This is an optimization exercise on Yosys and OpenROAD, whose aim is small area, not a production implementation.
At most, simulation tests tie the RTL to the original design; equivalence was not proved.
The series may have gaps, and a smaller design here may also do less where the tests do not look.
No functional check of the RTL was part of runs 2 to 4.
Power is estimated from default activity; no workload was simulated.

Run 1, clock tree branches:
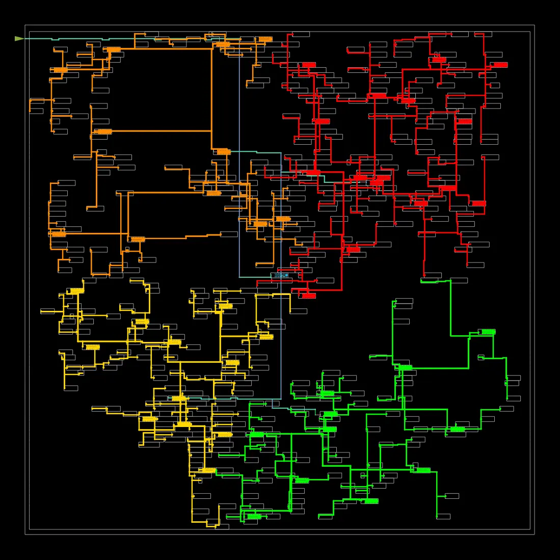
Run 1, metal 4:
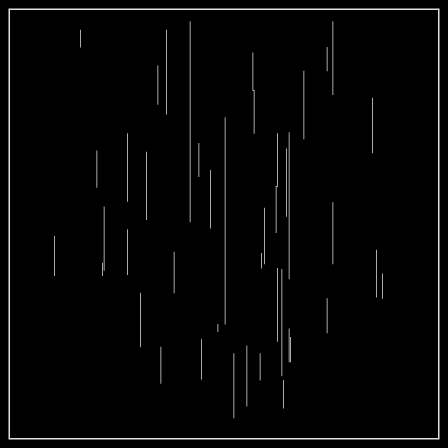
Run 1, logic cells by family:
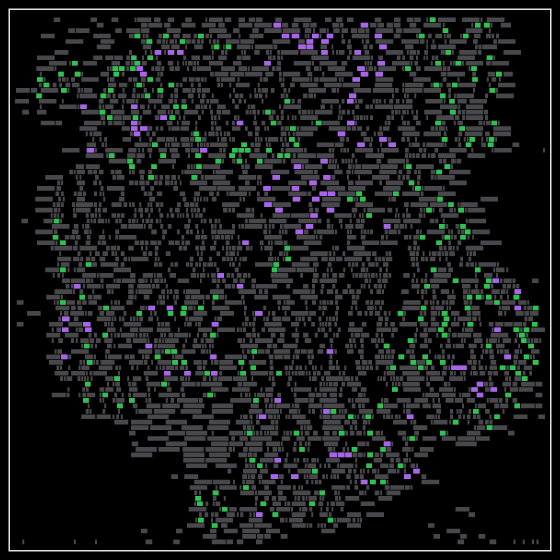
Run 1, metal layers overlaid:
The bar under the picture is 100 microns long.
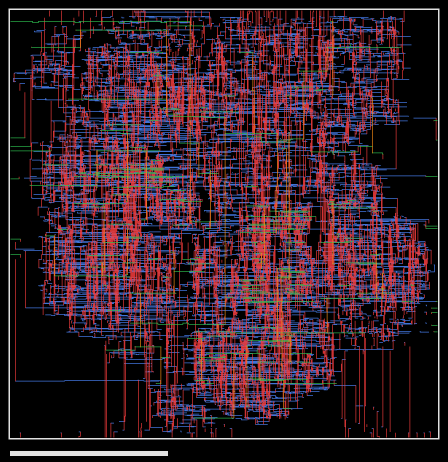
### flow/config.mk
export PLATFORM = sky130hd
export DESIGN_NAME = iwm
export DESIGN_NICKNAME = iwm
export VERILOG_FILES = /design/flow/design.v
export SDC_FILE = /design/flow/constraint.sdc
export NUM_CORES = 4
export LEC_CHECK = 0
export CAP_MARGIN = 20
export CORE_MARGIN = 2
export CORE_UTILIZATION = 40
export SLEW_MARGIN = 20
### flow/constraint.sdc
create_clock -name core_clock -period 10.0 [get_ports {clk}]
set_input_delay 2.0000 -clock core_clock [delete_from_list [all_inputs] [get_ports {clk}]]
set_output_delay 2.0000 -clock core_clock [all_outputs]
set_load 0.01 [all_outputs]
### flow/design.v
/*verilator lint_off UNUSED*/
/*verilator lint_off UNDRIVEN*/
/*verilator lint_off CASEINCOMPLETE*/
module floppy_track_encoder (
   input 			clk,  
   input				ready,
   input 			rst,
   input 			side,
   input 			sides,
   input [6:0] 	track,  
	output reg [21:0] 	addr,    
   input [7:0] 	idata,
   output [7:0] 	odata 
);
always @(posedge clk) begin
	addr <= 
		{ 3'b00, soff, 9'd0 } +                  
		(sides?{ 3'b00, soff, 9'd0 }:22'd0) +    
		(side?{ 9'd0, spt, 9'd0 }:22'd0) +       
		{ 9'd0, sector, src_offset };            
end
   wire [3:0] spt =
	      (track[6:4] == 3'd0)?4'd12:  
	      (track[6:4] == 3'd1)?4'd11:  
	      (track[6:4] == 3'd2)?4'd10:  
	      (track[6:4] == 3'd3)?4'd9:   
	      4'd8;                        
   wire [9:0] track_times_12 =        
	      { track, 3'b000 } +          
	      { 1'b0, track, 2'b00 };      
   wire [9:0] track_times_11 =        
	      { track, 3'b000 } +          
	      { 2'b00, track, 1'b0 } +     
	      { 3'b000, track };           
   wire [9:0] track_times_10 =        
	      { track, 3'b000 } +          
	      { 2'b00, track, 1'b0 };      
   wire [9:0] track_times_9 =         
	      { track, 3'b000 } +          
	      { 3'b000, track };           
   wire [9:0] track_times_8 =         
	      { track, 3'b000 };           
   wire [6:0] trackm1 = track - 7'd1;
   wire [9:0] soff =
      (track == 0)?10'd0:                                                  
      (trackm1[6:4] == 3'd0)?track_times_12:                               
      (trackm1[6:4] == 3'd1)?(track_times_11 + 10'd16):                    
      (trackm1[6:4] == 3'd2)?(track_times_10 + 10'd32 + 10'd16):           
      (trackm1[6:4] == 3'd3)?(track_times_9 + 10'd48 + 10'd32 + 10'd16):   
      (track_times_8 + 10'd64 + 10'd48 + 10'd32 + 10'd16);                 
   wire [5:0] sec_in_tr = {2'b00, sector};
   wire [5:0] track_low = track[5:0];
   wire [5:0] track_hi = { side, 4'b0000, track[6] };
   wire [5:0] format = { sides, 5'h2 };           
   wire [5:0] checksum = track_low ^ sec_in_tr ^ track_hi ^ format;
   wire [5:0] sony_addr_in =
	      (count == 3)?track_low:
	      (count == 4)?sec_in_tr:
	      (count == 5)?track_hi:
	      (count == 6)?format:
	      checksum;
   wire [5:0] sony_dhdr_in = sec_in_tr;
   wire [5:0] sony_dsum_in =
	      (count == 0)?{ c3[7:6], c2[7:6], c1[7:6] }:
	      (count == 1)?c3[5:0]:
	      (count == 2)?c2[5:0]:
	      c1[5:0];
   wire [5:0] si = 
	      (state == STATE_ADDR)?sony_addr_in:
	      (state == STATE_DHDR)?sony_dhdr_in:
	      (state == STATE_DZRO)?nib_out:
	      (state == STATE_DPRE)?nib_out:
	      (state == STATE_DATA)?nib_out:
	      (state == STATE_DSUM)?sony_dsum_in:
	      6'h3f;
   wire [7:0] sony_to_disk_byte =
	      (si==6'h00)?8'h96:(si==6'h01)?8'h97:(si==6'h02)?8'h9a:(si==6'h03)?8'h9b:  
	      (si==6'h04)?8'h9d:(si==6'h05)?8'h9e:(si==6'h06)?8'h9f:(si==6'h07)?8'ha6:
	      (si==6'h08)?8'ha7:(si==6'h09)?8'hab:(si==6'h0a)?8'hac:(si==6'h0b)?8'had:
	      (si==6'h0c)?8'hae:(si==6'h0d)?8'haf:(si==6'h0e)?8'hb2:(si==6'h0f)?8'hb3:
	      (si==6'h10)?8'hb4:(si==6'h11)?8'hb5:(si==6'h12)?8'hb6:(si==6'h13)?8'hb7:  
	      (si==6'h14)?8'hb9:(si==6'h15)?8'hba:(si==6'h16)?8'hbb:(si==6'h17)?8'hbc:
	      (si==6'h18)?8'hbd:(si==6'h19)?8'hbe:(si==6'h1a)?8'hbf:(si==6'h1b)?8'hcb:
	      (si==6'h1c)?8'hcd:(si==6'h1d)?8'hce:(si==6'h1e)?8'hcf:(si==6'h1f)?8'hd3:
	      (si==6'h20)?8'hd6:(si==6'h21)?8'hd7:(si==6'h22)?8'hd9:(si==6'h23)?8'hda:  
	      (si==6'h24)?8'hdb:(si==6'h25)?8'hdc:(si==6'h26)?8'hdd:(si==6'h27)?8'hde:
	      (si==6'h28)?8'hdf:(si==6'h29)?8'he5:(si==6'h2a)?8'he6:(si==6'h2b)?8'he7:
	      (si==6'h2c)?8'he9:(si==6'h2d)?8'hea:(si==6'h2e)?8'heb:(si==6'h2f)?8'hec:
	      (si==6'h30)?8'hed:(si==6'h31)?8'hee:(si==6'h32)?8'hef:(si==6'h33)?8'hf2:  
	      (si==6'h34)?8'hf3:(si==6'h35)?8'hf4:(si==6'h36)?8'hf5:(si==6'h37)?8'hf6:
	      (si==6'h38)?8'hf7:(si==6'h39)?8'hf9:(si==6'h3a)?8'hfa:(si==6'h3b)?8'hfb:
	      (si==6'h3c)?8'hfc:(si==6'h3d)?8'hfd:(si==6'h3e)?8'hfe:            8'hff;
   localparam STATE_SYN0 = 4'd0;       
   localparam STATE_ADDR = 4'd1;       
   localparam STATE_SYN1 = 4'd2;       
   localparam STATE_DHDR = 4'd3;       
   localparam STATE_DZRO = 4'd4;       
   localparam STATE_DPRE = 4'd5;       
   localparam STATE_DATA = 4'd6;       
   localparam STATE_DSUM = 4'd7;       
   localparam STATE_DTRL = 4'd8;       
   localparam STATE_WAIT = 4'd15;      
   wire [7:0] odata_addr =
	      (count == 0)?8'hd5:
	      (count == 1)?8'haa:
	      (count == 2)?8'h96:
	      (count == 8)?8'hde:
	      (count == 9)?8'haa:
	      sony_to_disk_byte;
   wire [7:0] odata_dhdr =
	      (count == 0)?8'hd5:
	      (count == 1)?8'haa:
	      (count == 2)?8'had:
	      sony_to_disk_byte;
   wire [7:0] odata_dtrl =
	      (count == 0)?8'hde:
	      (count == 1)?8'haa:
	      8'hff;
   assign odata = (state == STATE_ADDR)?odata_addr:
		  (state == STATE_DHDR)?odata_dhdr:
		  (state == STATE_DZRO)?sony_to_disk_byte:
		  (state == STATE_DPRE)?sony_to_disk_byte:
		  (state == STATE_DATA)?sony_to_disk_byte:
		  (state == STATE_DSUM)?sony_to_disk_byte:
		  (state == STATE_DTRL)?odata_dtrl:
		  8'hff;
   reg [7:0]  c1;
   reg [7:0]  c2;
   reg 	      c2x;
   reg [7:0]  c3;
   reg 	      c3x;
   wire       nibbler_reset = (state == STATE_DHDR);
   reg [1:0]  cnt;
   reg [7:0] nib_xor_0;
   reg [7:0] nib_xor_1;
   reg [7:0] nib_xor_2;
   wire strobe = ((state == STATE_DPRE) || 
		    ((state == STATE_DATA) && (count < 683-4-1))) 
					&& (cnt != 3);
reg [7:0] data_latch;
always @(posedge clk) if(ready && strobe) data_latch <= idata;
always @(posedge clk) begin
   if(nibbler_reset) begin
		c1 <= 8'h00;
		c2 <= 8'h00;
		c2x <= 1'b0;
		c3 <= 8'h00;
		c3x <= 1'b0;
		cnt <= 2'd0;
		nib_xor_0 <= 8'h00;
		nib_xor_1 <= 8'h00;
		nib_xor_2 <= 8'h00;
   end else if(ready && ((state == STATE_DPRE) || (state == STATE_DATA))) begin
		cnt <= cnt + 2'd1;
		if(count < 683-4) begin
			if(cnt == 1) begin
				c1 <= { c1[6:0], c1[7] };
				{ c3x, c3 } <= { 1'b0, c3 } + { 1'b0, nib_in } + { 8'd0, c1[7] };
				nib_xor_0 <= nib_in ^ { c1[6:0], c1[7] };
			end
			if(cnt == 2) begin
				{ c2x, c2 } <= { 1'b0, c2 } + { 1'b0, nib_in } + { 8'd0, c3x };
				c3x <= 1'b0;
				nib_xor_1 <= nib_in ^ c3;
			end
			if(cnt == 3) begin
				c1 <= c1 + nib_in + { 7'd0, c2x };
				c2x <= 1'b0;
				nib_xor_2 <= nib_in ^ c2;
			end
		end else begin
			if(cnt == 3)
				nib_xor_2 <= 8'h00;
		end
	end
end
wire [7:0] nib_in = 
			(state == STATE_DZRO)?8'h00:
			data_latch;
wire [5:0] nib_out =
			(cnt == 1)?nib_xor_0[5:0]:
	      (cnt == 2)?nib_xor_1[5:0]:
	      (cnt == 3)?nib_xor_2[5:0]:
	      { nib_xor_0[7:6], nib_xor_1[7:6], nib_xor_2[7:6] };
reg [3:0]  state; 
reg [9:0]  count;
reg [3:0]  sector;
reg [8:0] src_offset;
always @(posedge clk or posedge rst) begin
	if(rst) begin
		count <= 10'd0;
		state <= STATE_SYN0;
		sector <= 4'd0;
	   src_offset <= 9'd0;
	end else if(ready) begin
		count <= count + 10'd1;
	   if(strobe)
			src_offset <= src_offset + 9'd1;
		case(state)
			STATE_SYN0: begin
				if(count == 55) begin
					state <= STATE_ADDR;
					count <= 10'd0;
				end
			end
			STATE_ADDR: begin
				if(count == 9) begin
					state <= STATE_SYN1;
					count <= 10'd0;
				end
			end
			STATE_SYN1: begin
				if(count == 4) begin
					state <= STATE_DHDR;
					count <= 10'd0;
				end
			end
			STATE_DHDR: begin
				if(count == 3) begin
					state <= STATE_DZRO;
					count <= 10'd0;
				end
			end
			STATE_DZRO: begin
				if(count == 11) begin
					state <= STATE_DPRE;
					count <= 10'd0;
				end
			end
			STATE_DPRE: begin
				if(count == 3) begin
					state <= STATE_DATA;
					count <= 10'd0;
				end
			end
			STATE_DATA: begin
				if(count == 682) begin
					state <= STATE_DSUM;
					count <= 10'd0;
				end
			end
			STATE_DSUM: begin
				if(count == 3) begin
					state <= STATE_DTRL;
					count <= 10'd0;
				end
			end
			STATE_DTRL: begin
				if(count == 2) begin
					state <= STATE_WAIT;
					count <= 10'd0;
				end
			end
			STATE_WAIT: begin
				begin
					count <= 10'd0;
					state <= STATE_SYN0;
				   src_offset <= 9'd0;
					if((sector == spt-4'd2) || 
						(sector == spt-4'd1))   sector <= { 3'd0, !sector[0] }; 
					else						      sector <= sector + 4'd2;
				end
			end
		endcase
   end 
end
endmodule
module floppy
(
	input clk,
	input cep,
	input cen,
	input _reset,
	input ca0,				 
	input ca1,				 
	input ca2,				 
	input SEL, 				 
	input lstrb,			 
	input _enable, 			
	input [7:0] writeData,		
	output [7:0] readData,
	input advanceDriveHead,   
	output reg newByteReady,
	input insertDisk,
	input diskSides,
	output diskEject,
	output motor,
	output act,
	output [21:0] dskReadAddr,
	input dskReadAck,
	input [7:0] dskReadData
);
	assign motor = ~driveRegs[4   ];
	assign act = lstrbEdge;
	reg [15:0] driveRegs;
	reg [6:0] driveTrack;
	reg driveSide;
	reg [7:0] diskDataIn;  
	wire [15:0] driveRegsAsRead = {
		1'b0,  
		1'b0,  
		1'b0,  
		1'b1,  
		1'b0,  
		1'b0,  
		1'b0,  
		1'b0,  
		driveRegs[7   ],  
		1'b0,  
		~(driveTrack == 7'h00),  
		driveRegs[4   ],  
		1'b0,  
		1'b1,  
		driveRegs[1   ],  
		driveRegs[0   ]  
	};
	reg dskReadAckD;
	always @(posedge clk) if(cen) dskReadAckD <= dskReadAck;
	reg [7:0] dskReadDataLatch;
	always @(posedge clk) if(cep && dskReadAckD) dskReadDataLatch <= dskReadData;
	wire [7:0] dskReadDataEnc;
	reg old_newByteReady;
	always @(posedge clk) old_newByteReady <= newByteReady;
	floppy_track_encoder enc
	(
		.clk		( clk ),
		.ready	( ~old_newByteReady & newByteReady ),
		.rst     ( !_reset ),
		.side    ( driveSide ),
		.sides   ( doubleSidedDisk ),
		.track   ( driveTrack ),
		.addr    ( dskReadAddr ),
		.idata   ( dskReadDataLatch ),
		.odata   ( dskReadDataEnc )
	);
	wire doubleSidedDisk = diskSides;
	wire [3:0] driveReadAddr = {ca2,ca1,ca0,SEL};
	reg [6:0] diskDataByteTimer; 
	reg [7:0] diskImageData;	
	reg readyToAdvanceHead;
	always @(posedge clk or negedge _reset) begin
		if (_reset == 0) begin		
			driveSide <= 0;
			diskImageData <= 8'h00;
			diskDataIn <= 8'hFF;
			diskDataByteTimer <= 0;
			readyToAdvanceHead <= 1;
			newByteReady <= 1'b0;
		end 
		else begin			
			if(cep) begin
			if (diskDataByteTimer == 0 && readyToAdvanceHead && diskImageData != 0) begin
				diskDataIn <= diskImageData;
				newByteReady <= 1;
				diskDataByteTimer <= 1;   
				diskImageData <= 0;
				readyToAdvanceHead <= 1'b1;  
			end
			else begin
				diskDataByteTimer <= diskDataByteTimer + 1'b1;
				newByteReady <= 1'b0;
				if (dskReadAck) begin
					diskImageData <= dskReadDataEnc;   
 				end
				if (advanceDriveHead) begin
					readyToAdvanceHead <= 1'b1;
				end
			end
			if (driveReadAddr == 8    && lstrb == 1'b0)
				driveSide <= 0;
			if (driveReadAddr == 9    && lstrb == 1'b0)
				driveSide <= 1;	
		end
	end
	end
	reg lstrbPrev;
	always @(posedge clk) if(cep) lstrbPrev <= lstrb;
	wire lstrbEdge = lstrb == 1'b0 && lstrbPrev == 1'b1;
	assign readData = _enable ? 8'hFF :
	                  (driveReadAddr == 8    || driveReadAddr == 9   ) ? diskDataIn :
	                  { driveRegsAsRead[driveReadAddr], 7'h00 };
	wire [2:0] driveWriteAddr = {ca1,ca0,SEL};
	always @(posedge clk or negedge _reset) begin
		if (_reset == 1'b0) begin		
			driveRegs[0   ] <= 1'b0;
		end 
		else if(cep && _enable == 1'b0 && lstrbEdge == 1'b1 && driveWriteAddr == 0   ) begin
			driveRegs[0   ] <= ca2;
		end
	end
	reg [23:0] ejectIndicatorTimer;
	assign diskEject = (ejectIndicatorTimer != 0);
	always @(posedge clk or negedge _reset) begin
		if (_reset == 1'b0) begin		
			driveRegs[1   ] <= 1'b1;
			ejectIndicatorTimer <= 24'd0;
		end 
		else if(cep) begin
			if (_enable == 1'b0 && lstrbEdge == 1'b1 && driveWriteAddr == 6    && ca2 == 1'b1) begin
				driveRegs[1   ] <= 1'b1;
				ejectIndicatorTimer <= 24'hFFFFFF;
			end
			else if (insertDisk) begin
				driveRegs[1   ] <= 1'b0;
			end
			else begin
				if (ejectIndicatorTimer != 0)
					ejectIndicatorTimer <= ejectIndicatorTimer - 1'b1;
			end
		end
	end									
	always @(posedge clk or negedge _reset) begin
		if (_reset == 1'b0) begin	
			driveTrack <= 0; 
		end 
		else if(cep && _enable == 1'b0 && lstrbEdge == 1'b1 && driveWriteAddr == 2    && ca2 == 1'b0) begin
			if (driveRegs[0   ] == 1'b0 && driveTrack != 7'h4F) begin
				driveTrack <= driveTrack + 1'b1;
			end
			if (driveRegs[0   ] == 1'b1 && driveTrack != 0) begin
				driveTrack <= driveTrack - 1'b1;
			end
		end
	end
	always @(posedge clk or negedge _reset) begin
		if (_reset == 1'b0) begin		
			driveRegs[4   ] <= 1'b1;
		end 
		else if (cep && _enable == 1'b0 && lstrbEdge == 1'b1 && driveWriteAddr == 4   ) begin
			driveRegs[4   ] <= ca2;
		end
	end
	reg [13:0] driveTachTimer; 
	reg [13:0] driveTachPeriod;
	always @(*) begin
		case (driveTrack[6:4])
			0:  
				driveTachPeriod <= 9996;
			1:  
				driveTachPeriod <= 9122;
			2:  
				driveTachPeriod <= 8292;
			3:  
				driveTachPeriod <= 7463;
			default:  
				driveTachPeriod <= 6634;	
		endcase
	end
	always @(posedge clk or negedge _reset) begin
		if (_reset == 1'b0) begin		
			driveRegs[7   ] <= 1'b0;
			driveTachTimer <= 0;
		end 
		else if(cep) begin
			if (driveTachTimer == driveTachPeriod) begin
				driveTachTimer <= 0;
				driveRegs[7   ] <= ~driveRegs[7   ];
			end
			else begin
				driveTachTimer <= driveTachTimer + 1'b1;
			end
		end
	end	
endmodule
module iwm
(
	input clk,
	input cep,
	input cen,
	input _reset,
	input selectIWM,
	input _cpuRW,
	input _cpuLDS,	
	input [15:0] dataIn,
	input [3:0] cpuAddrRegHi,
	input SEL,  
	input driveSel,  
	output [15:0] dataOut,
	input [1:0] insertDisk,
	output [1:0] diskEject,
	input [1:0] diskSides,
	output [1:0] diskMotor,
	output [1:0] diskAct,
	output [21:0] dskReadAddrInt,
	input dskReadAckInt,
	output [21:0] dskReadAddrExt,
	input dskReadAckExt,
	input [7:0] dskReadData
);
	wire [7:0] dataInLo = dataIn[7:0];
	reg [7:0] dataOutLo;
	assign dataOut = { 8'hBE, dataOutLo };
	reg ca0, ca1, ca2, lstrb, selectExternalDrive, q6, q7;
	reg ca0Next, ca1Next, ca2Next, lstrbNext, selectExternalDriveNext, q6Next, q7Next;
	wire advanceDriveHead;  
	reg [7:0] writeData;
	reg [7:0] readDataLatch;
	wire _iwmBusy, _writeUnderrun;
	assign _iwmBusy = 1'b1;  
	assign _writeUnderrun = 1'b1;
	reg diskEnableExt, diskEnableInt;
	reg diskEnableExtNext, diskEnableIntNext;
	wire newByteReadyInt;
	wire [7:0] readDataInt;
	wire senseInt = readDataInt[7];  
	wire newByteReadyExt;
	wire [7:0] readDataExt;
	wire senseExt = readDataExt[7];  
	floppy floppyInt
	(
		.clk(clk),
		.cep(cep),
		.cen(cen),
		._reset(_reset),
		.ca0(ca0),
		.ca1(ca1),
		.ca2(ca2),
		.SEL(SEL),
		.lstrb(lstrb),
		._enable(~(diskEnableInt & driveSel)),
		.writeData(writeData),
		.readData(readDataInt),
		.advanceDriveHead(advanceDriveHead),
		.newByteReady(newByteReadyInt),
		.insertDisk(insertDisk[0]),
		.diskSides(diskSides[0]),
		.diskEject(diskEject[0]),	
		.motor(diskMotor[0]),
		.act(diskAct[0]),
		.dskReadAddr(dskReadAddrInt),
		.dskReadAck(dskReadAckInt),
		.dskReadData(dskReadData)
	);
	floppy floppyExt
	(
		.clk(clk),
		.cep(cep),
		.cen(cen),
		._reset(_reset),
		.ca0(ca0),
		.ca1(ca1),
		.ca2(ca2),
		.SEL(SEL),
		.lstrb(lstrb),
		._enable(~diskEnableExt),
		.writeData(writeData),
		.readData(readDataExt),
		.advanceDriveHead(advanceDriveHead),
		.newByteReady(newByteReadyExt),
		.insertDisk(insertDisk[1]),
		.diskSides(diskSides[1]),
		.diskEject(diskEject[1]),
		.motor(diskMotor[1]),
		.act(diskAct[1]),
		.dskReadAddr(dskReadAddrExt),
		.dskReadAck(dskReadAckExt),
		.dskReadData(dskReadData)
	);
	wire [7:0] readData = selectExternalDrive ? readDataExt : readDataInt;
	wire newByteReady = selectExternalDrive ? newByteReadyExt : newByteReadyInt;
	reg [4:0] iwmMode;
	always @(*) begin
		ca0Next <= ca0;
		ca1Next <= ca1;
		ca2Next <= ca2;
		lstrbNext <= lstrb;
		diskEnableExtNext <= diskEnableExt;
		diskEnableIntNext <= diskEnableInt;
		selectExternalDriveNext <= selectExternalDrive;
		q6Next <= q6;
		q7Next <= q7;
		if (selectIWM == 1'b1 && _cpuLDS == 1'b0) begin
			case (cpuAddrRegHi[3:1])
				3'h0:  
					ca0Next <= cpuAddrRegHi[0];
				3'h1:  
					ca1Next <= cpuAddrRegHi[0];
				3'h2:  
					ca2Next <= cpuAddrRegHi[0];
				3'h3:  
					lstrbNext <= cpuAddrRegHi[0];
				3'h4:  
					if (selectExternalDrive)
						diskEnableExtNext <= cpuAddrRegHi[0];
					else
						diskEnableIntNext <= cpuAddrRegHi[0];
				3'h5:  
					selectExternalDriveNext <= cpuAddrRegHi[0];
				3'h6:  
					q6Next <= cpuAddrRegHi[0];
				3'h7:  
					q7Next <= cpuAddrRegHi[0];
			endcase
		end
	end
	always @(posedge clk or negedge _reset) begin
		if (_reset == 1'b0) begin
			ca0 <= 0;
			ca1 <= 0;
			ca2 <= 0;
			lstrb <= 0;
			diskEnableExt <= 0;
			diskEnableInt <= 0;
			selectExternalDrive <= 0;
			q6 <= 0;
			q7 <= 0;
		end
		else begin
			ca0 <= ca0Next;
			ca1 <= ca1Next;
			ca2 <= ca2Next;
			lstrb <= lstrbNext;
			diskEnableExt <= diskEnableExtNext;
			diskEnableInt <= diskEnableIntNext;
			selectExternalDrive <= selectExternalDriveNext;
			q6 <= q6Next;
			q7 <= q7Next;
		end
	end
	always @(*) begin
		dataOutLo = 8'hEF;
		case ({q7Next,q6Next}) 
			2'b00:  
				dataOutLo <= readDataLatch;
			2'b01:  
				dataOutLo <= { (selectExternalDriveNext ? senseExt : senseInt), 1'b0, diskEnableExt & diskEnableInt, iwmMode }; 
			2'b10:  
				dataOutLo <= { _iwmBusy, _writeUnderrun, 6'b000000 };
			2'b11:  
				dataOutLo <= 0;
		endcase
	end
	always @(posedge clk or negedge _reset) begin
		if (_reset == 1'b0) begin		
			iwmMode <= 0;
			writeData <= 0;
		end
		else if(cen) begin
			if (_cpuRW == 0 && selectIWM == 1'b1 && _cpuLDS == 1'b0) begin
				case ({q7Next,q6Next})
					2'b11: begin
						if (diskEnableExt | diskEnableInt)
							writeData <= dataInLo;
						else
							iwmMode <= dataInLo[4:0];
					end
				endcase
			end
		end
	end
	wire iwmRead = (_cpuRW == 1'b1 && selectIWM == 1'b1 && _cpuLDS == 1'b0);
	reg [3:0] readLatchClearTimer; 
	always @(posedge clk or negedge _reset) begin
		if (_reset == 1'b0) begin	
			readDataLatch <= 0;
			readLatchClearTimer <= 0;
		end 
		else if(cen) begin
			if (readLatchClearTimer != 0) begin
				readLatchClearTimer <= readLatchClearTimer - 1'b1;
			end
			if (iwmRead && readDataLatch[7]) begin
				readLatchClearTimer <= 4'hD;  
			end
			if (newByteReady) begin
				readDataLatch <= readData;
			end
			else if (readLatchClearTimer == 1'b1) begin
				readDataLatch <= 0;
			end
		end
	end
	assign advanceDriveHead = readLatchClearTimer == 1'b1;  
endmodule
### flow/run.sh
#!/bin/bash
# synth_recipe.tcl (not shown) runs the flow's synth.tcl, then flattens the netlist and writes it again
# the make line also repeats each setting of config.mk as NAME=value (left out here)
make -C /OpenROAD-flow-scripts/flow DESIGN_CONFIG=/design/flow/config.mk WORK_HOME=/design/flow/orfs CLKGATE_MAP_FILE= SYNTH_SCRIPT=/design/flow/synth_recipe.tcl finish
==> summary.txt, run 1 <==
DP Area 29800 sq um; # rows 97; largest family of logic cells by synthesized area simple AND/OR/NAND/NOR gates; Post-Synth XOR/XNOR Area 0.0739; Clk Latency, worst-skew pair 620 ps; Max Fclk 141 MHz; fillers 6901; Leakage 13.4 nW; core area 70000 sq um; post-synthesis compound-gate area fraction 0.193; Ys Warns 3; hold_buf cts 0; Final Max Tran Viols 0; Post-CTS Setup Bufs 0; # setup viols final 0; metal2 WL 35100 microns; final period utilization 0.709; Crit. End Element output port; initial antenna violation count 0; Slew HR 0.290; Pwr Density 179 nW/um^2; Ant. Diodes 0; post-DR vias/cell 5.48; Post-synth EDFFs 35; highest metal used met4; mux cell area share after synthesis 0.0392; sequential share of the synthesized area 0.343; RSZ-0062 raised after global routing no; Max Root-Sink Buffers 3; post-synthesis adder-cell area fraction 0.106; ys flop type dfrtp_1; Worst Tran Pin Value 1060 ps; GP Congestion 0.929; IR drop worst, VDD 0.000135 V; sequential power share 0.395; DP Cell Count 4182; Internal Power 3.75 mW; FF-to-FF path depth 23; Synth Instances 3301; worst min-delay path class reg -> reg; IO Count 109; synthesized area per cell 8.58 sq um; global-route wire length before repair 121000 microns; post-route ant nets 0; Startpoint Class input pin; die extent in y 270 microns; Congestion Overflow GR 0; crit path DAT 5090 ps; Port Buf Inserts 87; GRT Util Overall 0.200; final non-filler cell total 4277; Post-Synth Simple-Gate Area 0.195; MaxCap Viol Count 0; final hold vios 0; clk_skew 26.7 ps; Hold Path Cell Cnt 0; Residual DRC 0; CTS buffer count 51; TritonCTS clock tree yes; total power 5.68 mW; Setup TNS Final 0 ps; kind of critical path in -> out; drt initial violations 1839; initial core utilization 0.404; vias in the first global route 22300; Post-Route WL 74300 microns; DR pass1 iterations 5; met1 WL 34700 microns; Wirelength per Cell 17.4 microns; via count 23400; post-synthesis cell type count 103; largest net degree at the start of global routing 111; Nets 3553; Sw Ratio 0.339; status finished clean; DPL Wire Length 53900 microns; layout cells sized above 1 0.0716; combinational share of power 0.260; die area 72900 sq um; clock power share 0.345; die extent in x 270 microns; routed wl met3 2950 microns; WP data required 8000 ps; Async SR Flop Fraction 0.554; Gates resized, CTS repair 0; synthesized area 28300 sq um; register bit total from synthesis 410; clk slew on worst S/H paths 60 ps; minimum clock period 7090 ps; CP max FO 9; area delta synth->final 11.7%; cell area after layout 31600 sq um; NetSw 1.92 mW
Back to the opening pictures, 'clock tree branches':
H-tree lvl count: 2
clk root buf: clkbuf_16
clock sink total: 410

Back to the opening pictures, 'metal 4':
The layer carries 1530 microns of wire. The longest straight run is 131 microns. 25 nets have wire on it. The layer holds 2.1% of the routed length. The wires run mostly vertical.

Back to the opening pictures, 'logic cells by family':
Purple shows multiplexers, cells 104. Green shows XOR/XNOR gates, cells 239, where spread over the die.

Back to the opening pictures, 'metal layers overlaid':
Blue shows met1, wire length 34.7 mm. Green shows met3, wire length 2950 microns. Red shows met2, wire length 35.1 mm. Orange shows met4, wire length 1530 microns.

-- run 1: sequential cells by signal, summed over array words and instances (netlist names), 9 cells and up --
| register | flops |
|---|---|
| floppyInt.enc.src_offset | 9 |
| floppyExt.driveTachTimer | 14 |
| floppyInt.enc.addr | 21 |
| floppyExt.enc.count | 10 |
| floppyInt.ejectIndicatorTimer | 24 |
| floppyExt.enc.addr | 21 |
| floppyExt.ejectIndicatorTimer | 24 |
| floppyInt.enc.count | 10 |
| floppyExt.enc.src_offset | 9 |
| floppyInt.driveTachTimer | 14 |
-- run 1: routing by layer --
| layer | GRT usage | up-vias |
|---|---|---|
| li1 | - | 11700 |
| met1 | 0.276 | 11200 |
| met2 | 0.332 | 477 |
| met3 | 0.0245 | 97 |
| met4 | 0.0525 | 0 |
| met5 | 0 | - |
-- run 1: worst paths after layout --
| path | from | endpoint | slack (ps) |
|---|---|---|---|
| setup reg to reg | floppyExt.driveTrack[4] | floppyExt.enc.addr[20] | 3200 |
| max in group asynchronous | _reset | floppyExt.enc.count[9] | 7050 |
| hold / removal | floppyExt.enc.src_offset[8] | floppyExt.enc.addr[8] | 400 |
| hold reg to reg | floppyExt.enc.src_offset[8] | floppyExt.enc.addr[8] | 400 |
| min in group asynchronous | _reset | floppyInt.ejectIndicatorTimer[10] | 1410 |
| setup / recovery | selectIWM | dataOut[5] | 2910 |
-- run 1: layout make-up --
class,count,area [sq um],area share
Multi-Input combinational cell,2565,17300,0.547
Inverter,156,586,0.0185
Clock inverter,30,384,0.0121
Timing Repair Buffer,111,1050,0.0332
Tap cell,940,1180,0.0372
Clock buffer,65,1420,0.0449
Sequential cell,410,9720,0.307
-- run 1: cells in the final DEF, fill, tap and decap left out, types with 50 or more instances in the layout --
master | Yosys | routed
nand2_1 | 418 | 418
nor2_1 | 253 | 253
dfrtp_1 | 207 | 207
dfxtp_1 | 148 | 148
nor3_1 | 58 | 53
clkbuf_16 | 0 | 52
nand3_1 | 85 | 85
xor2_1 | 90 | 90
clkdlybuf4s50_1 | 0 | 85
inv_1 | 154 | 154
a21oi_1 | 233 | 233
a21o_1 | 65 | 65
ha_1 | 179 | 179
a211oi_1 | 50 | 50
o21ai_0 | 174 | 174
xnor2_1 | 149 | 149
mux2i_1 | 57 | 57
-- run 1: through the flow --
step / util / setup slack (ps) / hold slack, ps
2_1_floorplan: - / 4110 / 365
3_3_place_gp: 0.426 / 2970 / 392
3_5_place_dp: 0.426 / 2940 / 394
4_1_cts: 0.452 / 2930 / 405
5_1_grt: 0.452 / 2510 / 418
6_report: 0.452 / 2910 / 401
-- run 1: cells in the mapped netlist (15+ instances only) --
library cell / count / area [sq um]
nor4_1: 28 / 175
a21o_1: 65 / 488
buf_4: 17 / 128
a31oi_1: 40 / 250
o21ai_0: 174 / 871
nor2_1: 253 / 950
nand2b_1: 34 / 213
or3_1: 20 / 125
o21bai_1: 15 / 113
mux2i_1: 57 / 571
mux2_2: 46 / 518
ha_1: 179 / 2240
nor3_1: 58 / 290
nand2_1: 418 / 1570
buf_2: 25 / 125
dfrtp_1: 207 / 5180
a211oi_1: 50 / 375
o211ai_1: 34 / 255
nor2b_1: 46 / 288
o21a_1: 17 / 128
clkbuf_1: 142 / 533
fa_1: 36 / 721
dfstp_2: 20 / 526
o22ai_1: 22 / 138
and3_1: 38 / 238
nand3_1: 85 / 425
edfxtp_1: 35 / 1050
xnor2_1: 149 / 1310
nand4_1: 31 / 194
a22oi_1: 28 / 210
inv_1: 154 / 578
and2_1: 38 / 238
xor2_1: 90 / 788
dfxtp_1: 148 / 2960
nand3b_1: 19 / 143
o31ai_1: 27 / 203
a21oi_1: 233 / 1170
-- run 1: worst max-delay path: stages --
cell and delay, ps:
clkdlybuf4s50_1 440, nor2b_1 330, nand2_1 160, nor3b_1 260
mux2i_1 800, inv_1 210, and3_1 240, a21oi_1 120
nor2_1 50, clkdlybuf4s50_1 480
-- run 1: power groups by stage --
| stage | Combinational [mW] | Clock (mW) | Sequential [mW] |
|---|---|---|---|
| 6_report | 1.48 | 1.96 | 2.24 |
| 5_1_grt | 1.66 | 2.08 | 2.29 |
| 4_1_cts | 1.48 | 2.01 | 2.24 |
| 3_5_place_dp | 1.47 | 0 | 2.27 |
| 3_3_place_gp | 1.46 | 0 | 2.27 |
| 2_1_floorplan | 1.13 | 0 | 2.17 |
## Run 2: files that changed since run 1, shown whole
==> flow/design.v <==
module floppy_track_encoder (
	input             clk,
	input             ready,
	input             _reset,
	input             side,
	input             sides,
	input      [6:0]  track,
	output     [21:0] addr,
	input      [7:0]  idata,
	output     [6:0]  odata    
);
	localparam STATE_SYN0 = 4'd0;
	localparam STATE_ADDR = 4'd1;
	localparam STATE_SYN1 = 4'd2;
	localparam STATE_DHDR = 4'd3;
	localparam STATE_DZRO = 4'd4;
	localparam STATE_DPRE = 4'd5;
	localparam STATE_DATA = 4'd6;
	localparam STATE_DSUM = 4'd7;
	localparam STATE_DTRL = 4'd8;
	localparam STATE_WAIT = 4'd15;
	reg [3:0] state;
	reg [9:0] count;
	reg [3:0] sector;
	wire sSYN0 = state == STATE_SYN0;
	wire sADDR = state == STATE_ADDR;
	wire sSYN1 = state == STATE_SYN1;
	wire sDHDR = state == STATE_DHDR;
	wire sDZRO = state == STATE_DZRO;
	wire sDPRE = state == STATE_DPRE;
	wire sDATA = state == STATE_DATA;
	wire sDSUM = state == STATE_DSUM;
	wire sDTRL = state == STATE_DTRL;
	wire sWAIT = state == STATE_WAIT;
	wire [1:0] cnt = count[1:0];
	wire [2:0] z = track[6:4];
	wire [3:0] r = track[3:0];
	wire [3:0] spt = 4'd12 - {1'b0, z};
	reg [9:0] kz;
	always @(*) begin
		case (z)
			3'd0: kz = 10'd0;
			3'd1: kz = 10'd192;
			3'd2: kz = 10'd368;
			3'd3: kz = 10'd528;
			default: kz = 10'd672;
		endcase
	end
	wire [9:0] soff = kz + r * spt;
	wire [10:0] upper = { 1'b0, soff } + (sides ? { 1'b0, soff } : 11'd0) +
	                    (side ? { 7'd0, spt } : 11'd0) + { 7'd0, sector };
	reg [10:0] addr_hi;
	always @(posedge clk) addr_hi <= upper;
	reg [8:0] src_offset;
	reg       src_inc;
	always @(posedge clk) begin
		src_inc <= ready & strobe;
		if (!_reset)
			src_offset <= 9'd0;
		else if (src_inc)
			src_offset <= src_offset + 9'd1;
	end
	assign addr = { 2'b00, addr_hi, src_offset };
	wire hi = count[9] & count[7] & count[5];
	wire strobe = (sDPRE & (cnt != 2'd3)) |
	              (sDATA & (cnt != 2'd3) & !(hi & (count[3] | (count[1] & count[2]))));
	wire upd    = sDPRE | (sDATA & !(hi & (count[3] | (cnt == 2'd3 & count[2]))));
	wire x2clr  = sDATA & hi & count[2] & (cnt == 2'd3);
	reg [7:0] data_latch;
	always @(posedge clk) if (ready && strobe) data_latch <= idata;
	reg [7:0] ca, cb, cc;
	reg       cx;
	reg [7:0] x0, x1, x2;
	wire step1 = cnt == 2'd1;
	wire [7:0] xop = step1 ? { ca[6:0], ca[7] } : ca;
	wire [8:0] sum = { 1'b0, cc } + { 1'b0, data_latch } + { 8'd0, step1 ? ca[7] : cx };
	wire [7:0] nx = data_latch ^ xop;
	wire step = ready & upd & (cnt != 2'd0);
	always @(posedge clk) begin
		if (sDHDR) begin
			ca <= 8'd0;
			cb <= 8'd0;
			cc <= 8'd0;
		end else if (step) begin
			ca <= sum[7:0];
			cb <= xop;
			cc <= cb;
			cx <= sum[8];
		end
	end
	always @(posedge clk) begin
		if (step && cnt == 2'd1) x0 <= nx;
		if (step && cnt == 2'd2) x1 <= nx;
		if (step && cnt == 2'd3) x2 <= nx;
		if (ready && x2clr) x2[7:6] <= 2'b00;
	end
	wire [5:0] nib_out =
		(cnt == 2'd1) ? x0[5:0] :
		(cnt == 2'd2) ? x1[5:0] :
		(cnt == 2'd3) ? x2[5:0] :
		{ x0[7:6], x1[7:6], x2[7:6] };
	wire [5:0] dsum =
		(cnt == 2'd0) ? { cb[7:6], ca[7:6], cc[7:6] } :
		(cnt == 2'd1) ? cb[5:0] :
		(cnt == 2'd2) ? ca[5:0] :
		cc[5:0];
	wire [5:0] track_hi = { side, 4'b0000, track[6] };
	wire [5:0] format = { sides, 5'h2 };
	wire [5:0] sec6 = { 2'b00, sector };
	wire [5:0] checksum = track[5:0] ^ sec6 ^ track_hi ^ format;
	reg mark;       
	reg markAA;     
	reg [5:0] si;
	always @(*) begin
		mark = 1'b0;
		markAA = 1'b0;
		si = 6'h3f;
		case (state)
			STATE_ADDR: begin
				case (count[3:0])
					4'd0: mark = 1'b1;
					4'd1: begin mark = 1'b1; markAA = 1'b1; end
					4'd2: si = 6'h00;
					4'd3: si = track[5:0];
					4'd4: si = sec6;
					4'd5: si = track_hi;
					4'd6: si = format;
					4'd7: si = checksum;
					4'd8: si = 6'h27;
					default: begin mark = 1'b1; markAA = 1'b1; end
				endcase
			end
			STATE_DHDR: begin
				case (cnt)
					2'd0: mark = 1'b1;
					2'd1: begin mark = 1'b1; markAA = 1'b1; end
					2'd2: si = 6'h0b;
					default: si = sec6;
				endcase
			end
			STATE_DZRO, STATE_DPRE: si = 6'h00;
			STATE_DATA: si = nib_out;
			STATE_DSUM: si = dsum;
			STATE_DTRL: begin
				case (cnt)
					2'd0: si = 6'h27;
					2'd1: begin mark = 1'b1; markAA = 1'b1; end
					default: si = 6'h3f;
				endcase
			end
			default: si = 6'h3f;
		endcase
	end
	reg [6:0] gcr;
	always @(*) begin
		case (si)
			6'h00: gcr = 7'h16; 6'h01: gcr = 7'h17; 6'h02: gcr = 7'h1a; 6'h03: gcr = 7'h1b;
			6'h04: gcr = 7'h1d; 6'h05: gcr = 7'h1e; 6'h06: gcr = 7'h1f; 6'h07: gcr = 7'h26;
			6'h08: gcr = 7'h27; 6'h09: gcr = 7'h2b; 6'h0a: gcr = 7'h2c; 6'h0b: gcr = 7'h2d;
			6'h0c: gcr = 7'h2e; 6'h0d: gcr = 7'h2f; 6'h0e: gcr = 7'h32; 6'h0f: gcr = 7'h33;
			6'h10: gcr = 7'h34; 6'h11: gcr = 7'h35; 6'h12: gcr = 7'h36; 6'h13: gcr = 7'h37;
			6'h14: gcr = 7'h39; 6'h15: gcr = 7'h3a; 6'h16: gcr = 7'h3b; 6'h17: gcr = 7'h3c;
			6'h18: gcr = 7'h3d; 6'h19: gcr = 7'h3e; 6'h1a: gcr = 7'h3f; 6'h1b: gcr = 7'h4b;
			6'h1c: gcr = 7'h4d; 6'h1d: gcr = 7'h4e; 6'h1e: gcr = 7'h4f; 6'h1f: gcr = 7'h53;
			6'h20: gcr = 7'h56; 6'h21: gcr = 7'h57; 6'h22: gcr = 7'h59; 6'h23: gcr = 7'h5a;
			6'h24: gcr = 7'h5b; 6'h25: gcr = 7'h5c; 6'h26: gcr = 7'h5d; 6'h27: gcr = 7'h5e;
			6'h28: gcr = 7'h5f; 6'h29: gcr = 7'h65; 6'h2a: gcr = 7'h66; 6'h2b: gcr = 7'h67;
			6'h2c: gcr = 7'h69; 6'h2d: gcr = 7'h6a; 6'h2e: gcr = 7'h6b; 6'h2f: gcr = 7'h6c;
			6'h30: gcr = 7'h6d; 6'h31: gcr = 7'h6e; 6'h32: gcr = 7'h6f; 6'h33: gcr = 7'h72;
			6'h34: gcr = 7'h73; 6'h35: gcr = 7'h74; 6'h36: gcr = 7'h75; 6'h37: gcr = 7'h76;
			6'h38: gcr = 7'h77; 6'h39: gcr = 7'h79; 6'h3a: gcr = 7'h7a; 6'h3b: gcr = 7'h7b;
			6'h3c: gcr = 7'h7c; 6'h3d: gcr = 7'h7d; 6'h3e: gcr = 7'h7e; default: gcr = 7'h7f;
		endcase
	end
	assign odata = mark ? (markAA ? 7'h2a : 7'h55) : gcr;
	wire last =
		(sSYN0 & count[5] & count[4] & count[2] & count[1] & count[0]) |   
		(sADDR & count[3] & count[0]) |                                    
		(sSYN1 & count[2]) |                                               
		((sDHDR | sDPRE | sDSUM) & count[1] & count[0]) |                  
		(sDZRO & count[3] & count[1] & count[0]) |                         
		(sDATA & count[9] & count[7] & count[5] & count[3] & count[1]) |   
		(sDTRL & count[1]) |                                               
		sWAIT;
	always @(posedge clk or negedge _reset) begin
		if (!_reset) begin
			count <= 10'd0;
			state <= STATE_SYN0;
			sector <= 4'd0;
		end else if (ready) begin
			count <= last ? 10'd0 : count + 10'd1;
			case (state)
				STATE_SYN0: if (last) state <= STATE_ADDR;
				STATE_ADDR: if (last) state <= STATE_SYN1;
				STATE_SYN1: if (last) state <= STATE_DHDR;
				STATE_DHDR: if (last) state <= STATE_DZRO;
				STATE_DZRO: if (last) state <= STATE_DPRE;
				STATE_DPRE: if (last) state <= STATE_DATA;
				STATE_DATA: if (last) state <= STATE_DSUM;
				STATE_DSUM: if (last) state <= STATE_DTRL;
				STATE_DTRL: if (last) state <= STATE_WAIT;
				default: begin
					state <= STATE_SYN0;
					if ((sector == spt - 4'd2) || (sector == spt - 4'd1))
						sector <= { 3'd0, !sector[0] };
					else
						sector <= sector + 4'd2;
				end
			endcase
		end
	end
endmodule
module floppy
(
	input clk,
	input cep,
	input cen,
	input _reset,
	input ca0,
	input ca1,
	input ca2,
	input SEL,
	input lstrbEdge,          
	input rdSide0,            
	input rdSide1,            
	input byteTime,           
	input _enable,
	output [7:0] readData,
	output reg newByteReady,
	input insertDisk,
	input diskSides,
	output diskEject,
	output motor,
	output [21:0] dskReadAddr,
	input dskReadAck,
	input [7:0] dskReadData
);
	reg dirtn, cstin, motoron, tach;
	reg [6:0] driveTrack;
	reg driveSide;
	assign motor = ~motoron;
	reg dskReadAckD;
	always @(posedge clk) if (cen) dskReadAckD <= dskReadAck;
	reg [7:0] dskReadDataLatch;
	always @(posedge clk) if (cep && dskReadAckD) dskReadDataLatch <= dskReadData;
	wire [6:0] dskReadDataEnc;
	reg old_newByteReady;
	always @(posedge clk) old_newByteReady <= newByteReady;
	floppy_track_encoder enc
	(
		.clk    ( clk ),
		.ready  ( ~old_newByteReady & newByteReady ),
		._reset ( _reset ),
		.side   ( driveSide ),
		.sides  ( diskSides ),
		.track  ( driveTrack ),
		.addr   ( dskReadAddr ),
		.idata  ( dskReadDataLatch ),
		.odata  ( dskReadDataEnc )
	);
	reg       imageValid;
	reg [6:0] diskImageData;
	reg [6:0] diskDataIn;
	always @(posedge clk or negedge _reset) begin
		if (_reset == 0) begin
			driveSide <= 0;
			imageValid <= 1'b0;
			diskDataIn <= 7'h7F;
			newByteReady <= 1'b0;
		end else if (cep) begin
			if (byteTime && imageValid) begin
				diskDataIn <= diskImageData;
				newByteReady <= 1'b1;
				imageValid <= 1'b0;
			end else begin
				newByteReady <= 1'b0;
				if (dskReadAck)
					imageValid <= 1'b1;
			end
			if (rdSide0) driveSide <= 0;
			if (rdSide1) driveSide <= 1;
		end
	end
	always @(posedge clk)
		if (cep && !(byteTime && imageValid) && dskReadAck)
			diskImageData <= dskReadDataEnc;
	wire [3:0] driveReadAddr = { ca2, ca1, ca0, SEL };
	wire rdData = { ca2, ca1, ca0 } == 3'b100;
	reg regBit;
	always @(*) begin
		case (driveReadAddr)
			4'd0:  regBit = dirtn;
			4'd1:  regBit = cstin;
			4'd2:  regBit = 1'b1;
			4'd4:  regBit = motoron;
			4'd5:  regBit = driveTrack != 7'd0;
			4'd7:  regBit = tach;
			4'd12: regBit = 1'b1;
			default: regBit = 1'b0;
		endcase
	end
	assign readData[7] = _enable | rdData | regBit;
	assign readData[6:0] = _enable ? 7'h7F : rdData ? diskDataIn : 7'h00;
	wire [2:0] driveWriteAddr = { ca1, ca0, SEL };
	wire wr = cep & ~_enable & lstrbEdge;
	always @(posedge clk or negedge _reset) begin
		if (_reset == 1'b0) begin
			dirtn <= 1'b0;
			motoron <= 1'b1;
		end else begin
			if (wr && driveWriteAddr == 3'd0) dirtn <= ca2;
			if (wr && driveWriteAddr == 3'd4) motoron <= ca2;
		end
	end
	reg [23:0] ej;
	wire ejHi = |ej[23:1];
	assign diskEject = ej[0] | ejHi;
	wire ejectNow = wr && driveWriteAddr == 3'd6 && ca2;
	always @(posedge clk or negedge _reset) begin
		if (_reset == 1'b0) begin
			cstin <= 1'b1;
			ej <= 24'd0;
		end else if (cep) begin
			if (ejectNow) begin
				cstin <= 1'b1;
				ej <= 24'd2;
			end else if (insertDisk) begin
				cstin <= 1'b0;
			end else begin
				ej <= { ej[22:2], ej[1], ej[0] & ejHi, ej[23] ^ ej[22] ^ ej[21] ^ ej[16] };
			end
		end
	end
	always @(posedge clk or negedge _reset) begin
		if (_reset == 1'b0) begin
			driveTrack <= 0;
		end else if (wr && driveWriteAddr == 3'd2 && ca2 == 1'b0) begin
			if (dirtn == 1'b0 && driveTrack != 7'h4F)
				driveTrack <= driveTrack + 1'b1;
			if (dirtn == 1'b1 && driveTrack != 0)
				driveTrack <= driveTrack - 1'b1;
		end
	end
	reg [13:0] tachTimer;
	reg [13:0] tachEnd;
	always @(*) begin
		case (driveTrack[6:4])
			3'd0: tachEnd = 14'h162d;
			3'd1: tachEnd = 14'h103b;
			3'd2: tachEnd = 14'h02e1;
			3'd3: tachEnd = 14'h0129;
			default: tachEnd = 14'h33bf;
		endcase
	end
	wire tachFb = tachTimer[13] ^ tachTimer[12] ^ tachTimer[11] ^ tachTimer[1] ^ (tachTimer[12:0] == 13'd0);
	always @(posedge clk or negedge _reset) begin
		if (_reset == 1'b0) begin
			tach <= 1'b0;
			tachTimer <= 0;
		end else if (cep) begin
			if (tachTimer == tachEnd) begin
				tachTimer <= 0;
				tach <= ~tach;
			end else begin
				tachTimer <= { tachTimer[12:0], tachFb };
			end
		end
	end
endmodule
module iwm
(
	input clk,
	input cep,
	input cen,
	input _reset,
	input selectIWM,
	input _cpuRW,
	input _cpuLDS,
	input [15:0] dataIn,
	input [3:0] cpuAddrRegHi,
	input SEL,  
	input driveSel,  
	output [15:0] dataOut,
	input [1:0] insertDisk,
	output [1:0] diskEject,
	input [1:0] diskSides,
	output [1:0] diskMotor,
	output [1:0] diskAct,
	output [21:0] dskReadAddrInt,
	input dskReadAckInt,
	output [21:0] dskReadAddrExt,
	input dskReadAckExt,
	input [7:0] dskReadData
);
	reg [7:0] dataOutLo;
	assign dataOut = { 8'hBE, dataOutLo };
	reg ca0, ca1, ca2, lstrb, selectExternalDrive, q6, q7;
	reg diskEnableExt, diskEnableInt;
	reg [7:0] readDataLatch;
	reg [4:0] iwmMode;
	wire access = selectIWM & ~_cpuLDS;
	wire [7:0] hit = access ? (8'd1 << cpuAddrRegHi[3:1]) : 8'd0;
	wire bitVal = cpuAddrRegHi[0];
	wire q6Next = hit[6] ? bitVal : q6;
	wire q7Next = hit[7] ? bitVal : q7;
	wire selectExternalDriveNext = hit[5] ? bitVal : selectExternalDrive;
	always @(posedge clk or negedge _reset) begin
		if (_reset == 1'b0) begin
			ca0 <= 0;
			ca1 <= 0;
			ca2 <= 0;
			lstrb <= 0;
			diskEnableExt <= 0;
			diskEnableInt <= 0;
			selectExternalDrive <= 0;
			q6 <= 0;
			q7 <= 0;
		end else begin
			if (hit[0]) ca0 <= bitVal;
			if (hit[1]) ca1 <= bitVal;
			if (hit[2]) ca2 <= bitVal;
			if (hit[3]) lstrb <= bitVal;
			if (hit[4] && selectExternalDrive) diskEnableExt <= bitVal;
			if (hit[4] && !selectExternalDrive) diskEnableInt <= bitVal;
			selectExternalDrive <= selectExternalDriveNext;
			q6 <= q6Next;
			q7 <= q7Next;
		end
	end
	reg lstrbPrev;
	always @(posedge clk) if (cep) lstrbPrev <= lstrb;
	wire lstrbEdge = lstrb == 1'b0 && lstrbPrev == 1'b1;
	assign diskAct = { lstrbEdge, lstrbEdge };
	wire rdSide0 = { ca2, ca1, ca0, SEL } == 4'd8 && lstrb == 1'b0;
	wire rdSide1 = { ca2, ca1, ca0, SEL } == 4'd9 && lstrb == 1'b0;
	reg [6:0] byteTimer;
	wire byteLow0 = byteTimer[5:0] == 6'd0;
	wire byteTime = byteLow0 & ~byteTimer[6];
	always @(posedge clk or negedge _reset) begin
		if (_reset == 1'b0)
			byteTimer <= 7'd0;
		else if (cep)
			byteTimer <= { byteTimer[5:0], byteTimer[6] ^ byteTimer[5] ^ byteLow0 };
	end
	wire newByteReadyInt, newByteReadyExt;
	wire [7:0] readDataInt, readDataExt;
	floppy floppyInt
	(
		.clk(clk), .cep(cep), .cen(cen), ._reset(_reset),
		.ca0(ca0), .ca1(ca1), .ca2(ca2), .SEL(SEL),
		.lstrbEdge(lstrbEdge), .rdSide0(rdSide0), .rdSide1(rdSide1), .byteTime(byteTime),
		._enable(~(diskEnableInt & driveSel)),
		.readData(readDataInt),
		.newByteReady(newByteReadyInt),
		.insertDisk(insertDisk[0]),
		.diskSides(diskSides[0]),
		.diskEject(diskEject[0]),
		.motor(diskMotor[0]),
		.dskReadAddr(dskReadAddrInt),
		.dskReadAck(dskReadAckInt),
		.dskReadData(dskReadData)
	);
	floppy floppyExt
	(
		.clk(clk), .cep(cep), .cen(cen), ._reset(_reset),
		.ca0(ca0), .ca1(ca1), .ca2(ca2), .SEL(SEL),
		.lstrbEdge(lstrbEdge), .rdSide0(rdSide0), .rdSide1(rdSide1), .byteTime(byteTime),
		._enable(~diskEnableExt),
		.readData(readDataExt),
		.newByteReady(newByteReadyExt),
		.insertDisk(insertDisk[1]),
		.diskSides(diskSides[1]),
		.diskEject(diskEject[1]),
		.motor(diskMotor[1]),
		.dskReadAddr(dskReadAddrExt),
		.dskReadAck(dskReadAckExt),
		.dskReadData(dskReadData)
	);
	wire [7:0] readData = selectExternalDrive ? readDataExt : readDataInt;
	wire newByteReady = selectExternalDrive ? newByteReadyExt : newByteReadyInt;
	wire sense = selectExternalDriveNext ? readDataExt[7] : readDataInt[7];
	always @(*) begin
		case ({ q7Next, q6Next })
			2'b00: dataOutLo = readDataLatch;
			2'b01: dataOutLo = { sense, 1'b0, diskEnableExt & diskEnableInt, iwmMode };
			2'b10: dataOutLo = 8'hC0;
			default: dataOutLo = 8'h00;
		endcase
	end
	always @(posedge clk or negedge _reset) begin
		if (_reset == 1'b0)
			iwmMode <= 0;
		else if (cen && !_cpuRW && access && q7Next && q6Next && !(diskEnableExt | diskEnableInt))
			iwmMode <= dataIn[4:0];
	end
	wire iwmRead = _cpuRW & access;
	reg [3:0] readLatchClearTimer;
	always @(posedge clk or negedge _reset) begin
		if (_reset == 1'b0) begin
			readDataLatch <= 0;
			readLatchClearTimer <= 0;
		end else if (cen) begin
			if (readLatchClearTimer != 0)
				readLatchClearTimer <= readLatchClearTimer - 1'b1;
			if (iwmRead && readDataLatch[7])
				readLatchClearTimer <= 4'hD;
			if (newByteReady)
				readDataLatch <= readData;
			else if (readLatchClearTimer == 4'd1)
				readDataLatch <= 0;
		end
	end
endmodule
==> flow/config.mk <==
export PLATFORM = sky130hd
export DESIGN_NAME = iwm
export DESIGN_NICKNAME = iwm
export VERILOG_FILES = /design/flow/design.v
export SDC_FILE = /design/flow/constraint.sdc
export NUM_CORES = 4
export LEC_CHECK = 0
export ABC_AREA = 1
export CAP_MARGIN = 20
export CORE_MARGIN = 2
export CORE_UTILIZATION = 40
export SLEW_MARGIN = 20
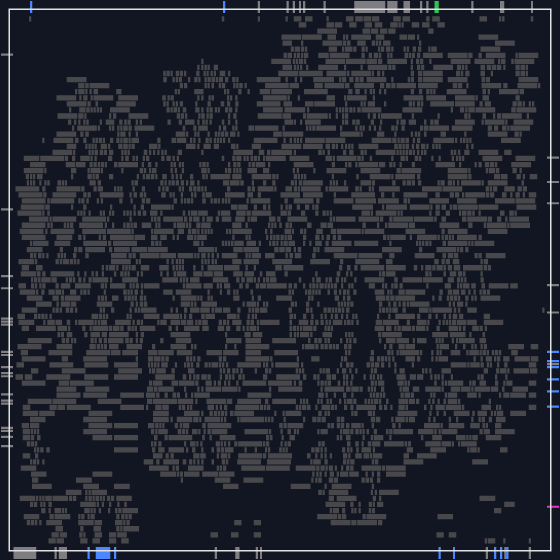
Run 2: I/O pins on the die edge
Pins as bars across the die edge, other pins in grey.
Green shows diskAct, pins 2, direction output, edge north. Magenta shows _reset, pins 1, direction input, edge east. Blue shows dskReadAddrExt, pins 22, direction output, edge 14 south, 6 east, 2 north.
All pins by edge: 39 north, 38 south, 19 west, 13 east.

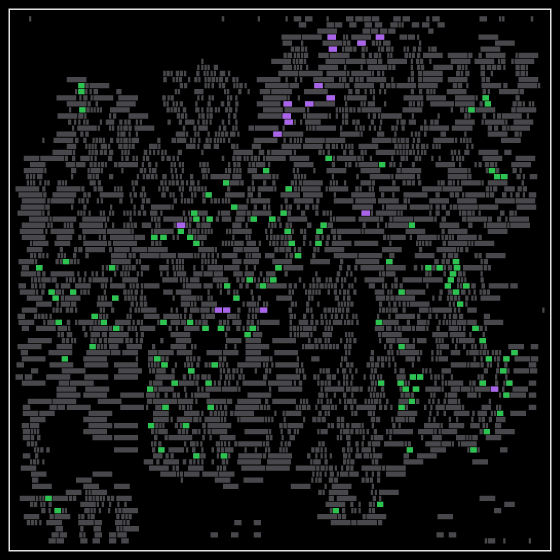
Run 2: logic cells by family
Green shows XOR/XNOR gates, cells 112. Purple shows multiplexers, cells 17.

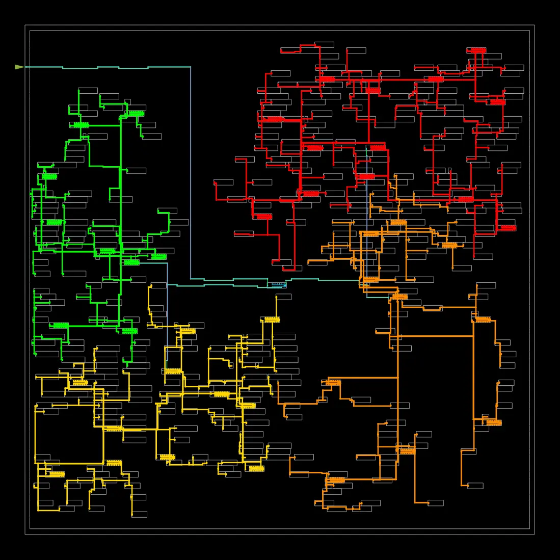
Run 2: clock tree branches
CTS buffer count: 44
Seq Cell Count: 377
clock sink total: 377

==> run 2 against run 1 <==
Against the previous run: design area is 19% lower; clock skew is 3.6 ps lower; sequential cell count is 33 lower; sequential share of layout area is 6.2 points higher; clock-buffer cell count is 5 lower; setup slack better by 530 ps; maximum frequency is 8.0% higher; register-to-register slack better by 430 ps; critical path depth is 1 higher; critical endpoint is now dataOut[7]; still clean; worst hold slack worse by 26 ps; critical path type unchanged; combinational power is 91% higher; sequential power is 8% lower.
==> summary.txt, run 2 <==
status finished clean; Wirelength per Cell 15.0 microns (-14%); worst min-delay path class reg -> reg; Congestion Overflow GR 0 (unchanged); Yosys top cell area share 0.186 (+0.00264); crit path DAT 4560 ps (-530 ps); Port Buf Inserts 85 (-2.3%); DR pass1 iterations 8 (+3); total power 6.54 mW (+15%); CP Launch Point selectIWM; via count 18900 (-19%); register area 9450 sq um (-2.8%); kind of critical path in -> out; hold_buf cts 0 (unchanged); # setup viols final 0 (unchanged); cell area after layout 25600 sq um (-19%); Crit. End Element output port; post-route ant nets 0 (unchanged); DPL Wire Length 40200 microns (-25%); Final WS setup 3440 ps (+527 ps); min-delay src floppyExt.newByteReady; final period utilization 0.656 (-0.0527); WP data required 8000 ps (about the same); initial antenna violation count 3 (+3); MaxCap Viol Count 0 (unchanged); Residual DRC 0 (unchanged); Setup TNS Final 0 ps (unchanged); Synth Instances 2852 (-14%); post-synthesis cell type count 53 (-49%); commonest non-fill, non-tap cells in the layout nand2_1 (602), inv_1 (360), nor2_1 (271); Leakage 11.6 nW (-13%); die extent in x 242 microns (-10%); # rows 87 (-10%); synth cell count leaders nand2_1 (602), inv_1 (360), nor2_1 (271); ys flop type dfrtp_1; clk slew on worst S/H paths 60 ps (about the same); Max Root-Sink Buffers 3 (unchanged); synthesized area per cell 7.94 sq um (-7.4%); largest net degree at the start of global routing 84 (-24%); area leader, netlist dfrtp_1; Slew HR 0.398 (+0.108); most frequent cell after synthesis nand2_1; Pwr Density 256 nW/um^2 (+42%); Gates resized, CTS repair 0 (unchanged); layout cells sized above 1 0.0675 (-0.00412); area delta synth->final 12.9%; Worst Tran Pin Value 895 ps (-170 ps); Post-Route WL 55500 microns (-25%); Ys Warns 3 (unchanged); Final Max Tran Viols 0 (unchanged); drt initial violations 1353 (-26%); Nets 3111 (-12%); synthesized area 22700 sq um (-20%); R2R Setup Slk 3630 ps (+430 ps); TritonCTS clock tree yes; clk_skew 23.1 ps (-3.61 ps); GP Congestion 0.860 (-7.4%); clk root buf clkbuf_16; Async SR Flop Fraction 0.493 (-0.0603); register bit total from synthesis 377 (-8.0%); IO Count 109 (unchanged); DP Area 24100 sq um (-19%); sequential share of the synthesized area 0.417 (+0.0740); pre-CTS setup slack 3460 ps (+526 ps); Clk Latency, worst-skew pair 580 ps (-40 ps); largest cells by area after synthesis dfrtp_1 (19%), edfxtp_1 (13%), nand2_1 (10%); die area 58600 sq um (-20%); die extent in y 242 microns (-10%); post-DR vias/cell 5.10 (-6.9%); Max Fclk 152 MHz (+8.0%); Post-synth EDFFs 95 (+170%); vias in the first global route 18400 (-17%); Layout Utilization 0.455 (+0.00379); Top Registers floppyExt.ej (24), floppyInt.ej (24); GRT Util Overall 0.189 (-0.0118); RSZ-0062 raised after global routing no; CP max FO 7 (-2); final hold vios 0 (unchanged); Post-CTS Setup Bufs 0 (unchanged); Multi-input gate area 11300 sq um (-35%); global-route wire length before repair 92000 microns (-24%); fillers 5548 (-20%); Startpoint Class input pin; H-tree lvl count 2 (unchanged); core area 56200 sq um (-20%); reg2reg start floppyInt.driveTrack[4]; minimum clock period 6560 ps (-527 ps); IR drop worst, VDD 0.000218 V (+62%); initial core utilization 0.403 (-0.00103); most common cell after layout, fill and taps aside nand2_1
## run 2: worst max-delay path, cell delays in order
cell and delay [ps]:
clkdlybuf4s50_1 450, inv_1 30, nor2_1 160, nand2_1 130, nor3_1 220, o21a_1 220, inv_1 90, nor2_1 340
nand2_1 100, o21ai_0 230, clkdlybuf4s50_1 590
## run 2: layout make-up
class / instances / area share
Multi-Input combinational cell: 2005 / 0.441
Tap cell: 756 / 0.0370
Antenna cell: 1 / 0.0000978
Clock buffer: 60 / 0.0481
Sequential cell: 377 / 0.369
Inverter: 388 / 0.0569
Clock inverter: 22 / 0.0106
Timing Repair Buffer: 96 / 0.0366
## run 2: power by group
part / internal (mW) / switching (mW)
combinational: 1.12 / 1.71
sequential: 1.87 / 0.191
clock: 0.980 / 0.674
total: 3.97 / 2.57
## run 2: routing by layer
| layer | track usage | vias to the layer above | share of wire | wire [microns] |
|---|---|---|---|---|
| met3 | 0.0306 | 94 | 0.047 | 2610 |
| met1 | 0.247 | 8936 | 0.45 | 25000 |
| li1 | - | 9429 | - | - |
| met4 | 0.0625 | 4 | 0.025 | 1380 |
| met2 | 0.318 | 414 | 0.48 | 26500 |
| met5 | 0 | - | 0.00038 | 21 |
## run 2: worst paths after layout
path,endpoint,cells past startpoint
worst max-delay path,dataOut[7],11
worst min-delay path,floppyExt.old_newByteReady,0
worst max register to register,floppyInt.enc.addr_hi[8],24
worst min register to register,floppyExt.old_newByteReady,0
max in group asynchronous,floppyInt.ej[10],2
min in group asynchronous,floppyExt.enc.count[5],1
## run 2: cells by family (layout without fill, tap and decap cells)
family,Yosys count,after routing,share of synthesized area
XOR/XNOR,112,112,0.0433
multiplexers,17,17,0.00823
flip-flops,377,377,0.417
adder cells (fa/ha/maj),156,156,0.0981
other,2,16,0.000332
AO/OA/AOI/OAI,499,499,0.118
buffers and inverters,483,566,0.0869
AND/OR/NAND/NOR,1206,1206,0.227
## run 2: stage by stage
stage          hold slack [ps]  instances
3_5_place_dp               364       3621
2_1_floorplan              347       2865
3_3_place_gp               355       3621
6_report                   375       3705
4_1_cts                    379       3703
5_1_grt                    392       3704
==> run 2 -> run 3 <==
--- a/flow/config.mk
+++ b/flow/config.mk
@@ -6,5 +6,4 @@
 export NUM_CORES = 4
 export LEC_CHECK = 0
-export ABC_AREA = 1
 export CAP_MARGIN = 20
 export CORE_MARGIN = 2
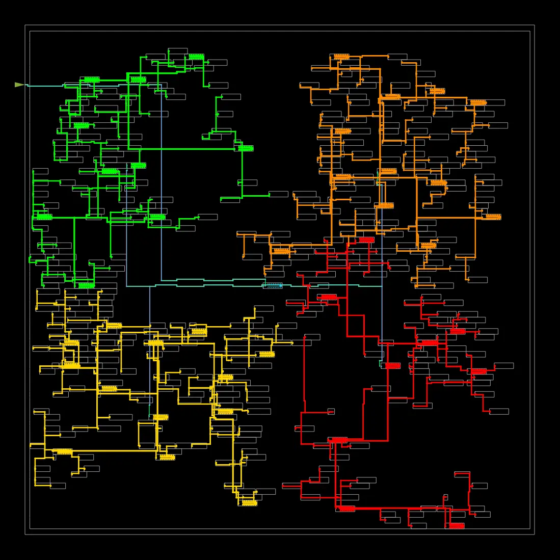
Run 3: clock tree branches
CTS buffer count: 45

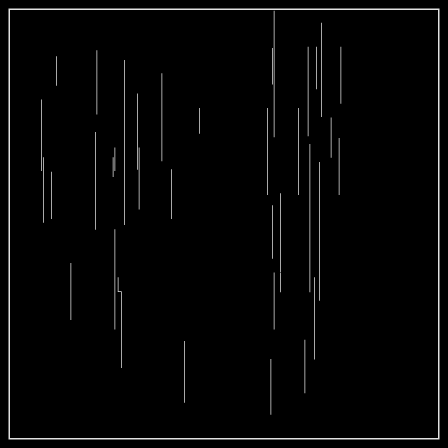
Run 3: metal 4
The layer carries 1460 microns of wire. The layer holds 2.7% of the routed length. 27 nets have wire on it. The wires run mostly vertical. The longest straight run is 93.2 microns.

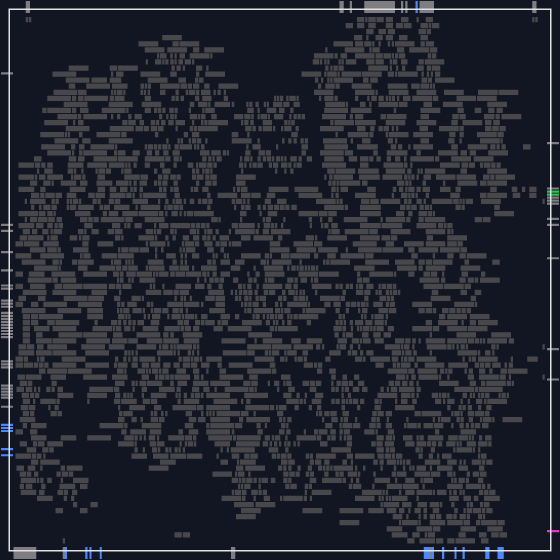
Run 3: I/O pins on the die edge
Pins as bars across the die edge, other pins in grey.
Magenta shows _reset, pins 1, direction input, edge east. Green shows diskAct, pins 2, direction output, edge east. Blue shows dskReadAddrExt, pins 22, direction output, edge 16 south, 5 west, 1 north.

==> run 3 against run 2 <==
Against the previous run: clock-buffer cell count shrank 3; setup slack got worse by 530 ps; clock power up 3%; core utilization rose by 0.096 points; sequential power decreased by 4%; largest power group is now sequential cells.
==> summary.txt, run 3 <==
Post-Route WL 54400 microns (-2.0%); # rows 87 (unchanged); Pwr Density 181 nW/um^2 (-29%); final period utilization 0.709 (+0.0534); Ys Warns 3 (unchanged); IR drop worst, VDD 0.000136 V (-38%); WP data required 8000 ps (about the same); worst min-delay path class reg -> reg; Sw Ratio 0.312 (-0.0811); combinational share of power 0.212 (-0.220); Post-CTS Setup Bufs 0 (unchanged); DP Cell Count 3105 (-14%); global-route wire length before repair 90100 microns (-2.1%); register bit total from synthesis 377 (unchanged); MaxCap Viol Count 0 (unchanged); Setup TNS Final 0 ps (unchanged); DR pass1 iterations 6 (-2); Layout Utilization 0.456 (+0.000964); Crit. End Element output port; Startpoint Class input pin; GP Congestion 0.886 (+3.1%); minimum clock period 7090 ps (+534 ps); clock power share 0.365 (+0.112); post-synthesis cell type count 91 (+72%); die extent in y 242 microns (+0.12%); largest cells by area after synthesis dfrtp_1 (19%), edfxtp_1 (13%), dfxtp_1 (8.5%); initial antenna violation count 2 (-1); # setup viols final 0 (unchanged); Worst Tran Pin Value 1030 ps (+137 ps); DPL Wire Length 38400 microns (-4.6%); commonest non-fill, non-tap cells in the layout nand2_1 (239), dfrtp_1 (168), inv_1 (159); Synth Instances 2360 (-17%); Gates resized, CTS repair 0 (unchanged); cell area after layout 25700 sq um (+0.41%); Final WS setup 2910 ps (-534 ps); core area 56300 sq um (+0.19%); CP max FO 8 (+1); grt met1 use 0.250 (+0.00293); status finished clean; initial core utilization 0.403 (about the same); synthesized area 22700 sq um (+0.24%); NetSw 1.46 mW (-43%); sequential power share 0.423 (+0.107); Slew HR 0.312 (-0.0856); Congestion Overflow GR 0 (unchanged); synth cell count leaders nand2_1 (239), dfrtp_1 (168), inv_1 (159); most common cell after layout, fill and taps aside nand2_1; Yosys top cell area share 0.185 (-0.000450); area delta synth->final 13.1%; CP Launch Point selectIWM; Post-synth EDFFs 95 (unchanged); sequential share of the synthesized area 0.416 (-0.00101); total power 4.66 mW (-29%); kind of critical path in -> out; H-tree lvl count 2 (unchanged); TritonCTS clock tree yes; ys flop type dfrtp_1; min-delay src floppyInt.dskReadDataLatch[5]; Nets 2595 (-17%); layout cells sized above 1 0.0826 (+0.0151); hold_buf cts 0 (unchanged); most frequent cell after synthesis nand2_1; WHS 420 ps (+44.7 ps); met2 Track Usage GR 0.299 (-0.0185); GRT Util Overall 0.184 (-0.00424); pre-CTS setup slack 2940 ps (-523 ps); Final Max Tran Viols 0 (unchanged); post-DR vias/cell 5.43 (+6.7%); die extent in x 242 microns (+0.12%); clk slew on worst S/H paths 60 ps (about the same); RSZ-0062 raised after global routing no; Async SR Flop Fraction 0.493 (unchanged); die area 58700 sq um (+0.24%); final non-filler cell total 3192 (-14%); grt peak-use layer met2
[run 3: changes by cell type after synthesis, sizes merged, moves of 76 or more]
cell,previous run,this run
nand2,619,239
inv,385,161
nand3,188,40
nor2,294,156
o21ai,243,108
mux2i,4,80
[run 3: worst paths after layout]
path,to,slack [ps],cells after the start
max,dataOut[5],2910,10
min,floppyInt.enc.data_latch[5],420,0
max reg2reg,floppyInt.enc.addr_hi[10],3680,23
min reg2reg,floppyInt.enc.data_latch[5],420,0
max in group asynchronous,floppyInt.enc.state[1],7180,2
min in group asynchronous,floppyExt.tachTimer[1],1440,1
[run 3: cells by family after synthesis]
family,share of synthesized area
and+or+nand+nor,0.152
other,0.000331
buffers and inverters,0.0564
adders and majority gates,0.0979
muxes,0.0655
AOI/OAI and AO/OA,0.162
DFF,0.416
xor gates and xnor gates,0.0494
[run 3: metal layers]
layer / part of all wire / routed length, microns
met3: 0.049 / 2690
met5: 0 / 0
met4: 0.027 / 1460
met1: 0.46 / 25000
met2: 0.46 / 25300
[run 3: area by class of cell]
type / instances / area [sq um]
fill: 5315 / 30600
multi-input combinational: 1697 / 12100
sequential: 377 / 9450
clock buffer: 57 / 1230
timing repair buffer: 109 / 1030
tap: 756 / 946
inverter: 166 / 623
clock inverter: 27 / 320
antenna: 3 / 7.51
[run 3: power by group through the flow]
stage / logic [mW] / clock network (mW) / registers [mW]
6_report: 0.987 / 1.70 / 1.97
5_1_grt: 1.10 / 1.81 / 2.00
4_1_cts: 0.988 / 1.75 / 1.97
3_5_place_dp: 0.983 / 0 / 2.00
3_3_place_gp: 0.966 / 0 / 1.99
2_1_floorplan: 0.779 / 0 / 1.90
[run 3: worst max-delay path, cell delays in order]
cell	delay, ps
clkdlybuf4s50_1	440
nor2b_1	350
nand2_1	160
nor3b_1	270
mux2i_1	750
inv_1	220
and3_1	240
a21oi_1	120
nor2_1	60
clkdlybuf4s50_1	480
==> run 3 -> run 4 <==
--- a/flow/config.mk
+++ b/flow/config.mk
@@ -6,6 +6,8 @@
 export NUM_CORES = 4
 export LEC_CHECK = 0
+export ABC_AREA = 1
 export CAP_MARGIN = 20
 export CORE_MARGIN = 2
 export CORE_UTILIZATION = 40
+export CTS_BUF_LIST = sky130_fd_sc_hd__clkbuf_4
 export SLEW_MARGIN = 20
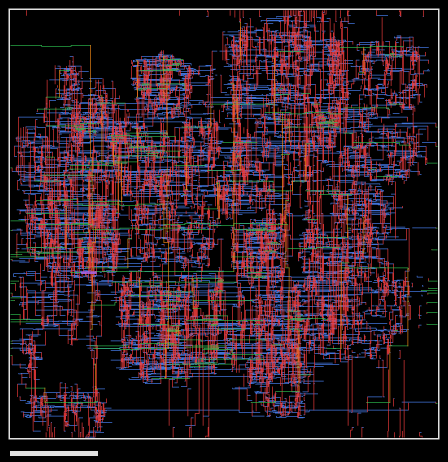
Run 4: metal layers overlaid
The bar under the picture is 50 microns long.
Blue shows met1, wire length 25.2 mm. Red shows met2, wire length 26.9 mm. Purple shows met5, wire length 7.40 microns. Green shows met3, wire length 2860 microns. Orange shows met4, wire length 1320 microns.

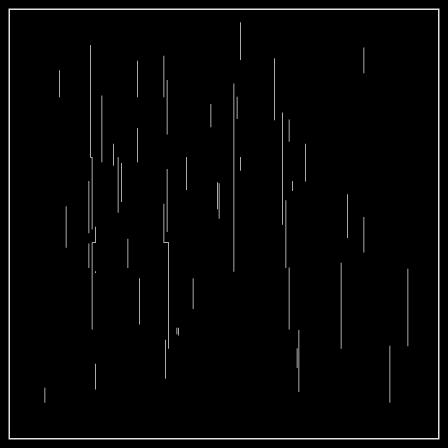
Run 4: metal 4
28 nets have wire on it. The longest straight run is 106 microns. The wires run mostly vertical. The layer holds 2.4% of the routed length.

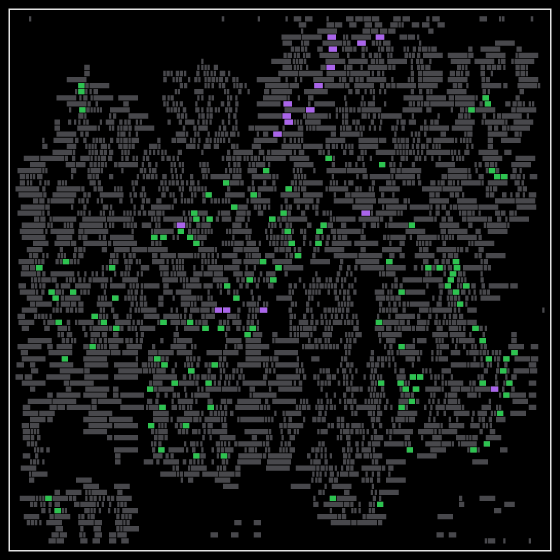
Run 4: logic cells by family
Purple shows multiplexers, cells 17. Green shows XOR/XNOR gates, cells 112.

==> run 4 against run 3 <==
Against the previous run: still clean; critical path depth grew 1; synthesized cell count grew 21%; area after synthesis is 0.24% lower; non-clock buffer count decreased by 13; critical path type unchanged; critical endpoint is now dataOut[7].
==> summary.txt, run 4 <==
Post-Route WL 56300 microns (+3.5%); drt initial violations 1314; initial core utilization 0.403 (about the same); CTS buffer count 102 (+130%); clk root buf clkbuf_4; ys flop type dfrtp_1; Congestion Overflow GR 0 (unchanged); reg2reg start floppyInt.driveTrack[4]; Crit. End Element output port; Hold Path Cell Cnt 0 (unchanged); GRT Util Overall 0.192 (+0.00782); final non-filler cell total 3815 (+20%); Post-CTS Setup Bufs 0 (unchanged); Yosys top cell area share 0.186 (+0.000450); die extent in x 242 microns (-0.12%); most frequent cell after synthesis nand2_1; synthesized area 22700 sq um (-0.24%); # rows 87 (unchanged); Leakage 11.7 nW; initial antenna violation count 3 (+1); MaxCap Viol Count 0 (unchanged); die area 58600 sq um (-0.24%); synthesized area per cell 7.94 sq um; commonest non-fill, non-tap cells in the layout nand2_1 (602), inv_1 (360), nor2_1 (271); final hold vios 0; highest metal used met5; Synth Instances 2852 (+21%); post-route ant nets 0; Clk Latency, worst-skew pair 860 ps; IO Count 109; area leader, netlist dfrtp_1; vias in the first global route 19000; Gates resized, CTS repair 0 (unchanged); Wirelength per Cell 14.8 microns; metal2 WL 26900 microns (+6.6%); TritonCTS clock tree yes; core area 56200 sq um (-0.19%); DPL Wire Length 40200 microns (+4.9%); FF-to-FF path depth 24 (+4.3%); R2R Setup Slk 3620 ps (-60 ps); post-DR vias/cell 5.05 (-7.1%); WP data required 8000 ps (about the same); sequential share of the synthesized area 0.417 (+0.00101); # setup viols final 0 (unchanged); crit path DAT 4540 ps; most common cell after layout, fill and taps aside nand2_1; Setup TNS Final 0 ps (unchanged); IR drop worst, VDD 0.000201 V (+48%); clk_skew 71.4 ps; register bit total from synthesis 377 (unchanged); end of the worst hold path floppyExt.old_newByteReady; Top Registers floppyExt.ej (24), floppyInt.ej (24); Pwr Density 248 nW/um^2 (+37%); layout cells sized above 1 0.0942 (+0.0116); Slew HR 0.392 (+0.0797); GP Congestion 0.860 (-3.0%); via count 19300; total power 6.31 mW (+35%); Worst Tran Pin Value 904 ps (-128 ps); DP Cell Count 3621 (+17%); status finished clean; minimum clock period 6540 ps (-557 ps); Post-synth EDFFs 95 (unchanged); WHS 378 ps (-41.6 ps); routed wl met3 2860 microns (+6.1%); area delta synth->final 12.3%; worst r2r dst floppyInt.enc.addr_hi[8]; CP max FO 7 (-1); DR pass1 iterations 5 (-1); min-delay src floppyExt.newByteReady; final period utilization 0.654 (-0.0557); clk slew on worst S/H paths 60 ps (about the same); synth cell count leaders nand2_1 (602), inv_1 (360), nor2_1 (271); Final Max Tran Viols 0 (unchanged); post-synthesis cell type count 53 (-42%); Max Root-Sink Buffers 3; Port Buf Inserts 85; kind of critical path in -> out; global-route wire length before repair 93400 microns (+3.7%); largest net degree at the start of global routing 84; Residual DRC 0; Ys Warns 3 (unchanged); largest cells by area after synthesis dfrtp_1 (19%), edfxtp_1 (13%), nand2_1 (10%); cell area after layout 25400 sq um (-0.94%); H-tree lvl count 3 (+1); DP Area 24100 sq um; Nets 3169 (+22%); met1 WL 25200 microns (+0.87%); clock sink total 377; worst min-delay path class reg -> reg; die extent in y 242 microns (-0.12%); RSZ-0062 raised after global routing no; Startpoint Class input pin; Async SR Flop Fraction 0.493 (unchanged); Max Fclk 153 MHz; hold_buf cts 0 (unchanged)
[run 4: changes by cell type after synthesis, sizes merged, moves of 31 or more]
cell    previous run  this run
mux2i             80         4
nand2            239       619
o21ai            108       243
and2              33         1
xor2              41        76
nor2             156       294
nand2b            41         0
nand3             40       188
xnor2             87        36
nor2b             31         0
clkbuf            73        37
mux2              60        13
a22o              54         0
inv              161       385
[run 4: logic make-up after synthesis]
group           share of synthesized area
compound gates                      0.118
xor+xnor                           0.0433
buf+inv                            0.0869
other cells                      0.000332
fa+ha+maj                          0.0981
mux                               0.00823
flops                               0.417
simple gates                        0.227
[run 4: critical path, stage by stage]
cell,delay [ps]
clkdlybuf4s50_1,450
inv_1,30
nor2_1,160
nand2_1,130
nor3_1,220
o21a_1,230
inv_1,90
nor2_1,350
nand2_1,100
o21ai_0,200
clkdlybuf4s50_1,580
[run 4: metrics by stage]
stage	utilization	setup slack [ps]
2_1_floorplan	-	4250
3_3_place_gp	0.428	3510
3_5_place_dp	0.428	3460
4_1_cts	0.453	3450
5_1_grt	0.453	3230
6_report	0.453	3460
[run 4: power by group]
part	total, mW	internal (mW)	switching (mW)
Combinational	2.83	1.12	1.71
Sequential	2.06	1.87	0.191
Clock	1.42	0.738	0.683
Total	6.31	3.72	2.59
[run 4: worst max-delay path by stage]
stage | from | endpoint | slack [ps] | cells past startpoint
floorplan | floppyInt.driveTrack[4] | floppyInt.enc.addr_hi[8] | 4250 | 25
global placement | selectIWM | dataOut[7] | 3510 | 11
detailed placement | selectIWM | dataOut[7] | 3460 | 11
CTS | selectIWM | dataOut[7] | 3450 | 11
global route | floppyInt.driveTrack[4] | floppyInt.enc.addr_hi[8] | 3230 | 24
finish | selectIWM | dataOut[7] | 3460 | 11
[run 4: area by class of cell]
cell class / count / area (sq um)
multi-input cells: 2005 / 11300
flip-flops and latches: 377 / 9450
clock inverters: 42 / 248
inverters: 388 / 1460
fillers: 5639 / 30700
repair buffers: 96 / 936
diodes: 3 / 7.51
clock buffers: 148 / 1110
well taps: 756 / 946
[run 4: layer usage]
layer	track usage	vias to the layer above
met3	0.0378	105
met2	0.323	480
met1	0.245	9039
li1	-	9631
met5	0	-
met4	0.0723	2
==> run 4 -> run 5 <==
--- a/flow/design.v
+++ b/flow/design.v
@@ -37,17 +37,30 @@
 	wire [3:0] r = track[3:0];
 	wire [3:0] spt = 4'd12 - {1'b0, z};
-	reg [9:0] kz;
+	reg [6:0] kq;   
 	always @(*) begin
 		case (z)
-			3'd0: kz = 10'd0;
-			3'd1: kz = 10'd192;
-			3'd2: kz = 10'd368;
-			3'd3: kz = 10'd528;
-			default: kz = 10'd672;
+			3'd0: kq = 7'd0;
+			3'd1: kq = sides ? 7'd24 : 7'd12;
+			3'd2: kq = sides ? 7'd46 : 7'd23;
+			3'd3: kq = sides ? 7'd66 : 7'd33;
+			default: kq = sides ? 7'd84 : 7'd42;
 		endcase
 	end
-	wire [9:0] soff = kz + r * spt;
-	wire [10:0] upper = { 1'b0, soff } + (sides ? { 1'b0, soff } : 11'd0) +
-	                    (side ? { 7'd0, spt } : 11'd0) + { 7'd0, sector };
+	wire [4:0] q = sides ? { r, side } : r + side;
+	wire [6:0] q4 = (z == 3'd0) ? { q, 2'b00 } : (z == 3'd1 || z == 3'd2) ? { 1'b0, q, 1'b0 } : 7'd0;
+	wire [4:0] q1 = (z == 3'd1 || z == 3'd3) ? q : 5'd0;
+	wire [10:0] ta = { kq, sector }, tb = { 3'b0, q, 3'b000 }, tc = { 4'b0, q4 }, td = { 6'b0, q1 };
+	wire [10:0] s1 = ta ^ tb ^ tc;
+	wire [10:0] c1 = { (ta[9:0] & tb[9:0]) | (ta[9:0] & tc[9:0]) | (tb[9:0] & tc[9:0]), 1'b0 };
+	wire [10:0] s2 = s1 ^ c1 ^ td;
+	wire [10:0] c2 = { (s1[9:0] & c1[9:0]) | (s1[9:0] & td[9:0]) | (c1[9:0] & td[9:0]), 1'b0 };
+	wire [11:0] rc;
+	wire [10:0] upper;
+	assign rc[0] = 1'b0;
+	genvar gi;
+	generate for (gi = 0; gi < 11; gi = gi + 1) begin : rip
+		assign upper[gi] = s2[gi] ^ c2[gi] ^ rc[gi];
+		assign rc[gi+1] = (s2[gi] & c2[gi]) | (rc[gi] & (s2[gi] ^ c2[gi]));
+	end endgenerate
 	reg [10:0] addr_hi;
 	always @(posedge clk) addr_hi <= upper;
--- a/flow/config.mk
+++ b/flow/config.mk
@@ -10,4 +10,6 @@
 export CORE_MARGIN = 2
 export CORE_UTILIZATION = 40
-export CTS_BUF_LIST = sky130_fd_sc_hd__clkbuf_4
+export CTS_BUF_LIST = sky130_fd_sc_hd__clkbuf_8
+export CTS_CLUSTER_DIAMETER = 50
+export CTS_CLUSTER_SIZE = 20
 export SLEW_MARGIN = 20
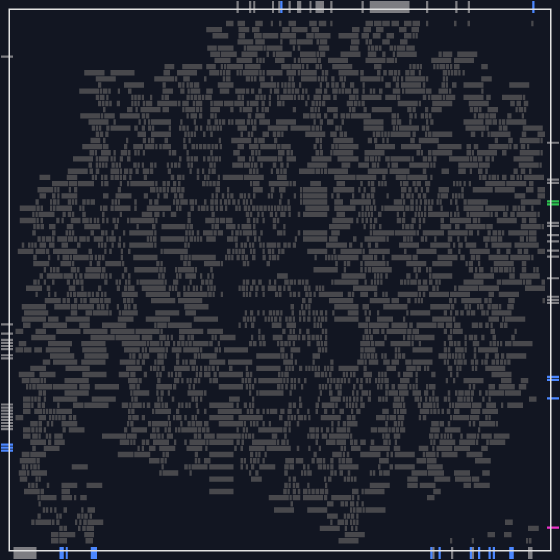
Run 5: I/O pins on the die edge
Pins as bars across the die edge, other pins in grey.
Magenta shows _reset, pins 1, direction input, edge east. Green shows diskAct, pins 2, direction output, edge east. Blue shows dskReadAddrExt, pins 22, direction output, edge 14 south, 3 east, 3 west, 2 north.

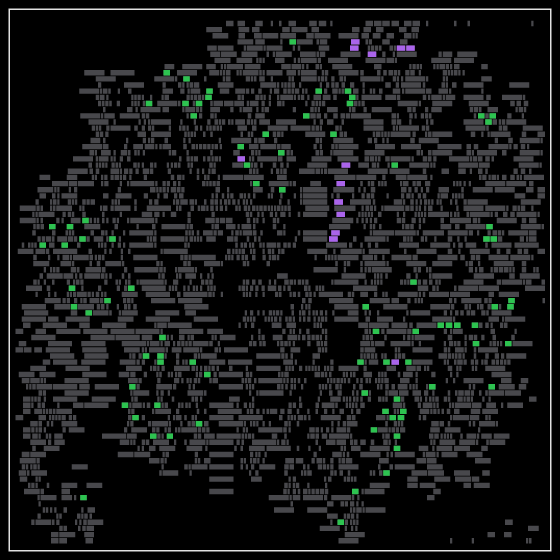
Run 5: logic cells by family
Purple shows multiplexers, cells 13. Green shows XOR/XNOR gates, cells 84, where spread over the die.

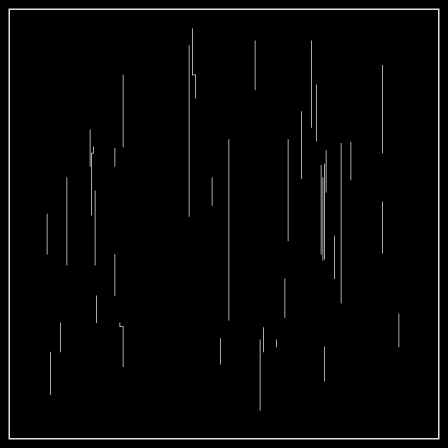
Run 5: metal 4
The layer holds 2.4% of the routed length. The longest straight run is 101 microns. The wires run mostly vertical. The layer carries 1290 microns of wire.

==> run 5 against run 4 <==
Against the previous run: critical path depth rose by 8; register-to-register slack improved by 610 ps; final cell count fell by 7.0%; clock skew fell by 41 ps; critical path type is now in -> reg.
==> summary.txt, run 5 <==
layout cells sized above 1 0.0695 (-0.0248); Max stage delay on crit path 660 ps (+80 ps); final period utilization 0.663 (+0.00952); DR pass1 iterations 5 (unchanged); die extent in y 239 microns (-1.4%); status finished clean; clock sink total 377 (unchanged); RSZ-0062 raised after global routing no; MaxCap Viol Count 0 (unchanged); Clk Latency, worst-skew pair 650 ps (-210 ps); Nets 2985 (-5.8%); fillers 5361 (-4.9%); register bit total from synthesis 377 (unchanged); area delta synth->final 10.5%; # rows 85 (-2.3%); clk_skew 29.9 ps (-41.5 ps); clk slew on worst S/H paths 80 ps (+20 ps); synthesized area 22000 sq um (-2.9%); crit path DAT 7160 ps (+2620 ps); Stages on worst setup path 19 (+8); Setup TNS Final 0 ps (unchanged); Gates resized, CTS repair 0 (unchanged); Final WS setup 3370 ps (-95.2 ps); die extent in x 239 microns (-1.4%); Max Root-Sink Buffers 3 (unchanged); Leakage 11.0 nW (-6.1%); initial antenna violation count 0 (-3); # setup viols final 0 (unchanged); register area 9450 sq um (unchanged); Worst Tran Pin Value 922 ps (+17.8 ps); IR drop worst, VDD 0.000111 V (-45%); reg2reg start floppyInt.driveSide; final hold vios 0 (unchanged); hold_buf cts 0 (unchanged); global-route wire length before repair 88400 microns (-5.4%); DPL Wire Length 38700 microns (-3.9%); GP Congestion 0.857 (-0.33%); Post-CTS Setup Bufs 0 (unchanged); synth cell count leaders nand2_1 (557), inv_1 (356), nor2_1 (282); minimum clock period 6630 ps (+95.2 ps); Multi-input gate area 10600 sq um (-6.4%); Crit-path slowest cell clkdlybuf4s50_1; CTS buffer count 47 (-54%); FF-to-FF path depth 17 (-29%); synthesized area per cell 7.98 sq um (+0.41%); Final Max Tran Viols 0 (unchanged); IO Count 109 (unchanged); worst path cell trace clkdlybuf4s50_1 > inv_1 > nor2_1 > inv_1 > o21ai_0 > o22ai_1 > ha_1 > fa_1 > fa_1 > fa_1 > fa_1 > fa_1 > inv_1 > fa_1 > fa_1 > fa_1 > inv_1 > fa_1 > xor2_1; Crit. End Element register; pre-CTS setup slack 2710 ps (-748 ps); die area 56900 sq um (-2.9%); Pwr Density 212 nW/um^2 (-14%); via count 18200 (-5.6%); TritonCTS clock tree yes; Synth Instances 2758 (-3.3%); Post-synth EDFFs 95 (unchanged); delay-heaviest family, CP adder cells; CP max FO 11 (+4); core area 54100 sq um (-3.6%); CP endpoint floppyInt.enc.addr_hi[10]; CP most frequent cell fa_1; Startpoint Class input pin
==> run 5: kinds of logic after synthesis <==
kind of cell,synth area share
flip-flops,0.430
adder cells (fa/ha/maj),0.0868
XOR/XNOR,0.0334
AO/OA/AOI/OAI,0.125
other,0.000341
multiplexers,0.00654
AND/OR/NAND/NOR,0.227
buffers and inverters,0.0918
==> run 5: how the worst min path moves through the flow <==
| stage | startpoint | endpoint | slack, ps | depth (start not counted) |
|---|---|---|---|---|
| final | floppyExt.newByteReady | floppyExt.old_newByteReady | 400 | 0 |
| after global routing | floppyExt.newByteReady | floppyExt.old_newByteReady | 410 | 0 |
| after CTS | floppyExt.newByteReady | floppyExt.old_newByteReady | 390 | 0 |
| after detailed placement | floppyExt.newByteReady | floppyExt.old_newByteReady | 370 | 0 |
| after global placement | floppyExt.newByteReady | floppyExt.old_newByteReady | 360 | 0 |
| after floorplan | floppyExt.newByteReady | floppyExt.old_newByteReady | 350 | 0 |
==> run 5: where the power goes <==
part | internal [mW] | leakage [nW] | switching (mW)
Combinational | 0.709 | 6.44 | 1.19
Clock | 0.570 | 0.548 | 0.665
Sequential | 1.84 | 3.98 | 0.187
==> run 5: per-stage QoR <==
| step | std cells | hold slack, ps | utilization | instance area [sq um] |
|---|---|---|---|---|
| after global placement | 3458 | 356 | 0.430 | 23300 |
| final | 3547 | 402 | 0.449 | 24300 |
| after global routing | 3546 | 410 | 0.449 | 24300 |
| after CTS | 3546 | 394 | 0.449 | 24300 |
| after floorplan | 2768 | 347 | - | 22000 |
| after detailed placement | 3458 | 366 | 0.430 | 23300 |
==> run 5: layout make-up <==
cell class	instances	area share
multi-input cells	1907	0.435
flip-flops and latches	377	0.389
inverters	384	0.0596
repair buffers	94	0.0377
well taps	696	0.0358
clock buffers	52	0.0294
clock inverters	36	0.0135
diodes	1	0.000103
==> run 5: metal layers <==
metal	share of wire	GRT usage	routed length, microns
met5	0	0	0
met1	0.46	0.251	24500
met2	0.47	0.315	24700
met3	0.047	0.0307	2490
met4	0.024	0.0528	1290
==> run 5 -> run 6 <==
--- a/flow/config.mk
+++ b/flow/config.mk
@@ -10,6 +10,6 @@
 export CORE_MARGIN = 2
 export CORE_UTILIZATION = 40
-export CTS_BUF_LIST = sky130_fd_sc_hd__clkbuf_8
-export CTS_CLUSTER_DIAMETER = 50
-export CTS_CLUSTER_SIZE = 20
+export CTS_BUF_LIST = sky130_fd_sc_hd__clkbuf_16
+export CTS_CLUSTER_DIAMETER = 60
+export CTS_CLUSTER_SIZE = 30
 export SLEW_MARGIN = 20
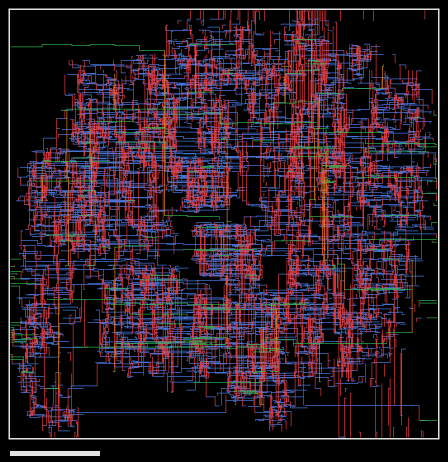
Run 6: metal layers overlaid
The bar under the picture is 50 microns long.
Red shows met2, wire length 24.9 mm. Blue shows met1, wire length 24.7 mm. Orange shows met4, wire length 1130 microns. Green shows met3, wire length 2310 microns.

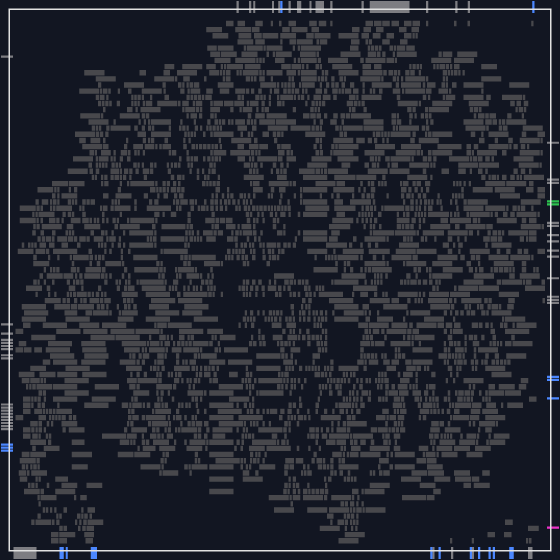
Run 6: I/O pins on the die edge
Pins as bars across the die edge, other pins in grey.
Green shows diskAct, pins 2, direction output, edge east. Magenta shows _reset, pins 1, direction input, edge east. Blue shows dskReadAddrExt, pins 22, direction output, edge 14 south, 3 east, 3 west, 2 north.
All pins by edge: 39 north, 30 south, 21 west, 19 east.

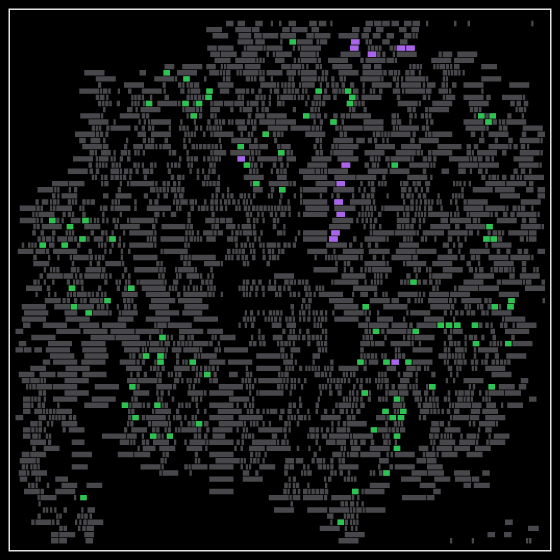
Run 6: logic cells by family
Green shows XOR/XNOR gates, cells 84, where spread over the die. Purple shows multiplexers, cells 13.

==> run 6 against run 5 <==
Against the previous run: sequential cell count unchanged; non-clock buffer count unchanged; synthesized cell count unchanged; first-iteration DRC count increased by 4.6%; maximum frequency decreased by 1.5%; critical path depth unchanged; setup slack got worse by 100 ps; die area unchanged.
==> summary.txt, run 6 <==
synth cell count leaders nand2_1 (557), inv_1 (356), nor2_1 (282); Post-synth EDFFs 95 (unchanged); H-tree lvl count 2; IO Count 109 (unchanged); GRT Util Overall 0.188; routed wl met3 2310 microns (-7.5%); layout cells sized above 1 0.0646 (-0.00486); clk root buf clkbuf_16; die extent in y 239 microns (unchanged); final non-filler cell total 3529 (-0.51%); DP Cell Count 3458 (unchanged); area delta synth->final 12.0%; register bit total from synthesis 377 (unchanged); CP Launch Point diskSides[0]; Synth Instances 2758 (unchanged); Max Fclk 149 MHz; CTS buffer count 38 (-19%); # setup viols final 0 (unchanged); clock power share 0.284 (+0.045); DPL Wire Length 38700 microns (unchanged); fillers 5303 (-1.1%); Pwr Density 222 nW/um^2 (+4.8%); die area 56900 sq um (unchanged); Max stage delay on crit path 660 ps (about the same); most common cell after layout, fill and taps aside nand2_1; via count 18200 (+0.077%); DP Area 23300 sq um (unchanged); Setup TNS Final 0 ps (unchanged); RSZ-0062 raised after global routing no; Startpoint Class input pin; final hold vios 0 (unchanged); Internal Power 3.37 mW (+8.1%); Gates resized, CTS repair 0 (unchanged); Final Max Tran Viols 0 (unchanged); Ys Warns 3; post-synthesis cell type count 56; total power 5.48 mW; worst min-delay path class reg -> reg; Async SR Flop Fraction 0.493; minimum clock period 6730 ps (+101 ps); Yosys top cell area share 0.191; crit path DAT 7170 ps (about the same); GP Congestion 0.857 (unchanged); NetSw 2.11 mW (+3.4%); DR pass1 iterations 7 (+2); min-delay src floppyExt.dskReadDataLatch[6]; Wirelength per Cell 15.0 microns; reg2reg start floppyInt.driveSide; WP data required 10440 ps; # rows 85 (unchanged); post-route ant nets 0; area leader, netlist dfrtp_1; cell area after layout 24600 sq um (+1.4%); sequential power share 0.370 (-0.023); status finished clean; clk_skew 31.5 ps (+1.60 ps); Post-CTS Setup Bufs 0 (unchanged); ys flop type dfrtp_1; initial antenna violation count 0 (unchanged); Top Registers floppyExt.ej (24), floppyInt.ej (24); sequential share of the synthesized area 0.430; kind of critical path in -> reg; Residual DRC 0; combinational share of power 0.346 (-0.022); Sw Ratio 0.385 (-0.0105); Nets 2976 (-0.30%); vias in the first global route 17800; met1 WL 24700 microns (+0.77%); Post-Route WL 53000 microns; worst path cell trace clkdlybuf4s50_1 > inv_1 > nor2_1 > inv_1 > o21ai_0 > o22ai_1 > ha_1 > fa_1 > fa_1 > fa_1 > fa_1 > fa_1 > inv_1 > fa_1 > fa_1 > fa_1 > inv_1 > fa_1 > xor2_1; synthesized area per cell 7.98 sq um (unchanged); TritonCTS clock tree yes; Layout Utilization 0.455 (+0.00626); IR drop worst, VDD 0.000144 V (+30%); CP most frequent cell fa_1; clk slew on worst S/H paths 90 ps (about the same); commonest non-fill, non-tap cells in the layout nand2_1 (557), inv_1 (358), nor2_1 (282); Worst Tran Pin Value 936 ps (+14.7 ps); initial core utilization 0.406; die extent in x 239 microns (unchanged); core area 54100 sq um (unchanged); Max Root-Sink Buffers 3 (unchanged); MaxCap Viol Count 0 (unchanged); Port Buf Inserts 85; CP max FO 11 (unchanged); Slew HR 0.376; clock sink total 377 (unchanged); synthesized area 22000 sq um (unchanged); largest net degree at the start of global routing 73; Crit-path slowest cell clkdlybuf4s50_1; Leakage 11.1 nW (+1.2%); hold_buf cts 0 (unchanged); post-DR vias/cell 5.16; drt initial violations 1049; Congestion Overflow GR 0; Clk Latency, worst-skew pair 590 ps (-60 ps); Crit. End Element register; final period utilization 0.673 (+0.0101); metal2 WL 24900 microns (+0.81%); highest metal used met4; largest cells by area after synthesis dfrtp_1 (19%), edfxtp_1 (13%), nand2_1 (9.5%); global-route wire length before repair 88500 microns (+0.19%); most frequent cell after synthesis nand2_1
run 6: cell counts after synthesis:
No cell type changed its count.
run 6: worst paths after layout:
kind / endpoint / slack, ps / cells past startpoint
hold / removal: floppyExt.enc.data_latch[6] / 410 / 0
setup / recovery: floppyInt.enc.addr_hi[10] / 3270 / 19
hold reg to reg: floppyExt.enc.data_latch[6] / 410 / 0
min in group asynchronous: byteTimer[5] / 1430 / 1
setup reg to reg: floppyInt.enc.addr_hi[10] / 4220 / 17
max in group asynchronous: floppyInt.enc.count[9] / 6420 / 3
run 6: area by class of cell:
class	count	area, sq um	area share
sequential	377	9450	0.384
tap	696	871	0.0353
multi-input combinational	1907	10600	0.429
inverter	384	1450	0.0587
antenna	1	2.50	0.000102
clock inverter	31	408	0.0166
timing repair buffer	94	917	0.0372
clock buffer	39	976	0.0396
run 6: power by group through the flow:
stage | clock, mW | combinational, mW | sequential [mW]
after CTS | 1.60 | 1.92 | 2.03
after detailed placement | 0 | 1.90 | 2.06
after global routing | 1.67 | 2.19 | 2.06
final | 1.56 | 1.90 | 2.03
after global placement | 0 | 1.85 | 2.05
after floorplan | 0 | 1.41 | 2.00
run 6: kinds of logic (layout without fill, tap and decap cells):
logic type,count (synthesis),after routing,share of synthesized area
DFF,377,377,0.430
other,2,13,0.000341
muxes,13,13,0.00654
xor gates and xnor gates,84,84,0.0334
and+or+nand+nor,1162,1162,0.227
buffers and inverters,484,548,0.0918
adders and majority gates,131,131,0.0868
AOI/OAI and AO/OA,505,505,0.125
run 6: worst max-delay path: cells and delay by family:
kind | cells | cell delay (ps)
AOI/OAI and AO/OA | 2 | 320
and+or+nand+nor | 1 | 140
xor gates and xnor gates | 1 | 160
adders and majority gates | 10 | 3430
buffers and inverters | 5 | 1110
run 6: per-layer routing:
layer / track usage / vias up
met5: 0 / -
met2: 0.316 / 352
met3: 0.0289 / 79
met1: 0.252 / 8652
li1: - / 9113
met4: 0.0492 / 0
run 6: through the flow:
stage               setup slack [ps]  hold WS, ps
floorplan                       3690          347
global placement                2800          356
detailed placement              2710          366
CTS                             3320          412
global route                    2980          428
finish                          3270          409

==> re-timing with driven ports <==
In the flow no input, the clock included, has a driving cell. The finished layouts below were timed again as built, in two steps. Step 1 (the two cells are an assumption about what drives the block):
set clk [get_ports {clk}]
set_driving_cell -lib_cell sky130_fd_sc_hd__clkbuf_16 $clk
set_driving_cell -lib_cell sky130_fd_sc_hd__buf_2 [delete_from_list [all_inputs] $clk]
Step 2, shift: input delay + t, output delay - t, t = (earliest + latest rising clock arrival at the registers) / 2. This alone moves slack from input paths to output paths. a / b / c = no drivers / after step 1 / after step 2; a / b = the first two.
| run | t, ns | slack for setup (ns) | slew at the worst register clock pin (ns) | pins driven straight from the clock port |
|---|---|---|---|---|
| run 1 | 0.674 | 2.912 / 2.887 / 2.887 | 0.06 / 0.06 | 1 |
| run 2 | 0.621 | 3.439 / 3.415 / 3.415 | 0.07 / 0.07 | 1 |
| run 3 | 0.641 | 2.905 / 2.882 / 2.882 | 0.06 / 0.06 | 1 |
| run 4 | 0.879 | 3.462 / 3.439 / 3.439 | 0.08 / 0.08 | 1 |
| run 5 | 0.693 | 3.367 / 3.395 / 2.703 | 0.10 / 0.10 | 1 |
| run 6 | 0.629 | 3.266 / 3.298 / 2.669 | 0.09 / 0.09 | 1 |
After both steps every run listed still meets setup and hold. For run 5, which loses most, drivers alone change the setup slack by +0.028 ns; drivers and shift together by -0.664 ns.
